What follows belongs to an exercise in optimizing a design on an open flow for small area; a production flow would make more cautious choices. At most, simulation tests tie the RTL to the original design; equivalence was not proved. Some runs may be left out. An edit can pass the tests and still lose a function that they never use. Only the layout flow was run in runs 1 and 2; the RTL was not checked for function there.

## flow/design.v in outline (module list and top-level ports)
// module feed_forward_neural_network_top: 53 lines
// module ffnn_hidden: 511 lines
// module ffnn_mac: 4744 lines
// module ffnn_fa: 4 lines
// module ffnn_relu: 3 lines
module feed_forward_neural_network_top #(parameter
    BITS_PER_WORD = 32,
    INPUT_VECTOR_COUNT = 1,
    INPUT_VECTOR_SIZE=2,
    INPUT_WORD_SIZE=1,
    HIDDEN_LAYER_SIZE = 2,
    OUTPUT_VECTOR_SIZE = 1,
    BIAS_SIZE = 1,
    CLOG2_MAX_WEIGHTS_N = 2,
    CLOG2_MAX_WEIGHTS_M = 2
) (
    input clk,
    input reset_n,
    input weights_en,
    input [0:0] weights_layer_address,
    input [CLOG2_MAX_WEIGHTS_N-1:0] weights_n_address,
    input [CLOG2_MAX_WEIGHTS_M-1:0] weights_m_address,
    input signed [BITS_PER_WORD-1:0] weights_data,
    input in_en,
    input[INPUT_VECTOR_SIZE-1:0] in_data,
    output reg out_en,
    output reg[(BITS_PER_WORD * OUTPUT_VECTOR_SIZE)-1:0] out_data
);
  // ...
==> flow/flow/run.sh <==
#!/bin/bash
# The standard layout, except that ABC maps the combinational logic with an
# area-oriented script (flow/abc_area.script, selected by ABC_AREA=1) instead of
# ORFS's delay-driven one, and the port buffers are the smallest buffer cell.
# Everything else is ORFS's own scripts, unchanged.
set -euo pipefail
work=$(pwd)
rm -rf "$work/scripts"
cp -r "$FLOW_HOME/scripts" "$work/scripts"
cp "$work/flow/abc_area.script" "$work/scripts/abc_area.script"
bash "$work/standard.sh" SCRIPTS_DIR="$work/scripts" BUFFER_PORTS_ARGS="-buffer_cell sky130_fd_sc_hd__buf_1" finish > "$work/standard.log" 2>&1
==> flow/flow/abc_area.script <==
&get -n
&st
&dch
&nf -R 1000
&put
==> flow/standard.sh <==
#!/bin/bash
# synth_recipe.tcl (not shown) runs the flow's synth.tcl, then flattens the netlist and writes it again
# the make line also repeats each setting of config.mk as NAME=value (left out here)
make -C /OpenROAD-flow-scripts/flow DESIGN_CONFIG=/design/flow/config.mk WORK_HOME=/design/flow/orfs CLKGATE_MAP_FILE= SYNTH_SCRIPT=/design/flow/synth_recipe.tcl "${@:-finish}"
==> flow/config.mk <==
export PLATFORM = sky130hd
export DESIGN_NAME = feed_forward_neural_network_top
export DESIGN_NICKNAME = feed_forward_neural_network_top
export VERILOG_FILES = /design/flow/design.v
export SDC_FILE = /design/flow/constraint.sdc
export NUM_CORES = 4
export LEC_CHECK = 0
export ABC_AREA = 1
export CAP_MARGIN = 5
export CORE_MARGIN = 2
export CORE_UTILIZATION = 40
export CTS_BUF_LIST = sky130_fd_sc_hd__clkbuf_4 sky130_fd_sc_hd__clkbuf_8
export CTS_CLUSTER_DIAMETER = 80
export CTS_CLUSTER_SIZE = 14
export SLEW_MARGIN = 5
export SYNTH_HIERARCHICAL = 1
==> flow/constraint.sdc <==
create_clock -name core_clock -period 20.0 [get_ports {clk}]
set_input_delay 4.0000 -clock core_clock [delete_from_list [all_inputs] [get_ports {clk}]]
set_output_delay 4.0000 -clock core_clock [all_outputs]
set_load 0.01 [all_outputs]
Run 1, path with the least slack:
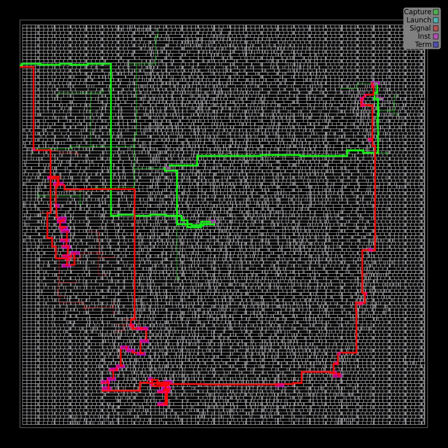
slack of the critical path: 0.888 ns
Final TNS setup: 0 ns
crit path time final: 19.11 ns
Final Util: 0.443

Run 1, M1 wires:
Scale: 2 px per um. Supply wires on this layer in grey. Cells faint in the background.
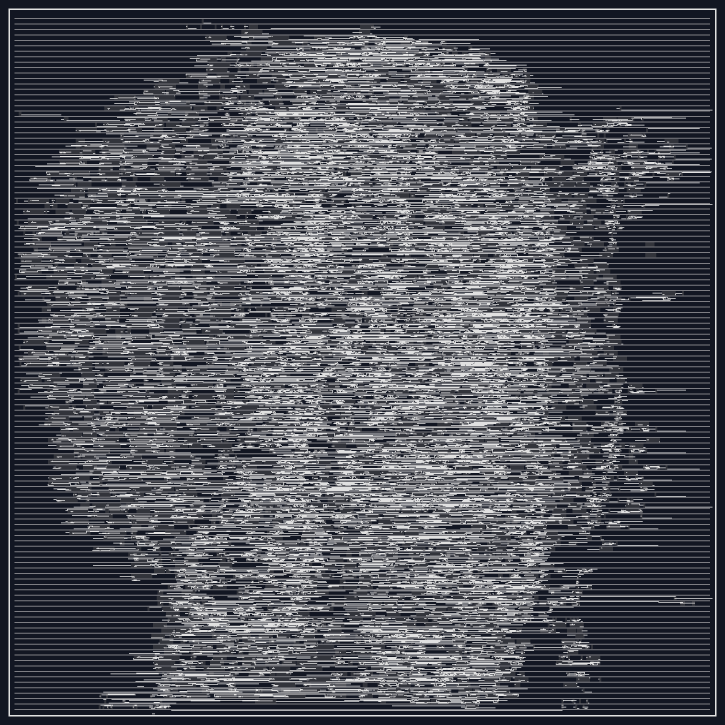
nets with wire on the layer: 4769
share of all routed wire: 38%

Run 1, local utilization:
Scale: 1 px per um. The die is cut into 35 by 35 equal tiles; dark purple is low, yellow is high, 0 to 100% covered.
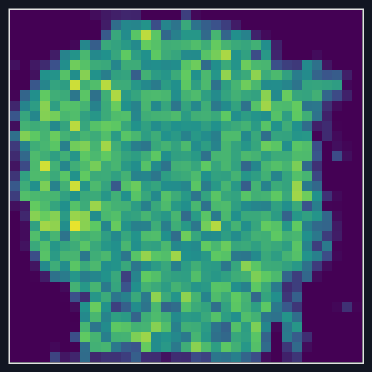
tiles over 75% full: 6.3%
fullest tile: 97%
nearly empty tiles: 21%
mean over tiles: 41%

==> metrics.yaml, run 1 <==
final_common_cell: "fa_1"
largest_class: "multi-input combinational cells"
drt_first_pass_iters: 7
maxSlewHeadroom: 0.170
die_area_mm2: 0.124
cp_slowest_stage_delay_ns: 0.53
skew_ns: 0.0404
finalSetupViolations: 0
hold_path_class: "reg2reg"
use_met2: 0.425
clockBufferDepth: 3
antenna_found_initial: 5
crit_path_end_kind: "flip-flop"
grt_pass1_vias: 38853
cap_violations: 0
top_usage_layer: "met2"
synth_common_cells: "1058 x fa_1, 860 x o22ai_1, 558 x xnor2_1"
n_antenna_cell: 3
synth_xor_area_frac: 0.175
worstPathRequired_ns: 20.67
rsz0062_at_grt: "false"
fmax_mhz: 52.3
fin_crit_sh: 0.956
nWellTaps: 1612
dpl.hpwl_um: 136000
synth_area_leaders: "fa_1 44%, edfxtp_1 18%, o22ai_1 11%"
finalWirelength_um: 186000
nets: 5389
syn_area_per_cell_um2: 12.2
synth_compound_area_frac: 0.127
synth_most_common_cell: "fa_1"
ys_seq_area_frac: 0.192
seq_cells: 321
cp_common_cell: "fa_1"
critPathLaunchType: "input pin"
crit_type: "in2reg"
avgRoutedWirePerCell_um: 31.5
gr-total-overflow: 0
fin_hold_ws_ns: 0.457
cts_setup_buffers: 0
cp_max_fo: 27
reg2reg_slack_ns: 4.31
synth_top_family_by_area: "adder cells"
clkCellAreaFrac: 0.0115
multi_input_cells: 3605
drive_above_1_share: 0.0685
grt_max_degree: 66
final-max-slew-violation-count: 0
final_area_mm2: 0.0532
arrival_ns: 19.79
core_area_mm2: 0.120
synth_cell_type_count: 40
gp_congestion: 0.992
fin_cells: 5892
ctsRootBufferMaster: "clkbuf_8"
final_cell_mix: "1058 x fa_1, 860 x o22ai_1, 532 x xnor2_1, 413 x xor2_1, 288 x edfxtp_1"
syn_to_final_growth_pct: 9.51
muxShareOfSynthArea: 0.0114
synth_flop_cell: "edfxtp_1"
multi_input_area_mm2: 0.0395
path_delay_family: "adder cells"
gr-usage-met3: 0.139
n_all_buffers: 245
drt_iter0_markers: 5449
yosys.area.top_type: "fa_1"
core.rowCount: 127
die_width_um: 352
yosysTopAreaCellShare: 0.436
fp.dieH_um: 352
multi_input_area_share: 0.742
clock-sinks: 321
worstMarginPinSlew_ns: 1.24
place_inst: 5837
synth_fa_ha_area_frac: 0.444
port-buffer-count: 75
dr_wl_met3_um: 28800
initial_core_util: 0.404
placed_cell_area_mm2: 0.0526
worst_r2r_path_depth: 48
clockBufferCount: 43
top_layer: "met5"
buf_share: 0.0296
ys_ff_latch: 321
drc: 0
grtUsageTotal: 0.295
hold_depth: 1
post_cts_resized: 0
worstSetupPathDepth: 49
dr_wl_met2_um: 76900
seq-cell-share: 0.175
status: "no timing/DRC/antenna violations"
ant_nets: 0
cts_hold_buf: 0
==> run 2: too many edits to list; what changed since run 1 <==
flow/design.v: 5315 -> 4800 lines; modules unchanged: 1
  feed_forward_neural_network_top: edited, 53 -> 54 lines
  ffnn_mac: edited, 4744 -> 4742 lines
  removed: ffnn_hidden, ffnn_relu
==> module feed_forward_neural_network_top as of run 2 <==
module feed_forward_neural_network_top #(parameter
    BITS_PER_WORD = 32,
    INPUT_VECTOR_COUNT = 1,
    INPUT_VECTOR_SIZE=2,
    INPUT_WORD_SIZE=1,
    HIDDEN_LAYER_SIZE = 2,
    OUTPUT_VECTOR_SIZE = 1,
    BIAS_SIZE = 1,
    CLOG2_MAX_WEIGHTS_N = 2,
    CLOG2_MAX_WEIGHTS_M = 2
) (
    input clk,
    input reset_n,
    input weights_en,
    input [0:0] weights_layer_address,
    input [CLOG2_MAX_WEIGHTS_N-1:0] weights_n_address,
    input [CLOG2_MAX_WEIGHTS_M-1:0] weights_m_address,
    input signed [BITS_PER_WORD-1:0] weights_data,
    input in_en,
    input[INPUT_VECTOR_SIZE-1:0] in_data,
    output reg out_en,
    output reg[(BITS_PER_WORD * OUTPUT_VECTOR_SIZE)-1:0] out_data
);
reg [31:0] w1_00, w1_01, w1_10, w1_11, w1_20, w1_21;
reg [31:0] w2_0, w2_1, w2_2;
wire wr1 = reset_n & weights_en & ~weights_layer_address[0] & ~weights_m_address[1];
wire wr2 = reset_n & weights_en &  weights_layer_address[0] & (weights_m_address == 2'd0);
always @(posedge clk) begin
    if (wr1 && weights_n_address == 2'd0 && !weights_m_address[0]) w1_00 <= weights_data;
    if (wr1 && weights_n_address == 2'd0 &&  weights_m_address[0]) w1_01 <= weights_data;
    if (wr1 && weights_n_address == 2'd1 && !weights_m_address[0]) w1_10 <= weights_data;
    if (wr1 && weights_n_address == 2'd1 &&  weights_m_address[0]) w1_11 <= weights_data;
    if (wr1 && weights_n_address == 2'd2 && !weights_m_address[0]) w1_20 <= weights_data;
    if (wr1 && weights_n_address == 2'd2 &&  weights_m_address[0]) w1_21 <= weights_data;
    if (wr2 && weights_n_address == 2'd0) w2_0 <= weights_data;
    if (wr2 && weights_n_address == 2'd1) w2_1 <= weights_data;
    if (wr2 && weights_n_address == 2'd2) w2_2 <= weights_data;
end
wire [31:0] h0 = w1_00 + ({32{in_data[0]}} & w1_10) + ({32{in_data[1]}} & w1_20);
wire [31:0] h1 = w1_01 + ({32{in_data[0]}} & w1_11) + ({32{in_data[1]}} & w1_21);
wire [30:0] a0 = h0[30:0] & {31{~h0[31]}};
wire [30:0] a1 = h1[30:0] & {31{~h1[31]}};
wire [31:0] y;
ffnn_mac mac (.a0(a0), .a1(a1), .w21(w2_1), .w22(w2_2), .b(w2_0), .y(y));
always @(posedge clk) begin
    if (!reset_n) begin
        out_en <= 1'b0;
        out_data <= 32'd0;
    end else if (in_en) begin
        out_en <= 1'b1;
        out_data <= y;
    end
end
endmodule
==> flow/run.sh (new file) <==
#!/bin/bash
# synth_recipe.tcl (not shown) runs the flow's synth.tcl, then flattens the netlist and writes it again
# the make line also repeats each setting of config.mk as NAME=value (left out here)
make -C /OpenROAD-flow-scripts/flow DESIGN_CONFIG=/design/flow/config.mk WORK_HOME=/design/flow/orfs CLKGATE_MAP_FILE= SYNTH_SCRIPT=/design/flow/synth_recipe.tcl finish
==> flow/config.mk (replaced) <==
export PLATFORM = sky130hd
export DESIGN_NAME = feed_forward_neural_network_top
export DESIGN_NICKNAME = feed_forward_neural_network_top
export VERILOG_FILES = /design/flow/design.v
export SDC_FILE = /design/flow/constraint.sdc
export NUM_CORES = 4
export LEC_CHECK = 0
export ABC_AREA = 1
export CAP_MARGIN = 20
export CORE_MARGIN = 2
export CORE_UTILIZATION = 40
export SLEW_MARGIN = 20
export SYNTH_HIERARCHICAL = 1
removed: flow/flow/run.sh
removed: flow/flow/abc_area.script
removed: flow/standard.sh
==> run 2 against run 1 <==
Net effect: count of clock-buffer cells in the layout is 1 lower; hold slack worse by 0.0015 ns; routed wire length is 13% higher; non-clock buffer count is 5 lower; setup slack better by 3.4 ns; register-to-register slack better by 3.5 ns; maximum frequency is 22% higher; first-iteration DRC count is 1.9% higher; critical path type unchanged.
==> metrics.yaml, run 2 <==
buf_share: 0.0345  # +0.00490
path_delay_family: "adder cells"
worstMarginPinSlew_ns: 1.18  # -0.0621 ns
n_all_buffers: 240  # -2.0%
clock-sinks: 321  # unchanged
worst_r2r_path_depth: 30  # -38%
largest_class: "multi-input combinational cells"
final-max-slew-violation-count: 0  # unchanged
reg2reg_slack_ns: 7.81  # +3.50 ns
gr-usage-met3: 0.0826  # -0.0566
cts_setup_buffers: 0  # unchanged
clockBufferCount: 42  # -2.3%
gp_congestion: 0.985  # -0.72%
syn_area_per_cell_um2: 9.53  # -22%
nets: 6596  # +22%
status: "no timing/DRC/antenna violations"
period_minus_slack_ns: 15.68  # -3.43 ns
grt_max_degree: 65  # -1.5%
synth_area_leaders: "fa_1 35%, edfxtp_1 16%, xor2_1 15%"
dpl.hpwl_um: 150000  # +10%
fp.dieH_um: 372  # +5.6%
drt_iter0_markers: 5551  # +1.9%
seq-cell-share: 0.161  # -0.0137
synth_top_family_by_area: "adder cells"
multi_input_cells: 4361  # +21%
port-buffer-count: 75  # unchanged
n_antenna_cell: 2  # -1
worstSetupPathDepth: 51  # +4.1%
final_area_mm2: 0.0577  # +8.5%
nWellTaps: 1781  # +10%
synth_most_common_cell: "fa_1"
cap_violations: 0  # unchanged
hold_path_class: "reg2reg"
initial_core_util: 0.402  # -0.00276
synth_fa_ha_area_frac: 0.373  # -0.0711
grt_pass1_vias: 45161  # +16%
place_inst: 7253  # +24%
worst_slack_ns: 4.32  # +3.43 ns
fmax_mhz: 63.8  # +22%
fin_tns_setup_ns: 0  # unchanged
antenna_found_initial: 9  # +4
cp_slowest_stage_delay_ns: 0.62  # +0.09 ns
cp_common_cell: "fa_1"
synth_compound_area_frac: 0.123  # -0.00416
multi_input_area_share: 0.708  # -0.0344
fin_crit_sh: 0.784  # -0.171
muxShareOfSynthArea: 0  # -0.0114
clkCellAreaFrac: 0.0221  # +0.0106
rsz0062_at_grt: "false"
drive_above_1_share: 0.0734  # +0.00493
hold_depth: 1  # unchanged
finalWirelength_um: 210000  # +13%
cts_hold_buf: 0  # unchanged
ctsRootBufferMaster: "clkbuf_16"
finalSetupViolations: 0  # unchanged
crit_type: "in2reg"
ys_ff_latch: 321  # unchanged
final_cell_mix: "959 x fa_1, 907 x xor2_1, 877 x nand2_1, 794 x o22ai_1, 536 x inv_1"
maxSlewHeadroom: 0.211  # +0.0409
gr-total-overflow: 0  # unchanged
drc: 0  # unchanged
synth_flop_cell: "edfxtp_1"
fin_hold_ws_ns: 0.456  # -0.00150 ns
drt_first_pass_iters: 6  # -1
ys_seq_area_frac: 0.172  # -0.0201
Run 2, path with the least slack:
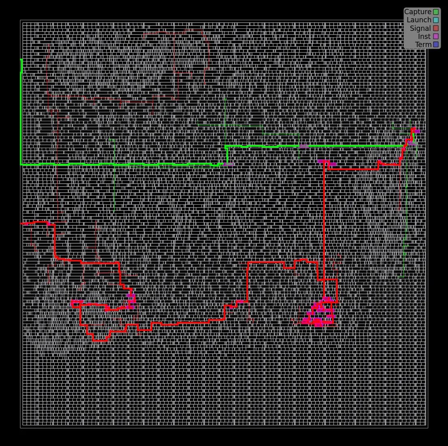
Final Util: 0.427
final cell count without fillers: 7325

Run 2, local utilization:
Scale: 1 px per um. The die is cut into 37 by 37 equal tiles; dark purple is low, yellow is high, 0 to 100% covered.
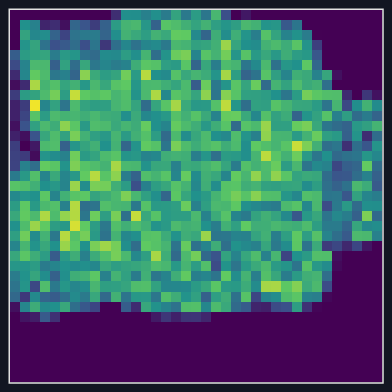
nearly empty tiles: 26%
tiles over 75% full: 6.6%
mean over tiles: 40%
fullest tile: 98%
emptiest ninth of the die: lower right

--- run 3: outline of the changes from run 2 ---
flow/design.v: 4800 -> 5248 lines; modules unchanged: 1
  feed_forward_neural_network_top: edited, 54 -> 53 lines
  ffnn_hidden: new, 449 lines
  ffnn_mac: edited, 4742 -> 4742 lines
==> module feed_forward_neural_network_top as of run 3 <==
module feed_forward_neural_network_top #(parameter
    BITS_PER_WORD = 32,
    INPUT_VECTOR_COUNT = 1,
    INPUT_VECTOR_SIZE=2,
    INPUT_WORD_SIZE=1,
    HIDDEN_LAYER_SIZE = 2,
    OUTPUT_VECTOR_SIZE = 1,
    BIAS_SIZE = 1,
    CLOG2_MAX_WEIGHTS_N = 2,
    CLOG2_MAX_WEIGHTS_M = 2
) (
    input clk,
    input reset_n,
    input weights_en,
    input [0:0] weights_layer_address,
    input [CLOG2_MAX_WEIGHTS_N-1:0] weights_n_address,
    input [CLOG2_MAX_WEIGHTS_M-1:0] weights_m_address,
    input signed [BITS_PER_WORD-1:0] weights_data,
    input in_en,
    input[INPUT_VECTOR_SIZE-1:0] in_data,
    output reg out_en,
    output reg[(BITS_PER_WORD * OUTPUT_VECTOR_SIZE)-1:0] out_data
);
reg [31:0] w1_00, w1_01, w1_10, w1_11, w1_20, w1_21;
reg [31:0] w2_0, w2_1, w2_2;
wire wr1 = reset_n & weights_en & ~weights_layer_address[0] & ~weights_m_address[1];
wire wr2 = reset_n & weights_en &  weights_layer_address[0] & (weights_m_address == 2'd0);
always @(posedge clk) begin
    if (wr1 && weights_n_address == 2'd0 && !weights_m_address[0]) w1_00 <= weights_data;
    if (wr1 && weights_n_address == 2'd0 &&  weights_m_address[0]) w1_01 <= weights_data;
    if (wr1 && weights_n_address == 2'd1 && !weights_m_address[0]) w1_10 <= weights_data;
    if (wr1 && weights_n_address == 2'd1 &&  weights_m_address[0]) w1_11 <= weights_data;
    if (wr1 && weights_n_address == 2'd2 && !weights_m_address[0]) w1_20 <= weights_data;
    if (wr1 && weights_n_address == 2'd2 &&  weights_m_address[0]) w1_21 <= weights_data;
    if (wr2 && weights_n_address == 2'd0) w2_0 <= weights_data;
    if (wr2 && weights_n_address == 2'd1) w2_1 <= weights_data;
    if (wr2 && weights_n_address == 2'd2) w2_2 <= weights_data;
end
wire [30:0] an0, an1;
ffnn_hidden hid0 (.x(in_data), .w0(w1_00), .w1(w1_10), .w2(w1_20), .an(an0));
ffnn_hidden hid1 (.x(in_data), .w0(w1_01), .w1(w1_11), .w2(w1_21), .an(an1));
wire [31:0] y;
ffnn_mac mac (.an0(an0), .an1(an1), .w2_0(w2_0), .w2_1(w2_1), .w2_2(w2_2), .y(y));
always @(posedge clk) begin
    if (!reset_n) begin
        out_en <= 1'b0;
        out_data <= 32'd0;
    end else if (in_en) begin
        out_en <= 1'b1;
        out_data <= y;
    end
end
endmodule
==> module ffnn_hidden as of run 3 <==
module ffnn_hidden (
    input  [1:0] x,
    input  [31:0] w0,
    input  [31:0] w1,
    input  [31:0] w2,
    output [30:0] an
);
wire g1;
wire g2;
wire g3;
wire g4;
wire g5;
wire g6;
wire g7;
wire g8;
wire g9;
wire g10;
wire g11;
wire g12;
wire g13;
wire g14;
wire g15;
wire g16;
wire g17;
wire g18;
wire g19;
wire g20;
wire g21;
wire g22;
wire g23;
wire g24;
wire g25;
wire g26;
wire g27;
wire g28;
wire g29;
wire g30;
wire g31;
wire g32;
wire g33;
wire g34;
wire g35;
wire g36;
wire g37;
wire g38;
wire g39;
wire g40;
wire g41;
wire g42;
wire g43;
wire g44;
wire g45;
wire g46;
wire g47;
wire g48;
wire g49;
wire g50;
wire g51;
wire g52;
wire g53;
wire g54;
wire g55;
wire g56;
wire g57;
wire g58;
wire g59;
wire g60;
wire g61;
wire g62;
wire g63;
wire g64;
wire s65;
wire c66;
wire s67;
wire c68;
wire s69;
wire c70;
wire s71;
wire c72;
wire s73;
wire c74;
wire s75;
wire c76;
wire s77;
wire c78;
wire s79;
wire c80;
wire s81;
wire c82;
wire s83;
wire c84;
wire s85;
wire c86;
wire s87;
wire c88;
wire s89;
wire c90;
wire s91;
wire c92;
wire s93;
wire c94;
wire s95;
wire c96;
wire s97;
wire c98;
wire s99;
wire c100;
wire s101;
wire c102;
wire s103;
wire c104;
wire s105;
wire c106;
wire s107;
wire c108;
wire s109;
wire c110;
wire s111;
wire c112;
wire s113;
wire c114;
wire s115;
wire c116;
wire s117;
wire c118;
wire s119;
wire c120;
wire s121;
wire c122;
wire s123;
wire c124;
wire s125;
wire c126;
wire hx127;
wire hs128;
wire hc129;
wire s130;
wire c131;
wire s132;
wire c133;
wire s134;
wire c135;
wire s136;
wire c137;
wire s138;
wire c139;
wire s140;
wire c141;
wire s142;
wire c143;
wire hs144;
wire hc145;
wire s146;
wire c147;
wire s148;
wire c149;
wire s150;
wire c151;
wire s152;
wire c153;
wire s154;
wire c155;
wire s156;
wire c157;
wire s158;
wire c159;
wire ci160;
wire ci161;
wire cp162;
wire ci163;
wire cp164;
wire ci165;
wire cp166;
wire ci167;
wire cp168;
wire ci169;
wire cp170;
wire ci171;
wire cp172;
wire ci173;
wire cp174;
wire cc175;
wire hs176;
wire hc177;
wire s178;
wire c179;
wire s180;
wire c181;
wire s182;
wire c183;
wire s184;
wire c185;
wire s186;
wire c187;
wire s188;
wire c189;
wire s190;
wire c191;
wire ci192;
wire ci193;
wire cp194;
wire ci195;
wire cp196;
wire ci197;
wire cp198;
wire ci199;
wire cp200;
wire ci201;
wire cp202;
wire ci203;
wire cp204;
wire ci205;
wire cp206;
wire cc207;
wire hs208;
wire hc209;
wire s210;
wire c211;
wire s212;
wire c213;
wire s214;
wire c215;
wire s216;
wire c217;
wire s218;
wire c219;
wire s220;
wire c221;
wire ci222;
wire ci223;
wire cp224;
wire ci225;
wire cp226;
wire ci227;
wire cp228;
wire ci229;
wire cp230;
wire ci231;
wire cp232;
wire ci233;
wire cp234;
assign g1 = x[0] & w1[0];
assign g2 = x[0] & w1[1];
assign g3 = x[0] & w1[2];
assign g4 = x[0] & w1[3];
assign g5 = x[0] & w1[4];
assign g6 = x[0] & w1[5];
assign g7 = x[0] & w1[6];
assign g8 = x[0] & w1[7];
assign g9 = x[0] & w1[8];
assign g10 = x[0] & w1[9];
assign g11 = x[0] & w1[10];
assign g12 = x[0] & w1[11];
assign g13 = x[0] & w1[12];
assign g14 = x[0] & w1[13];
assign g15 = x[0] & w1[14];
assign g16 = x[0] & w1[15];
assign g17 = x[0] & w1[16];
assign g18 = x[0] & w1[17];
assign g19 = x[0] & w1[18];
assign g20 = x[0] & w1[19];
assign g21 = x[0] & w1[20];
assign g22 = x[0] & w1[21];
assign g23 = x[0] & w1[22];
assign g24 = x[0] & w1[23];
assign g25 = x[0] & w1[24];
assign g26 = x[0] & w1[25];
assign g27 = x[0] & w1[26];
assign g28 = x[0] & w1[27];
assign g29 = x[0] & w1[28];
assign g30 = x[0] & w1[29];
assign g31 = x[0] & w1[30];
assign g32 = x[0] & w1[31];
assign g33 = x[1] & w2[0];
assign g34 = x[1] & w2[1];
assign g35 = x[1] & w2[2];
assign g36 = x[1] & w2[3];
assign g37 = x[1] & w2[4];
assign g38 = x[1] & w2[5];
assign g39 = x[1] & w2[6];
assign g40 = x[1] & w2[7];
assign g41 = x[1] & w2[8];
assign g42 = x[1] & w2[9];
assign g43 = x[1] & w2[10];
assign g44 = x[1] & w2[11];
assign g45 = x[1] & w2[12];
assign g46 = x[1] & w2[13];
assign g47 = x[1] & w2[14];
assign g48 = x[1] & w2[15];
assign g49 = x[1] & w2[16];
assign g50 = x[1] & w2[17];
assign g51 = x[1] & w2[18];
assign g52 = x[1] & w2[19];
assign g53 = x[1] & w2[20];
assign g54 = x[1] & w2[21];
assign g55 = x[1] & w2[22];
assign g56 = x[1] & w2[23];
assign g57 = x[1] & w2[24];
assign g58 = x[1] & w2[25];
assign g59 = x[1] & w2[26];
assign g60 = x[1] & w2[27];
assign g61 = x[1] & w2[28];
assign g62 = x[1] & w2[29];
assign g63 = x[1] & w2[30];
assign g64 = x[1] & w2[31];
ffnn_fa us65 (.a(w0[0]), .b(g1), .c(g33), .s(s65), .co(c66));
ffnn_fa us67 (.a(w0[1]), .b(g2), .c(g34), .s(s67), .co(c68));
ffnn_fa us69 (.a(w0[2]), .b(g3), .c(g35), .s(s69), .co(c70));
ffnn_fa us71 (.a(w0[3]), .b(g4), .c(g36), .s(s71), .co(c72));
ffnn_fa us73 (.a(w0[4]), .b(g5), .c(g37), .s(s73), .co(c74));
ffnn_fa us75 (.a(w0[5]), .b(g6), .c(g38), .s(s75), .co(c76));
ffnn_fa us77 (.a(w0[6]), .b(g7), .c(g39), .s(s77), .co(c78));
ffnn_fa us79 (.a(w0[7]), .b(g8), .c(g40), .s(s79), .co(c80));
ffnn_fa us81 (.a(w0[8]), .b(g9), .c(g41), .s(s81), .co(c82));
ffnn_fa us83 (.a(w0[9]), .b(g10), .c(g42), .s(s83), .co(c84));
ffnn_fa us85 (.a(w0[10]), .b(g11), .c(g43), .s(s85), .co(c86));
ffnn_fa us87 (.a(w0[11]), .b(g12), .c(g44), .s(s87), .co(c88));
ffnn_fa us89 (.a(w0[12]), .b(g13), .c(g45), .s(s89), .co(c90));
ffnn_fa us91 (.a(w0[13]), .b(g14), .c(g46), .s(s91), .co(c92));
ffnn_fa us93 (.a(w0[14]), .b(g15), .c(g47), .s(s93), .co(c94));
ffnn_fa us95 (.a(w0[15]), .b(g16), .c(g48), .s(s95), .co(c96));
ffnn_fa us97 (.a(w0[16]), .b(g17), .c(g49), .s(s97), .co(c98));
ffnn_fa us99 (.a(w0[17]), .b(g18), .c(g50), .s(s99), .co(c100));
ffnn_fa us101 (.a(w0[18]), .b(g19), .c(g51), .s(s101), .co(c102));
ffnn_fa us103 (.a(w0[19]), .b(g20), .c(g52), .s(s103), .co(c104));
ffnn_fa us105 (.a(w0[20]), .b(g21), .c(g53), .s(s105), .co(c106));
ffnn_fa us107 (.a(w0[21]), .b(g22), .c(g54), .s(s107), .co(c108));
ffnn_fa us109 (.a(w0[22]), .b(g23), .c(g55), .s(s109), .co(c110));
ffnn_fa us111 (.a(w0[23]), .b(g24), .c(g56), .s(s111), .co(c112));
ffnn_fa us113 (.a(w0[24]), .b(g25), .c(g57), .s(s113), .co(c114));
ffnn_fa us115 (.a(w0[25]), .b(g26), .c(g58), .s(s115), .co(c116));
ffnn_fa us117 (.a(w0[26]), .b(g27), .c(g59), .s(s117), .co(c118));
ffnn_fa us119 (.a(w0[27]), .b(g28), .c(g60), .s(s119), .co(c120));
ffnn_fa us121 (.a(w0[28]), .b(g29), .c(g61), .s(s121), .co(c122));
ffnn_fa us123 (.a(w0[29]), .b(g30), .c(g62), .s(s123), .co(c124));
ffnn_fa us125 (.a(w0[30]), .b(g31), .c(g63), .s(s125), .co(c126));
assign hx127 = w0[31] ^ g32 ^ g64;
assign hs128 = s67 ^ c66;
assign hc129 = s67 & c66;
ffnn_fa us130 (.a(s69), .b(c68), .c(hc129), .s(s130), .co(c131));
ffnn_fa us132 (.a(s71), .b(c70), .c(c131), .s(s132), .co(c133));
ffnn_fa us134 (.a(s73), .b(c72), .c(c133), .s(s134), .co(c135));
ffnn_fa us136 (.a(s75), .b(c74), .c(c135), .s(s136), .co(c137));
ffnn_fa us138 (.a(s77), .b(c76), .c(c137), .s(s138), .co(c139));
ffnn_fa us140 (.a(s79), .b(c78), .c(c139), .s(s140), .co(c141));
ffnn_fa us142 (.a(s81), .b(c80), .c(c141), .s(s142), .co(c143));
assign hs144 = s83 ^ c82;
assign hc145 = s83 & c82;
ffnn_fa us146 (.a(s85), .b(c84), .c(hc145), .s(s146), .co(c147));
ffnn_fa us148 (.a(s87), .b(c86), .c(c147), .s(s148), .co(c149));
ffnn_fa us150 (.a(s89), .b(c88), .c(c149), .s(s150), .co(c151));
ffnn_fa us152 (.a(s91), .b(c90), .c(c151), .s(s152), .co(c153));
ffnn_fa us154 (.a(s93), .b(c92), .c(c153), .s(s154), .co(c155));
ffnn_fa us156 (.a(s95), .b(c94), .c(c155), .s(s156), .co(c157));
ffnn_fa us158 (.a(s97), .b(c96), .c(c157), .s(s158), .co(c159));
assign ci160 = hs144 ^ c143;
assign ci161 = s146 ^ (c143 & hs144);
assign cp162 = hs144 & s146;
assign ci163 = s148 ^ (c143 & cp162);
assign cp164 = cp162 & s148;
assign ci165 = s150 ^ (c143 & cp164);
assign cp166 = cp164 & s150;
assign ci167 = s152 ^ (c143 & cp166);
assign cp168 = cp166 & s152;
assign ci169 = s154 ^ (c143 & cp168);
assign cp170 = cp168 & s154;
assign ci171 = s156 ^ (c143 & cp170);
assign cp172 = cp170 & s156;
assign ci173 = s158 ^ (c143 & cp172);
assign cp174 = cp172 & s158;
assign cc175 = c159 | (c143 & cp174);
assign hs176 = s99 ^ c98;
assign hc177 = s99 & c98;
ffnn_fa us178 (.a(s101), .b(c100), .c(hc177), .s(s178), .co(c179));
ffnn_fa us180 (.a(s103), .b(c102), .c(c179), .s(s180), .co(c181));
ffnn_fa us182 (.a(s105), .b(c104), .c(c181), .s(s182), .co(c183));
ffnn_fa us184 (.a(s107), .b(c106), .c(c183), .s(s184), .co(c185));
ffnn_fa us186 (.a(s109), .b(c108), .c(c185), .s(s186), .co(c187));
ffnn_fa us188 (.a(s111), .b(c110), .c(c187), .s(s188), .co(c189));
ffnn_fa us190 (.a(s113), .b(c112), .c(c189), .s(s190), .co(c191));
assign ci192 = hs176 ^ cc175;
assign ci193 = s178 ^ (cc175 & hs176);
assign cp194 = hs176 & s178;
assign ci195 = s180 ^ (cc175 & cp194);
assign cp196 = cp194 & s180;
assign ci197 = s182 ^ (cc175 & cp196);
assign cp198 = cp196 & s182;
assign ci199 = s184 ^ (cc175 & cp198);
assign cp200 = cp198 & s184;
assign ci201 = s186 ^ (cc175 & cp200);
assign cp202 = cp200 & s186;
assign ci203 = s188 ^ (cc175 & cp202);
assign cp204 = cp202 & s188;
assign ci205 = s190 ^ (cc175 & cp204);
assign cp206 = cp204 & s190;
assign cc207 = c191 | (cc175 & cp206);
assign hs208 = s115 ^ c114;
assign hc209 = s115 & c114;
ffnn_fa us210 (.a(s117), .b(c116), .c(hc209), .s(s210), .co(c211));
ffnn_fa us212 (.a(s119), .b(c118), .c(c211), .s(s212), .co(c213));
ffnn_fa us214 (.a(s121), .b(c120), .c(c213), .s(s214), .co(c215));
ffnn_fa us216 (.a(s123), .b(c122), .c(c215), .s(s216), .co(c217));
ffnn_fa us218 (.a(s125), .b(c124), .c(c217), .s(s218), .co(c219));
ffnn_fa us220 (.a(hx127), .b(c126), .c(c219), .s(s220), .co(c221));
assign ci222 = hs208 ^ cc207;
assign ci223 = s210 ^ (cc207 & hs208);
assign cp224 = hs208 & s210;
assign ci225 = s212 ^ (cc207 & cp224);
assign cp226 = cp224 & s212;
assign ci227 = s214 ^ (cc207 & cp226);
assign cp228 = cp226 & s214;
assign ci229 = s216 ^ (cc207 & cp228);
assign cp230 = cp228 & s216;
assign ci231 = s218 ^ (cc207 & cp230);
assign cp232 = cp230 & s218;
assign ci233 = s220 ^ (cc207 & cp232);
assign cp234 = cp232 & s220;
assign an[0] = ~(s65 & ~ci233);
assign an[1] = ~(hs128 & ~ci233);
assign an[2] = ~(s130 & ~ci233);
assign an[3] = ~(s132 & ~ci233);
assign an[4] = ~(s134 & ~ci233);
assign an[5] = ~(s136 & ~ci233);
assign an[6] = ~(s138 & ~ci233);
assign an[7] = ~(s140 & ~ci233);
assign an[8] = ~(s142 & ~ci233);
assign an[9] = ~(ci160 & ~ci233);
assign an[10] = ~(ci161 & ~ci233);
assign an[11] = ~(ci163 & ~ci233);
assign an[12] = ~(ci165 & ~ci233);
assign an[13] = ~(ci167 & ~ci233);
assign an[14] = ~(ci169 & ~ci233);
assign an[15] = ~(ci171 & ~ci233);
assign an[16] = ~(ci173 & ~ci233);
assign an[17] = ~(ci192 & ~ci233);
assign an[18] = ~(ci193 & ~ci233);
assign an[19] = ~(ci195 & ~ci233);
assign an[20] = ~(ci197 & ~ci233);
assign an[21] = ~(ci199 & ~ci233);
assign an[22] = ~(ci201 & ~ci233);
assign an[23] = ~(ci203 & ~ci233);
assign an[24] = ~(ci205 & ~ci233);
assign an[25] = ~(ci222 & ~ci233);
assign an[26] = ~(ci223 & ~ci233);
assign an[27] = ~(ci225 & ~ci233);
assign an[28] = ~(ci227 & ~ci233);
assign an[29] = ~(ci229 & ~ci233);
assign an[30] = ~(ci231 & ~ci233);
endmodule
==> flow/flow/run.sh (new file) <==
#!/bin/bash
# The standard layout, except that ABC maps the combinational logic with an
# area-oriented script (flow/abc_area.script, selected by ABC_AREA=1) instead of
# ORFS's delay-driven one, and the port buffers are the smallest buffer cell.
# Everything else is ORFS's own scripts, unchanged.
set -euo pipefail
work=$(pwd)
rm -rf "$work/scripts"
cp -r "$FLOW_HOME/scripts" "$work/scripts"
cp "$work/flow/abc_area.script" "$work/scripts/abc_area.script"
bash "$work/standard.sh" SCRIPTS_DIR="$work/scripts" BUFFER_PORTS_ARGS="-buffer_cell sky130_fd_sc_hd__buf_1" finish > "$work/standard.log" 2>&1
==> flow/flow/abc_area.script (new file) <==
&get -n
&st
&dch
&nf -R 1000
&put
==> flow/standard.sh (new file) <==
#!/bin/bash
# synth_recipe.tcl (not shown) runs the flow's synth.tcl, then flattens the netlist and writes it again
# the make line also repeats each setting of config.mk as NAME=value (left out here)
make -C /OpenROAD-flow-scripts/flow DESIGN_CONFIG=/design/flow/config.mk WORK_HOME=/design/flow/orfs CLKGATE_MAP_FILE= SYNTH_SCRIPT=/design/flow/synth_recipe.tcl "${@:-finish}"
--- a/flow/config.mk
+++ b/flow/config.mk
@@ -7,7 +7,10 @@
 export LEC_CHECK = 0
 export ABC_AREA = 1
-export CAP_MARGIN = 20
+export CAP_MARGIN = 5
 export CORE_MARGIN = 2
-export CORE_UTILIZATION = 40
-export SLEW_MARGIN = 20
+export CORE_UTILIZATION = 52
+export CTS_BUF_LIST = sky130_fd_sc_hd__clkbuf_4 sky130_fd_sc_hd__clkbuf_8
+export CTS_CLUSTER_DIAMETER = 80
+export CTS_CLUSTER_SIZE = 14
+export SLEW_MARGIN = 5
 export SYNTH_HIERARCHICAL = 1
removed: flow/run.sh
==> run 3 against run 2 <==
Net effect: core utilization up 15 points; non-clock buffer count rose by 26; die area decreased by 32%; critical path type unchanged; largest cell class unchanged.
==> metrics.yaml, run 3 <==
ioPinCount: 76
fin_cells: 5392  # -26%
yosys.area.top_type: "fa_1"
buf_share: 0.0336  # -0.000890
cp_num_buf_inv: 4
finalSetupViolations: 0  # unchanged
drc: 0  # unchanged
syn_to_final_growth_pct: 8.88
cts_tree: "done"
synth_fa_ha_area_frac: 0.436  # +0.0633
maxSlewHeadroom: 0.120  # -0.0912
via_per_inst: 7.03
cp_slowest_stage_delay_ns: 0.49  # -0.13 ns
seq-cell-share: 0.180  # +0.0187
worstPathRequired_ns: 20.68
final_cell_mix: "1012 x fa_1, 860 x o22ai_1, 537 x xnor2_1, 425 x xor2_1, 288 x edfxtp_1"
ys_seq_area_frac: 0.196  # +0.0244
worst_slack_ns: 0.737  # -3.58 ns
core.rowCount: 110
avgRoutedWirePerCell_um: 34.6
critPathLaunchType: "input pin"
drive_above_1_share: 0.0755  # +0.00206
clockBufferCount: 34  # -19%
path_delay_family: "adder cells"
synth_flop_cell: "edfxtp_1"
wl_met1_um: 68100
drt_iter0_markers: 5655  # +1.9%
finalWirelength_um: 186000  # -11%
drt_first_pass_iters: 7  # +1
clockBufferDepth: 3
dr_wl_met2_um: 77800
clk_latency_ns: 0.75
multi_input_cells: 3528  # -19%
synth_most_common_cell: "fa_1"
use_met1: 0.537
multi_input_area_mm2: 0.0384
fill_cells: 7686
final-max-slew-violation-count: 0  # unchanged
synthArstFlopShare: 0
die_area_mm2: 0.0938
cap_violations: 0  # unchanged
fp.dieH_um: 306  # -18%
grt_pass1_vias: 39059  # -14%
skew_ns: 0.0484
cts_hold_buf: 0  # unchanged
synth_top_family_by_area: "adder cells"
largest_class: "multi-input combinational cells"
rsz0062_at_grt: "false"
hold_depth: 1  # unchanged
synth_area_mm2: 0.0475
n_all_buffers: 266  # +11%
gp_congestion: 1.05  # +6.2%
synth_cell_type_count: 41
yosysTopAreaCellShare: 0.426
fin_hold_ws_ns: 0.460  # +0.00451 ns
dr_wl_met3_um: 29200
initial_core_util: 0.526  # +0.125
gr-total-overflow: 0  # unchanged
synth_common_cells: "1012 x fa_1, 860 x o22ai_1, 564 x xnor2_1"
synth_area_leaders: "fa_1 43%, edfxtp_1 18%, o22ai_1 11%"
cts_buffers: 30
final_area_mm2: 0.0517  # -10%
die_width_um: 306
fin_crit_sh: 0.963  # +0.179
antenna_found_initial: 6  # -3
place_ws_ns: -0.119
worstMarginPinSlew_ns: 1.32  # +0.137 ns
fmax_mhz: 51.9  # -19%
worst_r2r_path_depth: 53  # +77%
hold_viol_final: 0
nets: 5294  # -20%
syn_inst: 3898
seq_cells: 321
synth_xor_area_frac: 0.183
status: "no timing/DRC/antenna violations"
use_met2: 0.584
clock-sinks: 321  # unchanged
synthSimpleGateAreaFrac: 0.0481
n_all_inverters: 56
seqCellArea_mm2: 0.00931
multi_input_area_share: 0.743  # +0.0357
crit_slowest_cell: "fa_1"
synth_compound_area_frac: 0.133  # +0.00971
place_inst: 5347  # -26%
syn_area_per_cell_um2: 12.2  # +28%
grt_max_degree: 66  # +1.5%
final_common_cell: "fa_1"
period_minus_slack_ns: 19.26  # +3.58 ns
arrival_ns: 19.94
placed_cell_area_mm2: 0.0511
nWellTaps: 1176  # -34%
final_core_util: 0.573  # +0.146
core_area_mm2: 0.0903
reg2reg_slack_ns: 3.92  # -3.89 ns
hold_path_class: "reg2reg"
fin_tns_setup_ns: 0  # unchanged
grtUsageTotal: 0.403
cp_max_fo: 8
n_antenna_cell: 4  # +2
clkCellAreaFrac: 0.0104  # -0.0118
cts_setup_buffers: 0  # unchanged
htreeDepth: 1
port-buffer-count: 75  # unchanged
ant_nets: 0
yosys_warnings: 7
post_cts_resized: 0
crit_path_end_kind: "flip-flop"
top_usage_layer: "met2"
vias: 37926
path_clk_slew_ns: 0.09
ys_ff_latch: 321  # unchanged
cp_common_cell: "fa_1"
muxShareOfSynthArea: 0  # unchanged
top_layer: "met5"
crit_type: "in2reg"
ctsRootBufferMaster: "clkbuf_8"
grt_pass1_wl_um: 273000
dpl.hpwl_um: 130000  # -13%
gr-usage-met3: 0.155  # +0.0719
synth_edf_count: 288
worstSetupPathDepth: 54  # +5.9%
Run 3, M3 wires:
Scale: 2 px per um.
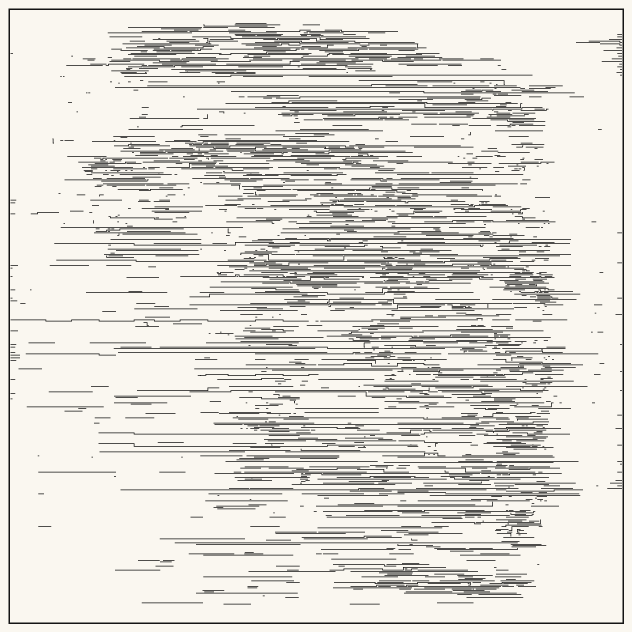
nets with wire on the layer: 595
wire length on this layer: 29.2 mm
share of all routed wire: 16%
main direction: horizontal
longest straight run: 202 um

Run 3, local utilization:
Scale: 1 px per um. The die is cut into 31 by 31 equal tiles; dark purple is low, yellow is high, 0 to 100% covered.
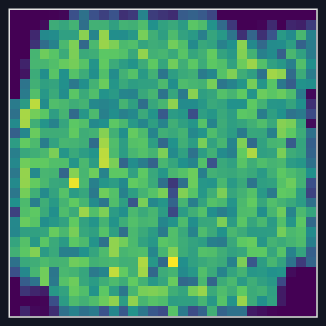
mean over tiles: 54%
nearly empty tiles: 5.8%
fullest tile: 100%
tiles over 75% full: 12%

## Run 4: large edit since run 3, in outline
flow/design.v: 5248 -> 5256 lines; modules unchanged: 2
  ffnn_hidden: edited, 449 -> 457 lines
  ffnn_mac: edited, 4742 -> 4742 lines
==> module ffnn_hidden as of run 4 <==
module ffnn_hidden (
    input  [1:0] x,
    input  [31:0] w0,
    input  [31:0] w1,
    input  [31:0] w2,
    output [30:0] an
);
wire g1;
wire g2;
wire g3;
wire g4;
wire g5;
wire g6;
wire g7;
wire g8;
wire g9;
wire g10;
wire g11;
wire g12;
wire g13;
wire g14;
wire g15;
wire g16;
wire g17;
wire g18;
wire g19;
wire g20;
wire g21;
wire g22;
wire g23;
wire g24;
wire g25;
wire g26;
wire g27;
wire g28;
wire g29;
wire g30;
wire g31;
wire g32;
wire g33;
wire g34;
wire g35;
wire g36;
wire g37;
wire g38;
wire g39;
wire g40;
wire g41;
wire g42;
wire g43;
wire g44;
wire g45;
wire g46;
wire g47;
wire g48;
wire g49;
wire g50;
wire g51;
wire g52;
wire g53;
wire g54;
wire g55;
wire g56;
wire g57;
wire g58;
wire g59;
wire g60;
wire g61;
wire g62;
wire g63;
wire g64;
wire s65;
wire c66;
wire s67;
wire c68;
wire s69;
wire c70;
wire s71;
wire c72;
wire s73;
wire c74;
wire s75;
wire c76;
wire s77;
wire c78;
wire s79;
wire c80;
wire s81;
wire c82;
wire s83;
wire c84;
wire s85;
wire c86;
wire s87;
wire c88;
wire s89;
wire c90;
wire s91;
wire c92;
wire s93;
wire c94;
wire s95;
wire c96;
wire s97;
wire c98;
wire s99;
wire c100;
wire s101;
wire c102;
wire s103;
wire c104;
wire s105;
wire c106;
wire s107;
wire c108;
wire s109;
wire c110;
wire s111;
wire c112;
wire s113;
wire c114;
wire s115;
wire c116;
wire s117;
wire c118;
wire s119;
wire c120;
wire s121;
wire c122;
wire s123;
wire c124;
wire s125;
wire c126;
wire hx127;
wire hs128;
wire hc129;
wire s130;
wire c131;
wire s132;
wire c133;
wire s134;
wire c135;
wire s136;
wire c137;
wire s138;
wire c139;
wire hs140;
wire hc141;
wire s142;
wire c143;
wire s144;
wire c145;
wire s146;
wire c147;
wire s148;
wire c149;
wire s150;
wire c151;
wire s152;
wire c153;
wire ci154;
wire ci155;
wire cp156;
wire ci157;
wire cp158;
wire ci159;
wire cp160;
wire ci161;
wire cp162;
wire ci163;
wire cp164;
wire ci165;
wire cp166;
wire cc167;
wire hs168;
wire hc169;
wire s170;
wire c171;
wire s172;
wire c173;
wire s174;
wire c175;
wire s176;
wire c177;
wire s178;
wire c179;
wire s180;
wire c181;
wire s182;
wire c183;
wire s184;
wire c185;
wire ci186;
wire ci187;
wire cp188;
wire ci189;
wire cp190;
wire ci191;
wire cp192;
wire ci193;
wire cp194;
wire ci195;
wire cp196;
wire ci197;
wire cp198;
wire ci199;
wire cp200;
wire ci201;
wire cp202;
wire cc203;
wire hs204;
wire hc205;
wire s206;
wire c207;
wire s208;
wire c209;
wire s210;
wire c211;
wire s212;
wire c213;
wire s214;
wire c215;
wire s216;
wire c217;
wire s218;
wire c219;
wire s220;
wire c221;
wire ci222;
wire ci223;
wire cp224;
wire ci225;
wire cp226;
wire ci227;
wire cp228;
wire ci229;
wire cp230;
wire ci231;
wire cp232;
wire ci233;
wire cp234;
wire ci235;
wire cp236;
wire ci237;
wire cp238;
assign g1 = x[0] & w1[0];
assign g2 = x[0] & w1[1];
assign g3 = x[0] & w1[2];
assign g4 = x[0] & w1[3];
assign g5 = x[0] & w1[4];
assign g6 = x[0] & w1[5];
assign g7 = x[0] & w1[6];
assign g8 = x[0] & w1[7];
assign g9 = x[0] & w1[8];
assign g10 = x[0] & w1[9];
assign g11 = x[0] & w1[10];
assign g12 = x[0] & w1[11];
assign g13 = x[0] & w1[12];
assign g14 = x[0] & w1[13];
assign g15 = x[0] & w1[14];
assign g16 = x[0] & w1[15];
assign g17 = x[0] & w1[16];
assign g18 = x[0] & w1[17];
assign g19 = x[0] & w1[18];
assign g20 = x[0] & w1[19];
assign g21 = x[0] & w1[20];
assign g22 = x[0] & w1[21];
assign g23 = x[0] & w1[22];
assign g24 = x[0] & w1[23];
assign g25 = x[0] & w1[24];
assign g26 = x[0] & w1[25];
assign g27 = x[0] & w1[26];
assign g28 = x[0] & w1[27];
assign g29 = x[0] & w1[28];
assign g30 = x[0] & w1[29];
assign g31 = x[0] & w1[30];
assign g32 = x[0] & w1[31];
assign g33 = x[1] & w2[0];
assign g34 = x[1] & w2[1];
assign g35 = x[1] & w2[2];
assign g36 = x[1] & w2[3];
assign g37 = x[1] & w2[4];
assign g38 = x[1] & w2[5];
assign g39 = x[1] & w2[6];
assign g40 = x[1] & w2[7];
assign g41 = x[1] & w2[8];
assign g42 = x[1] & w2[9];
assign g43 = x[1] & w2[10];
assign g44 = x[1] & w2[11];
assign g45 = x[1] & w2[12];
assign g46 = x[1] & w2[13];
assign g47 = x[1] & w2[14];
assign g48 = x[1] & w2[15];
assign g49 = x[1] & w2[16];
assign g50 = x[1] & w2[17];
assign g51 = x[1] & w2[18];
assign g52 = x[1] & w2[19];
assign g53 = x[1] & w2[20];
assign g54 = x[1] & w2[21];
assign g55 = x[1] & w2[22];
assign g56 = x[1] & w2[23];
assign g57 = x[1] & w2[24];
assign g58 = x[1] & w2[25];
assign g59 = x[1] & w2[26];
assign g60 = x[1] & w2[27];
assign g61 = x[1] & w2[28];
assign g62 = x[1] & w2[29];
assign g63 = x[1] & w2[30];
assign g64 = x[1] & w2[31];
ffnn_fa us65 (.a(w0[0]), .b(g1), .c(g33), .s(s65), .co(c66));
ffnn_fa us67 (.a(w0[1]), .b(g2), .c(g34), .s(s67), .co(c68));
ffnn_fa us69 (.a(w0[2]), .b(g3), .c(g35), .s(s69), .co(c70));
ffnn_fa us71 (.a(w0[3]), .b(g4), .c(g36), .s(s71), .co(c72));
ffnn_fa us73 (.a(w0[4]), .b(g5), .c(g37), .s(s73), .co(c74));
ffnn_fa us75 (.a(w0[5]), .b(g6), .c(g38), .s(s75), .co(c76));
ffnn_fa us77 (.a(w0[6]), .b(g7), .c(g39), .s(s77), .co(c78));
ffnn_fa us79 (.a(w0[7]), .b(g8), .c(g40), .s(s79), .co(c80));
ffnn_fa us81 (.a(w0[8]), .b(g9), .c(g41), .s(s81), .co(c82));
ffnn_fa us83 (.a(w0[9]), .b(g10), .c(g42), .s(s83), .co(c84));
ffnn_fa us85 (.a(w0[10]), .b(g11), .c(g43), .s(s85), .co(c86));
ffnn_fa us87 (.a(w0[11]), .b(g12), .c(g44), .s(s87), .co(c88));
ffnn_fa us89 (.a(w0[12]), .b(g13), .c(g45), .s(s89), .co(c90));
ffnn_fa us91 (.a(w0[13]), .b(g14), .c(g46), .s(s91), .co(c92));
ffnn_fa us93 (.a(w0[14]), .b(g15), .c(g47), .s(s93), .co(c94));
ffnn_fa us95 (.a(w0[15]), .b(g16), .c(g48), .s(s95), .co(c96));
ffnn_fa us97 (.a(w0[16]), .b(g17), .c(g49), .s(s97), .co(c98));
ffnn_fa us99 (.a(w0[17]), .b(g18), .c(g50), .s(s99), .co(c100));
ffnn_fa us101 (.a(w0[18]), .b(g19), .c(g51), .s(s101), .co(c102));
ffnn_fa us103 (.a(w0[19]), .b(g20), .c(g52), .s(s103), .co(c104));
ffnn_fa us105 (.a(w0[20]), .b(g21), .c(g53), .s(s105), .co(c106));
ffnn_fa us107 (.a(w0[21]), .b(g22), .c(g54), .s(s107), .co(c108));
ffnn_fa us109 (.a(w0[22]), .b(g23), .c(g55), .s(s109), .co(c110));
ffnn_fa us111 (.a(w0[23]), .b(g24), .c(g56), .s(s111), .co(c112));
ffnn_fa us113 (.a(w0[24]), .b(g25), .c(g57), .s(s113), .co(c114));
ffnn_fa us115 (.a(w0[25]), .b(g26), .c(g58), .s(s115), .co(c116));
ffnn_fa us117 (.a(w0[26]), .b(g27), .c(g59), .s(s117), .co(c118));
ffnn_fa us119 (.a(w0[27]), .b(g28), .c(g60), .s(s119), .co(c120));
ffnn_fa us121 (.a(w0[28]), .b(g29), .c(g61), .s(s121), .co(c122));
ffnn_fa us123 (.a(w0[29]), .b(g30), .c(g62), .s(s123), .co(c124));
ffnn_fa us125 (.a(w0[30]), .b(g31), .c(g63), .s(s125), .co(c126));
assign hx127 = w0[31] ^ g32 ^ g64;
assign hs128 = s67 ^ c66;
assign hc129 = s67 & c66;
ffnn_fa us130 (.a(s69), .b(c68), .c(hc129), .s(s130), .co(c131));
ffnn_fa us132 (.a(s71), .b(c70), .c(c131), .s(s132), .co(c133));
ffnn_fa us134 (.a(s73), .b(c72), .c(c133), .s(s134), .co(c135));
ffnn_fa us136 (.a(s75), .b(c74), .c(c135), .s(s136), .co(c137));
ffnn_fa us138 (.a(s77), .b(c76), .c(c137), .s(s138), .co(c139));
assign hs140 = s79 ^ c78;
assign hc141 = s79 & c78;
ffnn_fa us142 (.a(s81), .b(c80), .c(hc141), .s(s142), .co(c143));
ffnn_fa us144 (.a(s83), .b(c82), .c(c143), .s(s144), .co(c145));
ffnn_fa us146 (.a(s85), .b(c84), .c(c145), .s(s146), .co(c147));
ffnn_fa us148 (.a(s87), .b(c86), .c(c147), .s(s148), .co(c149));
ffnn_fa us150 (.a(s89), .b(c88), .c(c149), .s(s150), .co(c151));
ffnn_fa us152 (.a(s91), .b(c90), .c(c151), .s(s152), .co(c153));
assign ci154 = hs140 ^ c139;
assign ci155 = s142 ^ (c139 & hs140);
assign cp156 = hs140 & s142;
assign ci157 = s144 ^ (c139 & cp156);
assign cp158 = cp156 & s144;
assign ci159 = s146 ^ (c139 & cp158);
assign cp160 = cp158 & s146;
assign ci161 = s148 ^ (c139 & cp160);
assign cp162 = cp160 & s148;
assign ci163 = s150 ^ (c139 & cp162);
assign cp164 = cp162 & s150;
assign ci165 = s152 ^ (c139 & cp164);
assign cp166 = cp164 & s152;
assign cc167 = c153 | (c139 & cp166);
assign hs168 = s93 ^ c92;
assign hc169 = s93 & c92;
ffnn_fa us170 (.a(s95), .b(c94), .c(hc169), .s(s170), .co(c171));
ffnn_fa us172 (.a(s97), .b(c96), .c(c171), .s(s172), .co(c173));
ffnn_fa us174 (.a(s99), .b(c98), .c(c173), .s(s174), .co(c175));
ffnn_fa us176 (.a(s101), .b(c100), .c(c175), .s(s176), .co(c177));
ffnn_fa us178 (.a(s103), .b(c102), .c(c177), .s(s178), .co(c179));
ffnn_fa us180 (.a(s105), .b(c104), .c(c179), .s(s180), .co(c181));
ffnn_fa us182 (.a(s107), .b(c106), .c(c181), .s(s182), .co(c183));
ffnn_fa us184 (.a(s109), .b(c108), .c(c183), .s(s184), .co(c185));
assign ci186 = hs168 ^ cc167;
assign ci187 = s170 ^ (cc167 & hs168);
assign cp188 = hs168 & s170;
assign ci189 = s172 ^ (cc167 & cp188);
assign cp190 = cp188 & s172;
assign ci191 = s174 ^ (cc167 & cp190);
assign cp192 = cp190 & s174;
assign ci193 = s176 ^ (cc167 & cp192);
assign cp194 = cp192 & s176;
assign ci195 = s178 ^ (cc167 & cp194);
assign cp196 = cp194 & s178;
assign ci197 = s180 ^ (cc167 & cp196);
assign cp198 = cp196 & s180;
assign ci199 = s182 ^ (cc167 & cp198);
assign cp200 = cp198 & s182;
assign ci201 = s184 ^ (cc167 & cp200);
assign cp202 = cp200 & s184;
assign cc203 = c185 | (cc167 & cp202);
assign hs204 = s111 ^ c110;
assign hc205 = s111 & c110;
ffnn_fa us206 (.a(s113), .b(c112), .c(hc205), .s(s206), .co(c207));
ffnn_fa us208 (.a(s115), .b(c114), .c(c207), .s(s208), .co(c209));
ffnn_fa us210 (.a(s117), .b(c116), .c(c209), .s(s210), .co(c211));
ffnn_fa us212 (.a(s119), .b(c118), .c(c211), .s(s212), .co(c213));
ffnn_fa us214 (.a(s121), .b(c120), .c(c213), .s(s214), .co(c215));
ffnn_fa us216 (.a(s123), .b(c122), .c(c215), .s(s216), .co(c217));
ffnn_fa us218 (.a(s125), .b(c124), .c(c217), .s(s218), .co(c219));
ffnn_fa us220 (.a(hx127), .b(c126), .c(c219), .s(s220), .co(c221));
assign ci222 = hs204 ^ cc203;
assign ci223 = s206 ^ (cc203 & hs204);
assign cp224 = hs204 & s206;
assign ci225 = s208 ^ (cc203 & cp224);
assign cp226 = cp224 & s208;
assign ci227 = s210 ^ (cc203 & cp226);
assign cp228 = cp226 & s210;
assign ci229 = s212 ^ (cc203 & cp228);
assign cp230 = cp228 & s212;
assign ci231 = s214 ^ (cc203 & cp230);
assign cp232 = cp230 & s214;
assign ci233 = s216 ^ (cc203 & cp232);
assign cp234 = cp232 & s216;
assign ci235 = s218 ^ (cc203 & cp234);
assign cp236 = cp234 & s218;
assign ci237 = s220 ^ (cc203 & cp236);
assign cp238 = cp236 & s220;
assign an[0] = ~(s65 & ~ci237);
assign an[1] = ~(hs128 & ~ci237);
assign an[2] = ~(s130 & ~ci237);
assign an[3] = ~(s132 & ~ci237);
assign an[4] = ~(s134 & ~ci237);
assign an[5] = ~(s136 & ~ci237);
assign an[6] = ~(s138 & ~ci237);
assign an[7] = ~(ci154 & ~ci237);
assign an[8] = ~(ci155 & ~ci237);
assign an[9] = ~(ci157 & ~ci237);
assign an[10] = ~(ci159 & ~ci237);
assign an[11] = ~(ci161 & ~ci237);
assign an[12] = ~(ci163 & ~ci237);
assign an[13] = ~(ci165 & ~ci237);
assign an[14] = ~(ci186 & ~ci237);
assign an[15] = ~(ci187 & ~ci237);
assign an[16] = ~(ci189 & ~ci237);
assign an[17] = ~(ci191 & ~ci237);
assign an[18] = ~(ci193 & ~ci237);
assign an[19] = ~(ci195 & ~ci237);
assign an[20] = ~(ci197 & ~ci237);
assign an[21] = ~(ci199 & ~ci237);
assign an[22] = ~(ci201 & ~ci237);
assign an[23] = ~(ci222 & ~ci237);
assign an[24] = ~(ci223 & ~ci237);
assign an[25] = ~(ci225 & ~ci237);
assign an[26] = ~(ci227 & ~ci237);
assign an[27] = ~(ci229 & ~ci237);
assign an[28] = ~(ci231 & ~ci237);
assign an[29] = ~(ci233 & ~ci237);
assign an[30] = ~(ci235 & ~ci237);
endmodule
--- a/flow/config.mk
+++ b/flow/config.mk
@@ -9,5 +9,5 @@
 export CAP_MARGIN = 5
 export CORE_MARGIN = 2
-export CORE_UTILIZATION = 52
+export CORE_UTILIZATION = 58
 export CTS_BUF_LIST = sky130_fd_sc_hd__clkbuf_4 sky130_fd_sc_hd__clkbuf_8
 export CTS_CLUSTER_DIAMETER = 80
==> run 4 against run 3 <==
Net effect: still clean; core utilization rose by 6.7 points; synthesized cell count rose by 0.15%; register-to-register slack improved by 0.08 ns; critical path type unchanged; largest cell class unchanged.
==> metrics.yaml, run 4 <==
finalSetupViolations: 0  # unchanged
vias: 39114  # +3.1%
cts_buffers: 35  # +17%
dr_wl_met2_um: 81900  # +5.2%
worstPathRequired_ns: 20.61  # -0.07 ns
drt_iter0_markers: 5874  # +3.9%
arrival_ns: 19.87  # -0.07 ns
place_ws_ns: -0.140  # -0.0212 ns
cap_violations: 0  # unchanged
grt_max_degree: 66  # unchanged
final_cell_mix: "1012 x fa_1, 860 x o22ai_1, 535 x xnor2_1, 431 x xor2_1, 288 x edfxtp_1"
core_area_mm2: 0.0808  # -10%
worstSetupPathDepth: 56  # +3.7%
avgRoutedWirePerCell_um: 36.8  # +6.4%
final_common_cell: "fa_1"
grtUsageTotal: 0.468  # +0.0650
die_area_mm2: 0.0842  # -10%
hold_viol_final: 0  # unchanged
syn_inst: 3904  # +0.15%
post_cts_resized: 0  # unchanged
ant_nets: 0  # unchanged
seqCellArea_mm2: 0.00931  # unchanged
yosys_warnings: 7  # unchanged
ioPinCount: 76  # unchanged
fmax_mhz: 51.9  # about the same
worstMarginPinSlew_ns: 1.35  # +0.0316 ns
worst_r2r_path_depth: 55  # +3.8%
top_usage_layer: "met2"
fill_cells: 6394  # -17%
core.rowCount: 104  # -5.5%
cp_common_cell: "fa_1"
clk_latency_ns: 0.68  # -0.07 ns
dpl.hpwl_um: 134000  # +3.6%
fin_hold_ws_ns: 0.455  # -0.00574 ns
dr_wl_met3_um: 32100  # +10%
initial_core_util: 0.588  # +0.0619
drt_first_pass_iters: 8  # +1
grt_pass1_vias: 41768  # +6.9%
synth_compound_area_frac: 0.134  # +0.00107
multi_input_area_share: 0.743  # about the same
crit_type: "in2reg"
nWellTaps: 1060  # -9.9%
largest_class: "multi-input combinational cells"
clockBufferCount: 35  # +2.9%
wl_met1_um: 67100  # -1.5%
nets: 5314  # +0.38%
fin_crit_sh: 0.963  # about the same
gr-usage-met3: 0.201  # +0.0464
use_met2: 0.676  # +0.0923
ys_seq_area_frac: 0.196  # about the same
cts_tree: "done"
multi_input_cells: 3532  # +0.11%
synthArstFlopShare: 0  # unchanged
skew_ns: 0.0561  # +0.00768 ns
cts_setup_buffers: 0  # unchanged
place_inst: 5246  # -1.9%
seq_cells: 321  # unchanged
yosys.area.top_type: "fa_1"
status: "no timing/DRC/antenna violations"
synth_top_family_by_area: "adder cells"
syn_area_per_cell_um2: 12.2  # -0.13%
via_per_inst: 7.38  # +5.0%
cts_hold_buf: 0  # unchanged
clkCellAreaFrac: 0.0130  # +0.00258
synth_common_cells: "1012 x fa_1, 860 x o22ai_1, 562 x xnor2_1"
htreeDepth: 2  # +1
die_width_um: 290  # -5.2%
critPathLaunchType: "input pin"
port-buffer-count: 75  # unchanged
seq-cell-share: 0.180  # about the same
grt_pass1_wl_um: 285000  # +4.5%
cp_num_buf_inv: 5  # +1
path_clk_slew_ns: 0.08  # about the same
synth_area_mm2: 0.0475  # about the same
final_area_mm2: 0.0517  # about the same
rsz0062_at_grt: "false"
hold_depth: 1  # unchanged
n_all_buffers: 275  # +3.4%
reg2reg_slack_ns: 4.00  # +0.08 ns
yosysTopAreaCellShare: 0.426  # about the same
clock-sinks: 321  # unchanged
buf_share: 0.0345  # +0.000909
synth_xor_area_frac: 0.183  # +0.000321
crit_slowest_cell: "fa_1"
antenna_found_initial: 6  # unchanged
maxSlewHeadroom: 0.101  # -0.0189
syn_to_final_growth_pct: 8.88  # about the same
cp_max_fo: 10  # +2
cp_slowest_stage_delay_ns: 0.54  # +0.05 ns
clockBufferDepth: 3  # unchanged
drc: 0  # unchanged
multi_input_area_mm2: 0.0384  # about the same
drive_above_1_share: 0.0779  # +0.00241
synth_cell_type_count: 40  # -2.4%
n_all_inverters: 58  # +3.6%
final-max-slew-violation-count: 0  # unchanged
n_antenna_cell: 1  # -3
ys_ff_latch: 321  # unchanged
synthSimpleGateAreaFrac: 0.0467  # -0.00138
fin_tns_setup_ns: 0  # unchanged
synth_fa_ha_area_frac: 0.436  # about the same
crit_path_end_kind: "flip-flop"
top_layer: "met5"
synth_edf_count: 288  # unchanged
gr-total-overflow: 0  # unchanged
placed_cell_area_mm2: 0.0510  # -0.20%
path_delay_family: "adder cells"
use_met1: 0.597  # +0.0593
synth_flop_cell: "edfxtp_1"
synth_area_leaders: "fa_1 43%, edfxtp_1 18%, o22ai_1 11%"
hold_path_class: "reg2reg"
gp_congestion: 1.03  # -1.8%
finalWirelength_um: 195000  # +4.5%
ctsRootBufferMaster: "clkbuf_8"
synth_most_common_cell: "fa_1"
fp.dieH_um: 290  # -5.2%
muxShareOfSynthArea: 0  # unchanged
Run 4, path with the least slack:
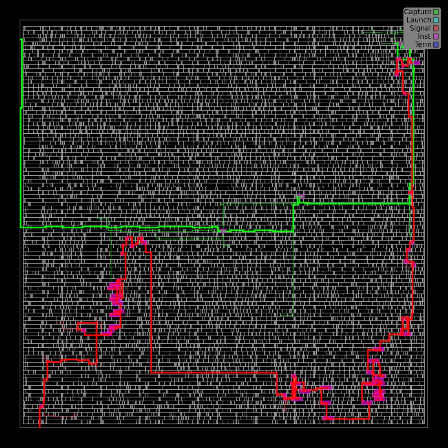
crit path time final: 19.26 ns
slack of the critical path: 0.738 ns
Final Util: 0.640
final cell count without fillers: 5297

Run 4, placed cells, one colour a class:
Scale: 1.5 px per um. Fill, decap, tap and diode cells in grey.
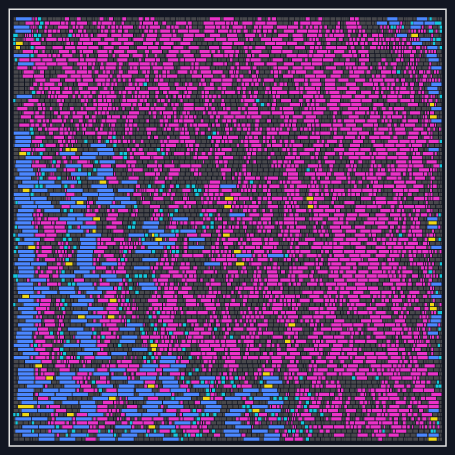
| colour | class | cells |
|---|---|---|
| magenta | all other logic | 3590 |
| blue | flops | 321 |
| yellow | clock drivers and dummy loads | 50 |
| cyan | other buffers and delay cells | 275 |

==> run 4 -> run 5 <==
--- a/flow/config.mk
+++ b/flow/config.mk
@@ -8,9 +8,10 @@
 export ABC_AREA = 1
 export CAP_MARGIN = 5
 export CORE_MARGIN = 2
-export CORE_UTILIZATION = 58
+export CORE_UTILIZATION = 52
 export CTS_BUF_LIST = sky130_fd_sc_hd__clkbuf_4 sky130_fd_sc_hd__clkbuf_8
 export CTS_CLUSTER_DIAMETER = 80
 export CTS_CLUSTER_SIZE = 14
+export PLACE_DENSITY = 0.75
 export SLEW_MARGIN = 5
 export SYNTH_HIERARCHICAL = 1
==> run 5 against run 4 <==
Net effect: largest cell class unchanged; die area rose by 11%; critical path depth is 1 higher; register-to-register slack better by 0.06 ns; synthesized cell count stayed put; final cell count grew 2.1%; highest routed layer unchanged.
==> metrics.yaml, run 5 <==
synth_cell_type_count: 40  # unchanged
gr-total-overflow: 0  # unchanged
nets: 5311  # -0.056%
synth_top_family_by_area: "adder cells"
ys_ff_latch: 321  # unchanged
worst_r2r_path_depth: 53  # -3.6%
via_per_inst: 7.21  # -2.4%
core_area_mm2: 0.0903  # +12%
critPathLaunchType: "input pin"
ioPinCount: 76  # unchanged
gp_congestion: 1.04  # +1.6%
yosys_warnings: 7  # unchanged
syn_area_per_cell_um2: 12.2  # unchanged
ys_seq_area_frac: 0.196  # unchanged
cp_slowest_stage_delay_ns: 0.49  # -0.05 ns
grtUsageTotal: 0.399  # -0.0689
ant_nets: 0  # unchanged
syn_to_final_growth_pct: 8.96  # about the same
top_usage_layer: "met2"
muxShareOfSynthArea: 0  # unchanged
synth_most_common_cell: "fa_1"
place_ws_ns: -0.0872  # +0.0529 ns
cts_hold_buf: 0  # unchanged
synth_area_mm2: 0.0475  # unchanged
final_common_cell: "fa_1"
post_cts_resized: 0  # unchanged
synth_compound_area_frac: 0.134  # unchanged
placed_cell_area_mm2: 0.0512  # +0.26%
cap_violations: 0  # unchanged
finalWirelength_um: 185000  # -5.3%
final_cell_mix: "1012 x fa_1, 860 x o22ai_1, 537 x xnor2_1, 431 x xor2_1, 288 x edfxtp_1"
initial_core_util: 0.526  # -0.0617
dr_wl_met3_um: 33700  # +5.0%
cp_common_cell: "fa_1"
reg2reg_slack_ns: 4.06  # +0.06 ns
wl_met1_um: 61900  # -7.7%
synth_common_cells: "1012 x fa_1, 860 x o22ai_1, 562 x xnor2_1"
worstSetupPathDepth: 57  # +1.8%
finalSetupViolations: 0  # unchanged
avgRoutedWirePerCell_um: 34.1  # -7.2%
use_met2: 0.564  # -0.112
gr-usage-met3: 0.214  # +0.0127
hold_viol_final: 0  # unchanged
fp.dieH_um: 306  # +5.5%
fill_cells: 7445  # +16%
synthSimpleGateAreaFrac: 0.0467  # unchanged
core.rowCount: 110  # +5.8%
n_all_buffers: 276  # +0.36%
fin_tns_setup_ns: 0  # unchanged
dr_wl_met2_um: 74400  # -9.1%
path_delay_family: "adder cells"
fin_crit_sh: 0.957  # -0.00581
hold_path_class: "reg2reg"
largest_class: "multi-input combinational cells"
drive_above_1_share: 0.0752  # -0.00271
buf_share: 0.0350  # +0.000483
clock-sinks: 321  # unchanged
cp_max_fo: 32  # +22
path_clk_slew_ns: 0.09  # about the same
crit_type: "in2reg"
cp_num_buf_inv: 5  # unchanged
syn_inst: 3904  # unchanged
drc: 0  # unchanged
cts_buffers: 31  # -11%
clk_latency_ns: 0.76  # +0.08 ns
status: "no timing/DRC/antenna violations"
vias: 38978  # -0.35%
worstPathRequired_ns: 20.68  # +0.07 ns
top_layer: "met5"
htreeDepth: 1  # -1
crit_slowest_cell: "fa_1"
grt_pass1_wl_um: 272000  # -4.4%
fin_hold_ws_ns: 0.459  # +0.00428 ns
drt_iter0_markers: 6329  # +7.7%
seq-cell-share: 0.180  # about the same
arrival_ns: 19.83  # -0.04 ns
final_area_mm2: 0.0518  # about the same
drt_first_pass_iters: 13  # +5
final_core_util: 0.573  # -0.0668
worstMarginPinSlew_ns: 1.28  # -0.0726 ns
skew_ns: 0.0763  # +0.0202 ns
fmax_mhz: 52.2  # +0.61%
synth_flop_cell: "edfxtp_1"
die_width_um: 306  # +5.5%
Run 5, path with the least slack:
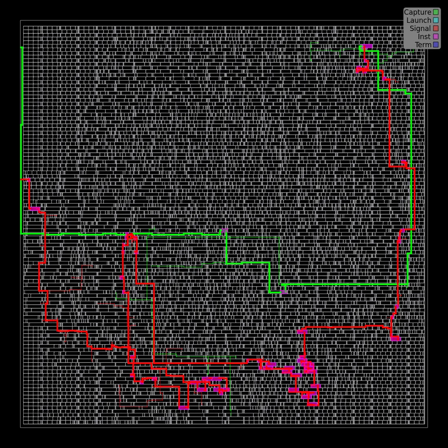
slack of the critical path: 0.854 ns
final cell count without fillers: 5409
crit path time final: 19.15 ns

Run 5, local utilization:
Scale: 1 px per um. The die is cut into 31 by 31 equal tiles; dark purple is low, yellow is high, 0 to 100% covered.
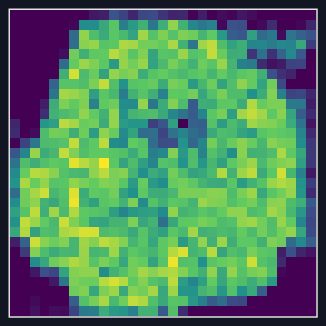
tiles over 75% full: 28%
emptiest ninth of the die: upper left
nearly empty tiles: 14%
mean over tiles: 54%
fullest tile: 100%

==> run 5 -> run 6 <==
--- a/flow/config.mk
+++ b/flow/config.mk
@@ -12,6 +12,5 @@
 export CTS_BUF_LIST = sky130_fd_sc_hd__clkbuf_4 sky130_fd_sc_hd__clkbuf_8
 export CTS_CLUSTER_DIAMETER = 80
 export CTS_CLUSTER_SIZE = 14
-export PLACE_DENSITY = 0.75
 export SLEW_MARGIN = 5
 export SYNTH_HIERARCHICAL = 1
==> run 6 against run 5 <==
Net effect: still clean; first-iteration DRC count is 15% lower; core utilization is 0.076 points lower; sequential share of layout area barely moved; maximum frequency is essentially flat; critical path depth fell by 2; hold slack gained 0.012 ns; non-clock buffer count fell by 4.
==> metrics.yaml, run 6 <==
final_cell_mix: "1012 x fa_1, 860 x o22ai_1, 535 x xnor2_1, 431 x xor2_1, 288 x edfxtp_1"
place_ws_ns: -0.108  # -0.0211 ns
synth_cell_type_count: 40  # unchanged
grt_max_degree: 66
drive_above_1_share: 0.0734  # -0.00179
crit_type: "in2reg"
syn_inst: 3904  # unchanged
multi_input_cells: 3532
cts_buffers: 29  # -6.5%
place_inst: 5358
muxShareOfSynthArea: 0  # unchanged
final-max-slew-violation-count: 0
clk_latency_ns: 0.76  # about the same
fin_hold_ws_ns: 0.471  # +0.0120 ns
synthArstFlopShare: 0
worstSetupPathDepth: 55  # -3.5%
yosys_warnings: 7  # unchanged
dpl.hpwl_um: 129000
path_delay_family: "adder cells"
synth_compound_area_frac: 0.134  # unchanged
final_common_cell: "fa_1"
arrival_ns: 19.82  # about the same
htreeDepth: 1  # unchanged
wl_met1_um: 68300  # +10%
cp_max_fo: 9  # -72%
largest_class: "multi-input combinational cells"
hold_path_class: "reg2reg"
die_area_mm2: 0.0938
synth_xor_area_frac: 0.183
drc: 0  # unchanged
fin_crit_sh: 0.957  # about the same
ys_ff_latch: 321  # unchanged
dr_wl_met3_um: 27300  # -19%
grtUsageTotal: 0.401  # +0.00208
core_area_mm2: 0.0903  # unchanged
synth_top_family_by_area: "adder cells"
yosysTopAreaCellShare: 0.426
critPathLaunchType: "input pin"
path_clk_slew_ns: 0.10  # about the same
synthSimpleGateAreaFrac: 0.0467  # unchanged
cp_num_buf_inv: 4  # -1
vias: 37820  # -3.0%
drt_iter0_markers: 5406  # -15%
nWellTaps: 1176
grt_pass1_vias: 39319
initial_core_util: 0.526  # unchanged
port-buffer-count: 75
final_area_mm2: 0.0517  # -0.13%
top_layer: "met5"
finalSetupViolations: 0  # unchanged
synth_area_mm2: 0.0475  # unchanged
clock-sinks: 321  # unchanged
synth_flop_cell: "edfxtp_1"
nets: 5305  # -0.11%
use_met2: 0.589  # +0.0246
cts_hold_buf: 0  # unchanged
gp_congestion: 1.01  # -2.8%
reg2reg_slack_ns: 4.07  # about the same
skew_ns: 0.0870  # +0.0107 ns
worstPathRequired_ns: 20.68  # about the same
gr-usage-met3: 0.147  # -0.0668
hold_viol_final: 0  # unchanged
yosys.area.top_type: "fa_1"
ioPinCount: 76  # unchanged
post_cts_resized: 0  # unchanged
clockBufferCount: 33
fin_tns_setup_ns: 0  # unchanged
core.rowCount: 110  # unchanged
avgRoutedWirePerCell_um: 34.2  # +0.37%
clkCellAreaFrac: 0.00958
seq-cell-share: 0.180  # +0.000240
ant_nets: 0  # unchanged
via_per_inst: 7.00  # -2.8%
synth_common_cells: "1012 x fa_1, 860 x o22ai_1, 562 x xnor2_1"
n_all_inverters: 58
n_antenna_cell: 3
cap_violations: 0  # unchanged
multi_input_area_share: 0.742
die_width_um: 306  # unchanged
fill_cells: 7644  # +2.7%
gr-total-overflow: 0  # unchanged
top_usage_layer: "met2"
rsz0062_at_grt: "false"
worst_r2r_path_depth: 54  # +1.9%
finalWirelength_um: 185000  # +0.24%
placed_cell_area_mm2: 0.0511  # about the same
crit_path_end_kind: "flip-flop"
cp_slowest_stage_delay_ns: 0.53  # +0.04 ns
ys_seq_area_frac: 0.196  # unchanged
buf_share: 0.0351  # +0.000119
drt_first_pass_iters: 8  # -5
grt_pass1_wl_um: 272000  # about the same
dr_wl_met2_um: 78200  # +5.1%
synth_most_common_cell: "fa_1"
syn_area_per_cell_um2: 12.2  # unchanged
status: "no timing/DRC/antenna violations"
syn_to_final_growth_pct: 8.81
cp_common_cell: "fa_1"
crit_slowest_cell: "fa_1"
worstMarginPinSlew_ns: 1.31  # +0.0331 ns
fmax_mhz: 52.3  # about the same
synth_area_leaders: "fa_1 43%, edfxtp_1 18%, o22ai_1 11%"
cts_setup_buffers: 0
n_all_buffers: 272  # -1.4%
fp.dieH_um: 306  # unchanged
Run 6, path with the least slack:
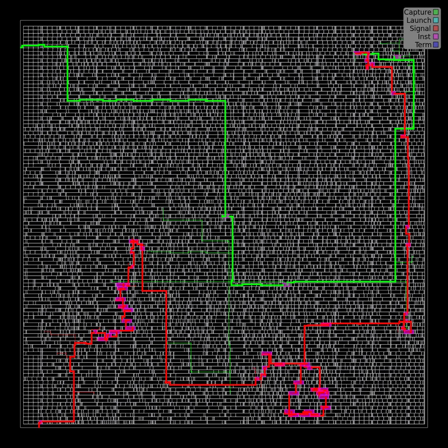
slack of the critical path: 0.866 ns
Final Util: 0.573
final cell count without fillers: 5402
crit path time final: 19.13 ns

Run 6, M3 wires:
Scale: 2 px per um.
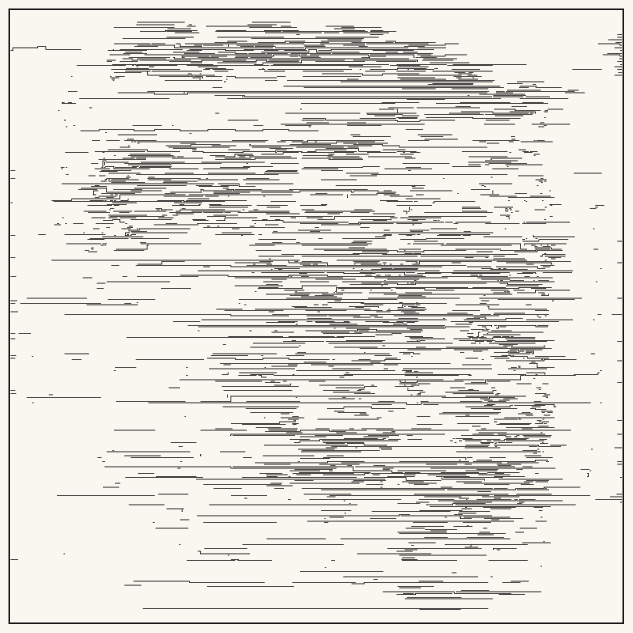
main direction: horizontal
nets with wire on the layer: 570

==> run 6 -> run 7 <==
--- a/flow/config.mk
+++ b/flow/config.mk
@@ -12,5 +12,6 @@
 export CTS_BUF_LIST = sky130_fd_sc_hd__clkbuf_4 sky130_fd_sc_hd__clkbuf_8
 export CTS_CLUSTER_DIAMETER = 80
 export CTS_CLUSTER_SIZE = 14
+export PLACE_DENSITY_LB_ADDON = 0.05
 export SLEW_MARGIN = 5
 export SYNTH_HIERARCHICAL = 1
==> run 7 against run 6 <==
Net effect: global-route usage up 1.0 points; register-to-register slack worse by 0.18 ns; final cell count up 0.22%; still clean.
==> metrics.yaml, run 7 <==
status: "no timing/DRC/antenna violations"
fmax_mhz: 51.9  # -0.61%
arrival_ns: 19.94  # +0.12 ns
htreeDepth: 1  # unchanged
ys_ff_latch: 321  # unchanged
wl_met1_um: 71500  # +4.8%
synth_fa_ha_area_frac: 0.436
placed_cell_area_mm2: 0.0512  # about the same
cp_common_cell: "fa_1"
core.rowCount: 110  # unchanged
die_area_mm2: 0.0938  # unchanged
drt_iter0_markers: 5284  # -2.3%
synth_most_common_cell: "fa_1"
hold_viol_final: 0  # unchanged
drt_first_pass_iters: 7  # -1
syn_inst: 3904  # unchanged
synthSimpleGateAreaFrac: 0.0467  # unchanged
synth_area_leaders: "fa_1 43%, edfxtp_1 18%, o22ai_1 11%"
buf_share: 0.0351  # about the same
avgRoutedWirePerCell_um: 35.2  # +2.8%
seq-cell-share: 0.180  # about the same
cts_hold_buf: 0  # unchanged
final_common_cell: "fa_1"
multi_input_area_share: 0.742  # about the same
n_all_buffers: 278  # +2.2%
dpl.hpwl_um: 134000  # +3.9%
worstPathRequired_ns: 20.69  # about the same
nWellTaps: 1176  # unchanged
skew_ns: 0.0421  # -0.0449 ns
finalSetupViolations: 0  # unchanged
reg2reg_slack_ns: 3.89  # -0.18 ns
vias: 37735  # -0.22%
muxShareOfSynthArea: 0  # unchanged
via_per_inst: 6.97  # -0.45%
gr-usage-met3: 0.163  # +0.0165
fin_tns_setup_ns: 0  # unchanged
core_area_mm2: 0.0903  # unchanged
n_all_inverters: 58  # unchanged
hold_path_class: "reg2reg"
synth_common_cells: "1012 x fa_1, 860 x o22ai_1, 562 x xnor2_1"
clockBufferCount: 33  # unchanged
yosys_warnings: 7  # unchanged
nets: 5312  # +0.13%
cts_buffers: 30  # +3.4%
top_layer: "met5"
path_clk_slew_ns: 0.09  # about the same
grt_pass1_wl_um: 276000  # +1.5%
gr-total-overflow: 0  # unchanged
clk_latency_ns: 0.76  # about the same
path_delay_family: "adder cells"
place_inst: 5365  # +0.13%
crit_slowest_cell: "fa_1"
place_ws_ns: 0.0337  # +0.142 ns
syn_area_per_cell_um2: 12.2  # unchanged
final-max-slew-violation-count: 0  # unchanged
cts_setup_buffers: 0  # unchanged
critPathLaunchType: "input pin"
multi_input_cells: 3532  # unchanged
cp_num_buf_inv: 3  # -1
syn_to_final_growth_pct: 8.89  # about the same
worstSetupPathDepth: 54  # -1.8%
synth_area_mm2: 0.0475  # unchanged
post_cts_resized: 0  # unchanged
ioPinCount: 76  # unchanged
synth_flop_cell: "edfxtp_1"
synth_cell_type_count: 40  # unchanged
worst_r2r_path_depth: 53  # -1.9%
dr_wl_met3_um: 28900  # +5.7%
synth_compound_area_frac: 0.134  # unchanged
top_usage_layer: "met2"
gp_congestion: 1.06  # +4.5%
rsz0062_at_grt: "false"
port-buffer-count: 75  # unchanged
n_antenna_cell: 7  # +4
initial_core_util: 0.526  # unchanged
final_area_mm2: 0.0517  # about the same
synth_top_family_by_area: "adder cells"
cp_slowest_stage_delay_ns: 0.53  # about the same
drc: 0  # unchanged
cap_violations: 0  # unchanged
fin_cells: 5414  # +0.22%
crit_type: "in2reg"
clock-sinks: 321  # unchanged
crit_path_end_kind: "flip-flop"
worstMarginPinSlew_ns: 1.27  # -0.0438 ns
drive_above_1_share: 0.0747  # +0.00128
grtUsageTotal: 0.411  # +0.0102
grt_pass1_vias: 39121  # -0.50%
fin_hold_ws_ns: 0.457  # -0.0137 ns
ant_nets: 0  # unchanged
largest_class: "multi-input combinational cells"
yosysTopAreaCellShare: 0.426  # unchanged
die_width_um: 306  # unchanged
dr_wl_met2_um: 80100  # +2.4%
ys_seq_area_frac: 0.196  # unchanged
cp_max_fo: 12  # +3
fill_cells: 7728  # +1.1%
Run 7, path with the least slack:
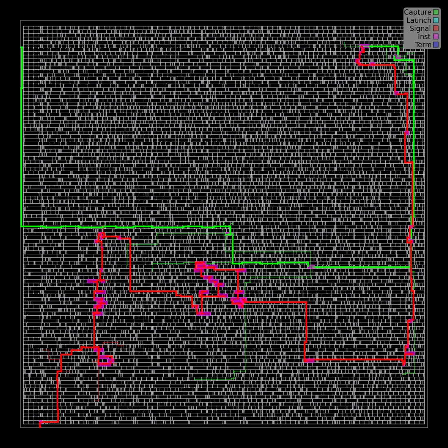
Final Util: 0.573
slack of the critical path: 0.747 ns

Run 7, placed cells, one colour a class:
Scale: 1.5 px per um. Fill, decap, tap and diode cells in grey.
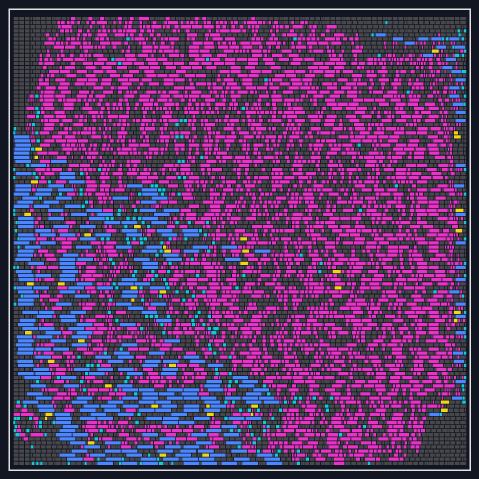
| colour | class | cells |
|---|---|---|
| magenta | all other logic | 3590 |
| cyan | other buffers and delay cells | 278 |
| yellow | clock drivers and dummy loads | 42 |
| blue | flops | 321 |

==> run 7 -> run 8 <==
--- a/flow/config.mk
+++ b/flow/config.mk
@@ -10,8 +10,7 @@
 export CORE_MARGIN = 2
 export CORE_UTILIZATION = 52
 export CTS_BUF_LIST = sky130_fd_sc_hd__clkbuf_4 sky130_fd_sc_hd__clkbuf_8
-export CTS_CLUSTER_DIAMETER = 80
-export CTS_CLUSTER_SIZE = 14
-export PLACE_DENSITY_LB_ADDON = 0.05
+export CTS_CLUSTER_DIAMETER = 90
+export CTS_CLUSTER_SIZE = 17
 export SLEW_MARGIN = 5
 export SYNTH_HIERARCHICAL = 1
==> run 8 against run 7 <==
Net effect: the layout now fails its checks (capacitance limit, slew limit); sequential share of layout area hardly changed; register-to-register slack better by 0.19 ns; count of clock-buffer cells in the layout shrank 3; routed wire length shrank 2.9%; final cell count shrank 0.28%; design area barely moved; via count about the same; die area unchanged; highest routed layer unchanged.
==> metrics.yaml, run 8 <==
place_inst: 5358  # -0.13%
hold_viol_final: 0  # unchanged
buf_share: 0.0346  # -0.000537
finalWirelength_um: 185000
muxShareOfSynthArea: 0  # unchanged
fin_hold_ws_ns: 0.474  # +0.0172 ns
gr-usage-met3: 0.143  # -0.0208
top_layer: "met5"
cts_hold_buf: 0  # unchanged
htreeDepth: 1  # unchanged
ioPinCount: 76  # unchanged
synth_cell_type_count: 40  # unchanged
drc: 0  # unchanged
skew_ns: 0.0657  # +0.0236 ns
die_area_mm2: 0.0938  # unchanged
drt_first_pass_iters: 6  # -1
synth_compound_area_frac: 0.134  # unchanged
drt_iter0_markers: 5366  # +1.6%
initial_core_util: 0.526  # unchanged
critPathLaunchType: "input pin"
synth_fa_ha_area_frac: 0.436  # unchanged
largest_class: "multi-input combinational cells"
dr_wl_met3_um: 27400  # -5.2%
ys_seq_area_frac: 0.196  # unchanged
fill_cells: 7647  # -1.0%
synth_area_mm2: 0.0475  # unchanged
yosysTopAreaCellShare: 0.426  # unchanged
clock-sinks: 321  # unchanged
grtUsageTotal: 0.401  # -0.0102
path_delay_family: "adder cells"
nets: 5302  # -0.19%
gp_congestion: 1.01  # -4.3%
worst_slack_ns: 0.833  # +0.0854 ns
n_antenna_cell: 1  # -6
n_all_buffers: 271  # -2.5%
n_all_inverters: 58  # unchanged
fmax_mhz: 52.2  # +0.45%
cp_num_buf_inv: 5  # +2
seqCellArea_mm2: 0.00931
worstMarginPinSlew_ns: 1.56  # +0.292 ns
antenna_found_initial: 6
cts_buffers: 27  # -10%
wl_met1_um: 68100  # -4.8%
syn_area_per_cell_um2: 12.2  # unchanged
post_cts_resized: 0  # unchanged
ant_nets: 0  # unchanged
nWellTaps: 1176  # unchanged
dpl.hpwl_um: 129000  # -3.8%
crit_type: "in2reg"
multi_input_area_share: 0.742  # about the same
hold_path_class: "reg2reg"
final_area_mm2: 0.0517  # about the same
synth_common_cells: "1012 x fa_1, 860 x o22ai_1, 562 x xnor2_1"
grt_pass1_vias: 39309  # +0.48%
synth_xor_area_frac: 0.183
cap_violations: 1  # +1
cp_max_fo: 31  # +19
clockBufferCount: 30  # -9.1%
place_ws_ns: -0.108  # -0.142 ns
grt_pass1_wl_um: 272000  # -1.5%
crit_slowest_cell: "fa_1"
seq_cells: 321
ys_ff_latch: 321  # unchanged
so_faults: "capacitance limit, slew limit"
avgRoutedWirePerCell_um: 34.3  # -2.6%
synth_area_leaders: "fa_1 43%, edfxtp_1 18%, o22ai_1 11%"
syn_inst: 3904  # unchanged
die_width_um: 306  # unchanged
cts_setup_buffers: 0  # unchanged
yosys_warnings: 7  # unchanged
drive_above_1_share: 0.0734  # -0.00126
clk_latency_ns: 0.73  # -0.03 ns
fin_cells: 5399  # -0.28%
path_clk_slew_ns: 0.11  # +0.02 ns
crit_path_end_kind: "flip-flop"
final_core_util: 0.573  # about the same
vias: 37768  # +0.087%
reg2reg_slack_ns: 4.08  # +0.19 ns
maxSlewHeadroom: -0.0411
status: "complete, but fails checks"
placed_cell_area_mm2: 0.0511  # about the same
multi_input_cells: 3532  # unchanged
synth_top_family_by_area: "adder cells"
cp_common_cell: "fa_1"
port-buffer-count: 75  # unchanged
core.rowCount: 110  # unchanged
seq-cell-share: 0.180  # about the same
gr-total-overflow: 0  # unchanged
worstSetupPathDepth: 54  # unchanged
arrival_ns: 19.83  # -0.11 ns
syn_to_final_growth_pct: 8.91  # about the same
fp.dieH_um: 306
synthSimpleGateAreaFrac: 0.0467  # unchanged
via_per_inst: 7.00  # +0.37%
cp_slowest_stage_delay_ns: 0.53  # about the same
fin_tns_setup_ns: 0  # unchanged
synth_flop_cell: "edfxtp_1"
final-max-slew-violation-count: 15  # +15
final_common_cell: "fa_1"
core_area_mm2: 0.0903  # unchanged
dr_wl_met2_um: 78300  # -2.2%
worst_r2r_path_depth: 53  # unchanged
worstPathRequired_ns: 20.66  # -0.03 ns
synth_most_common_cell: "fa_1"
top_usage_layer: "met2"
finalSetupViolations: 0  # unchanged
Run 8, M3 wires:
Scale: 2 px per um.
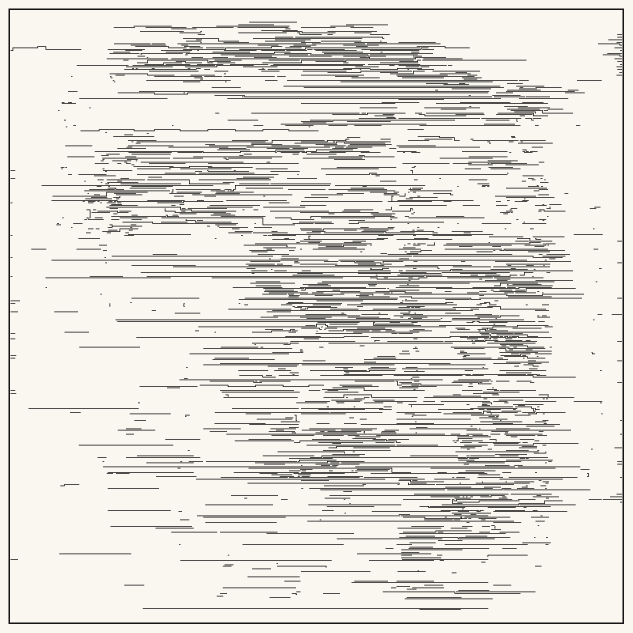
share of all routed wire: 15%
longest straight run: 175 um
wire length on this layer: 27.4 mm
nets with wire on the layer: 567

Run 8, M1 wires:
Scale: 2 px per um. Supply wires on this layer in grey. Cells faint in the background.
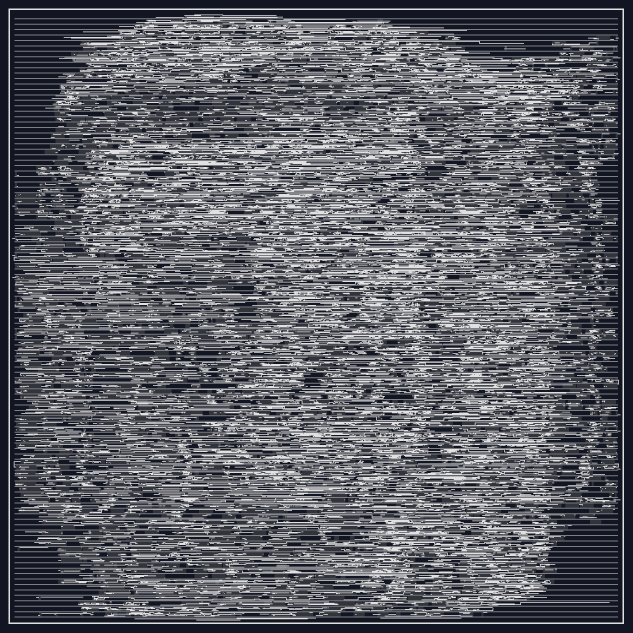
main direction: horizontal
share of all routed wire: 37%
longest straight run: 94.8 um
wire length on this layer: 68.1 mm


==> screenshots <==
Local utilization.
picture 1
Scale: 1 px per um. The die is cut into 31 by 31 equal tiles; dark purple is low, yellow is high, 0 to 100% covered.
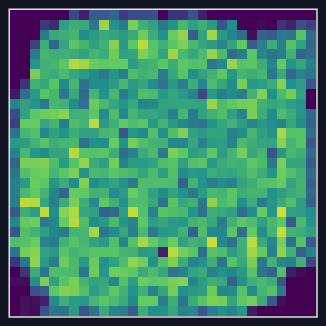
picture 2
Scale: 1 px per um. The die is cut into 29 by 29 equal tiles; dark purple is low, yellow is high, 0 to 100% covered.
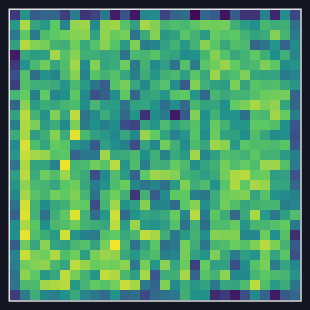
run 4 -> picture 2
run 8 -> picture 1


==> notes/layouts.md <==
Pictures saved along the way, in no particular order.

M3 wires.
panel A
Scale: 1.5 px per um.
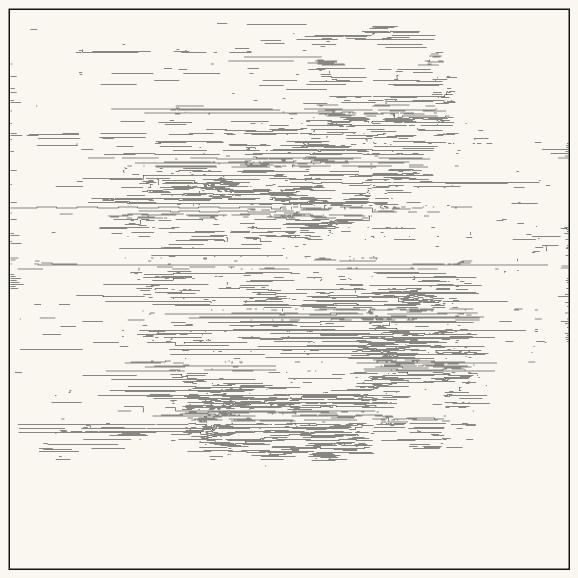
panel B
Scale: 2 px per um.
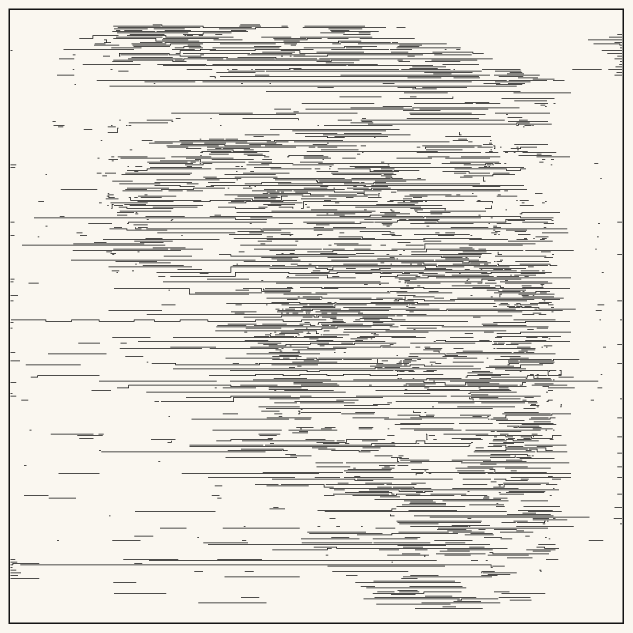
panel C
Scale: 1.5 px per um.
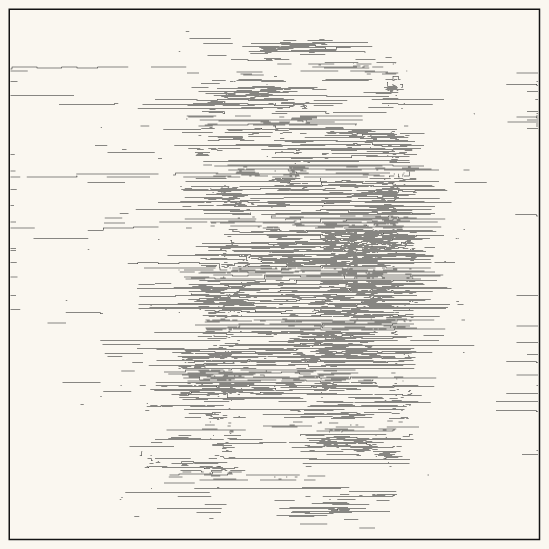
panel D
Scale: 2 px per um.
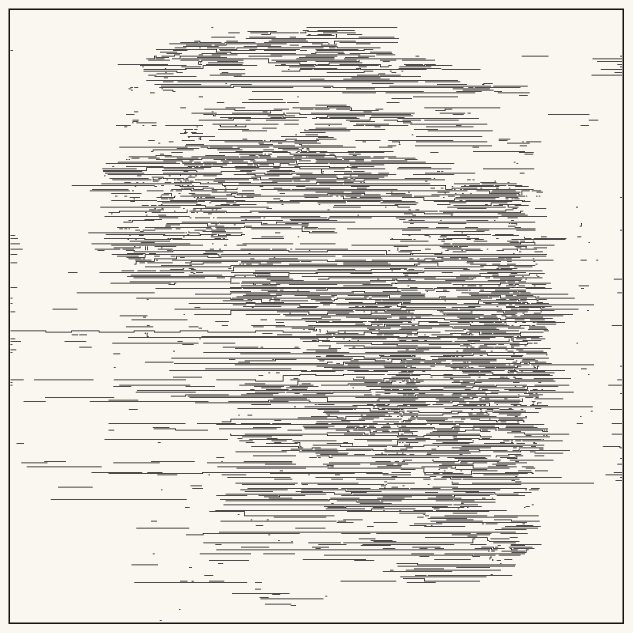
- run 1 = panel C
- run 5 = panel D
- run 7 = panel B
- run 2 = panel A

Key to panel A:
nets with wire on the layer: 671
longest straight run: 340 um
share of all routed wire: 12%

-- separate check: timing with driven ports --
In the flow no input, the clock included, has a driving cell. The finished layouts below were timed again as built, in two steps. Step 1 assumes that a clkbuf_16 drives the clock port and a buf_2 every other input. Step 2 adds t to the input delays and takes it off the output delays; t is the mean of the earliest and latest rising clock arrival at the registers after step 1. Input paths then give back, and output paths get back, about the clock's delay inside the block. a / b / c = ideal / step 1 / step 2; a / b = the first two.
| run | shift t [ns] | setup slack, ns | hold slack, ns | worst setup path after step 2 | latest minus earliest clock arrival (ns) |
|---|---|---|---|---|---|
| run 1 | 0.793 | 0.888 / 0.895 / 0.101 | 0.457 / 0.457 / 0.457 | input to register | 0.040 / 0.041 |
| run 2 | 0.665 | 4.317 / 4.365 / 3.699 | 0.456 / 0.456 / 0.456 | input to register | 0.055 / 0.055 |
| run 3 | 0.792 | 0.737 / 0.775 / -0.017 | 0.460 / 0.460 / 0.460 | input to register | 0.055 / 0.056 |
| run 4 | 0.728 | 0.738 / 0.774 / 0.046 | 0.455 / 0.455 / 0.455 | input to register | 0.072 / 0.071 |
| run 5 | 0.784 | 0.854 / 0.895 / 0.111 | 0.459 / 0.459 / 0.459 | input to register | 0.078 / 0.079 |
| run 6 | 0.793 | 0.866 / 0.917 / 0.124 | 0.471 / 0.471 / 0.471 | input to register | 0.098 / 0.097 |
| run 7 | 0.807 | 0.747 / 0.790 / -0.017 | 0.457 / 0.457 / 0.457 | input to register | 0.056 / 0.056 |
| run 8 | 0.781 | 0.833 / 0.886 / 0.105 | 0.474 / 0.474 / 0.474 | input to register | 0.076 / 0.077 |
With both steps, setup timing fails in run 3 and run 7, where it was met with ideal ports. For run 1, which loses most, drivers alone change the setup slack by +0.007 ns; drivers and shift together by -0.787 ns.
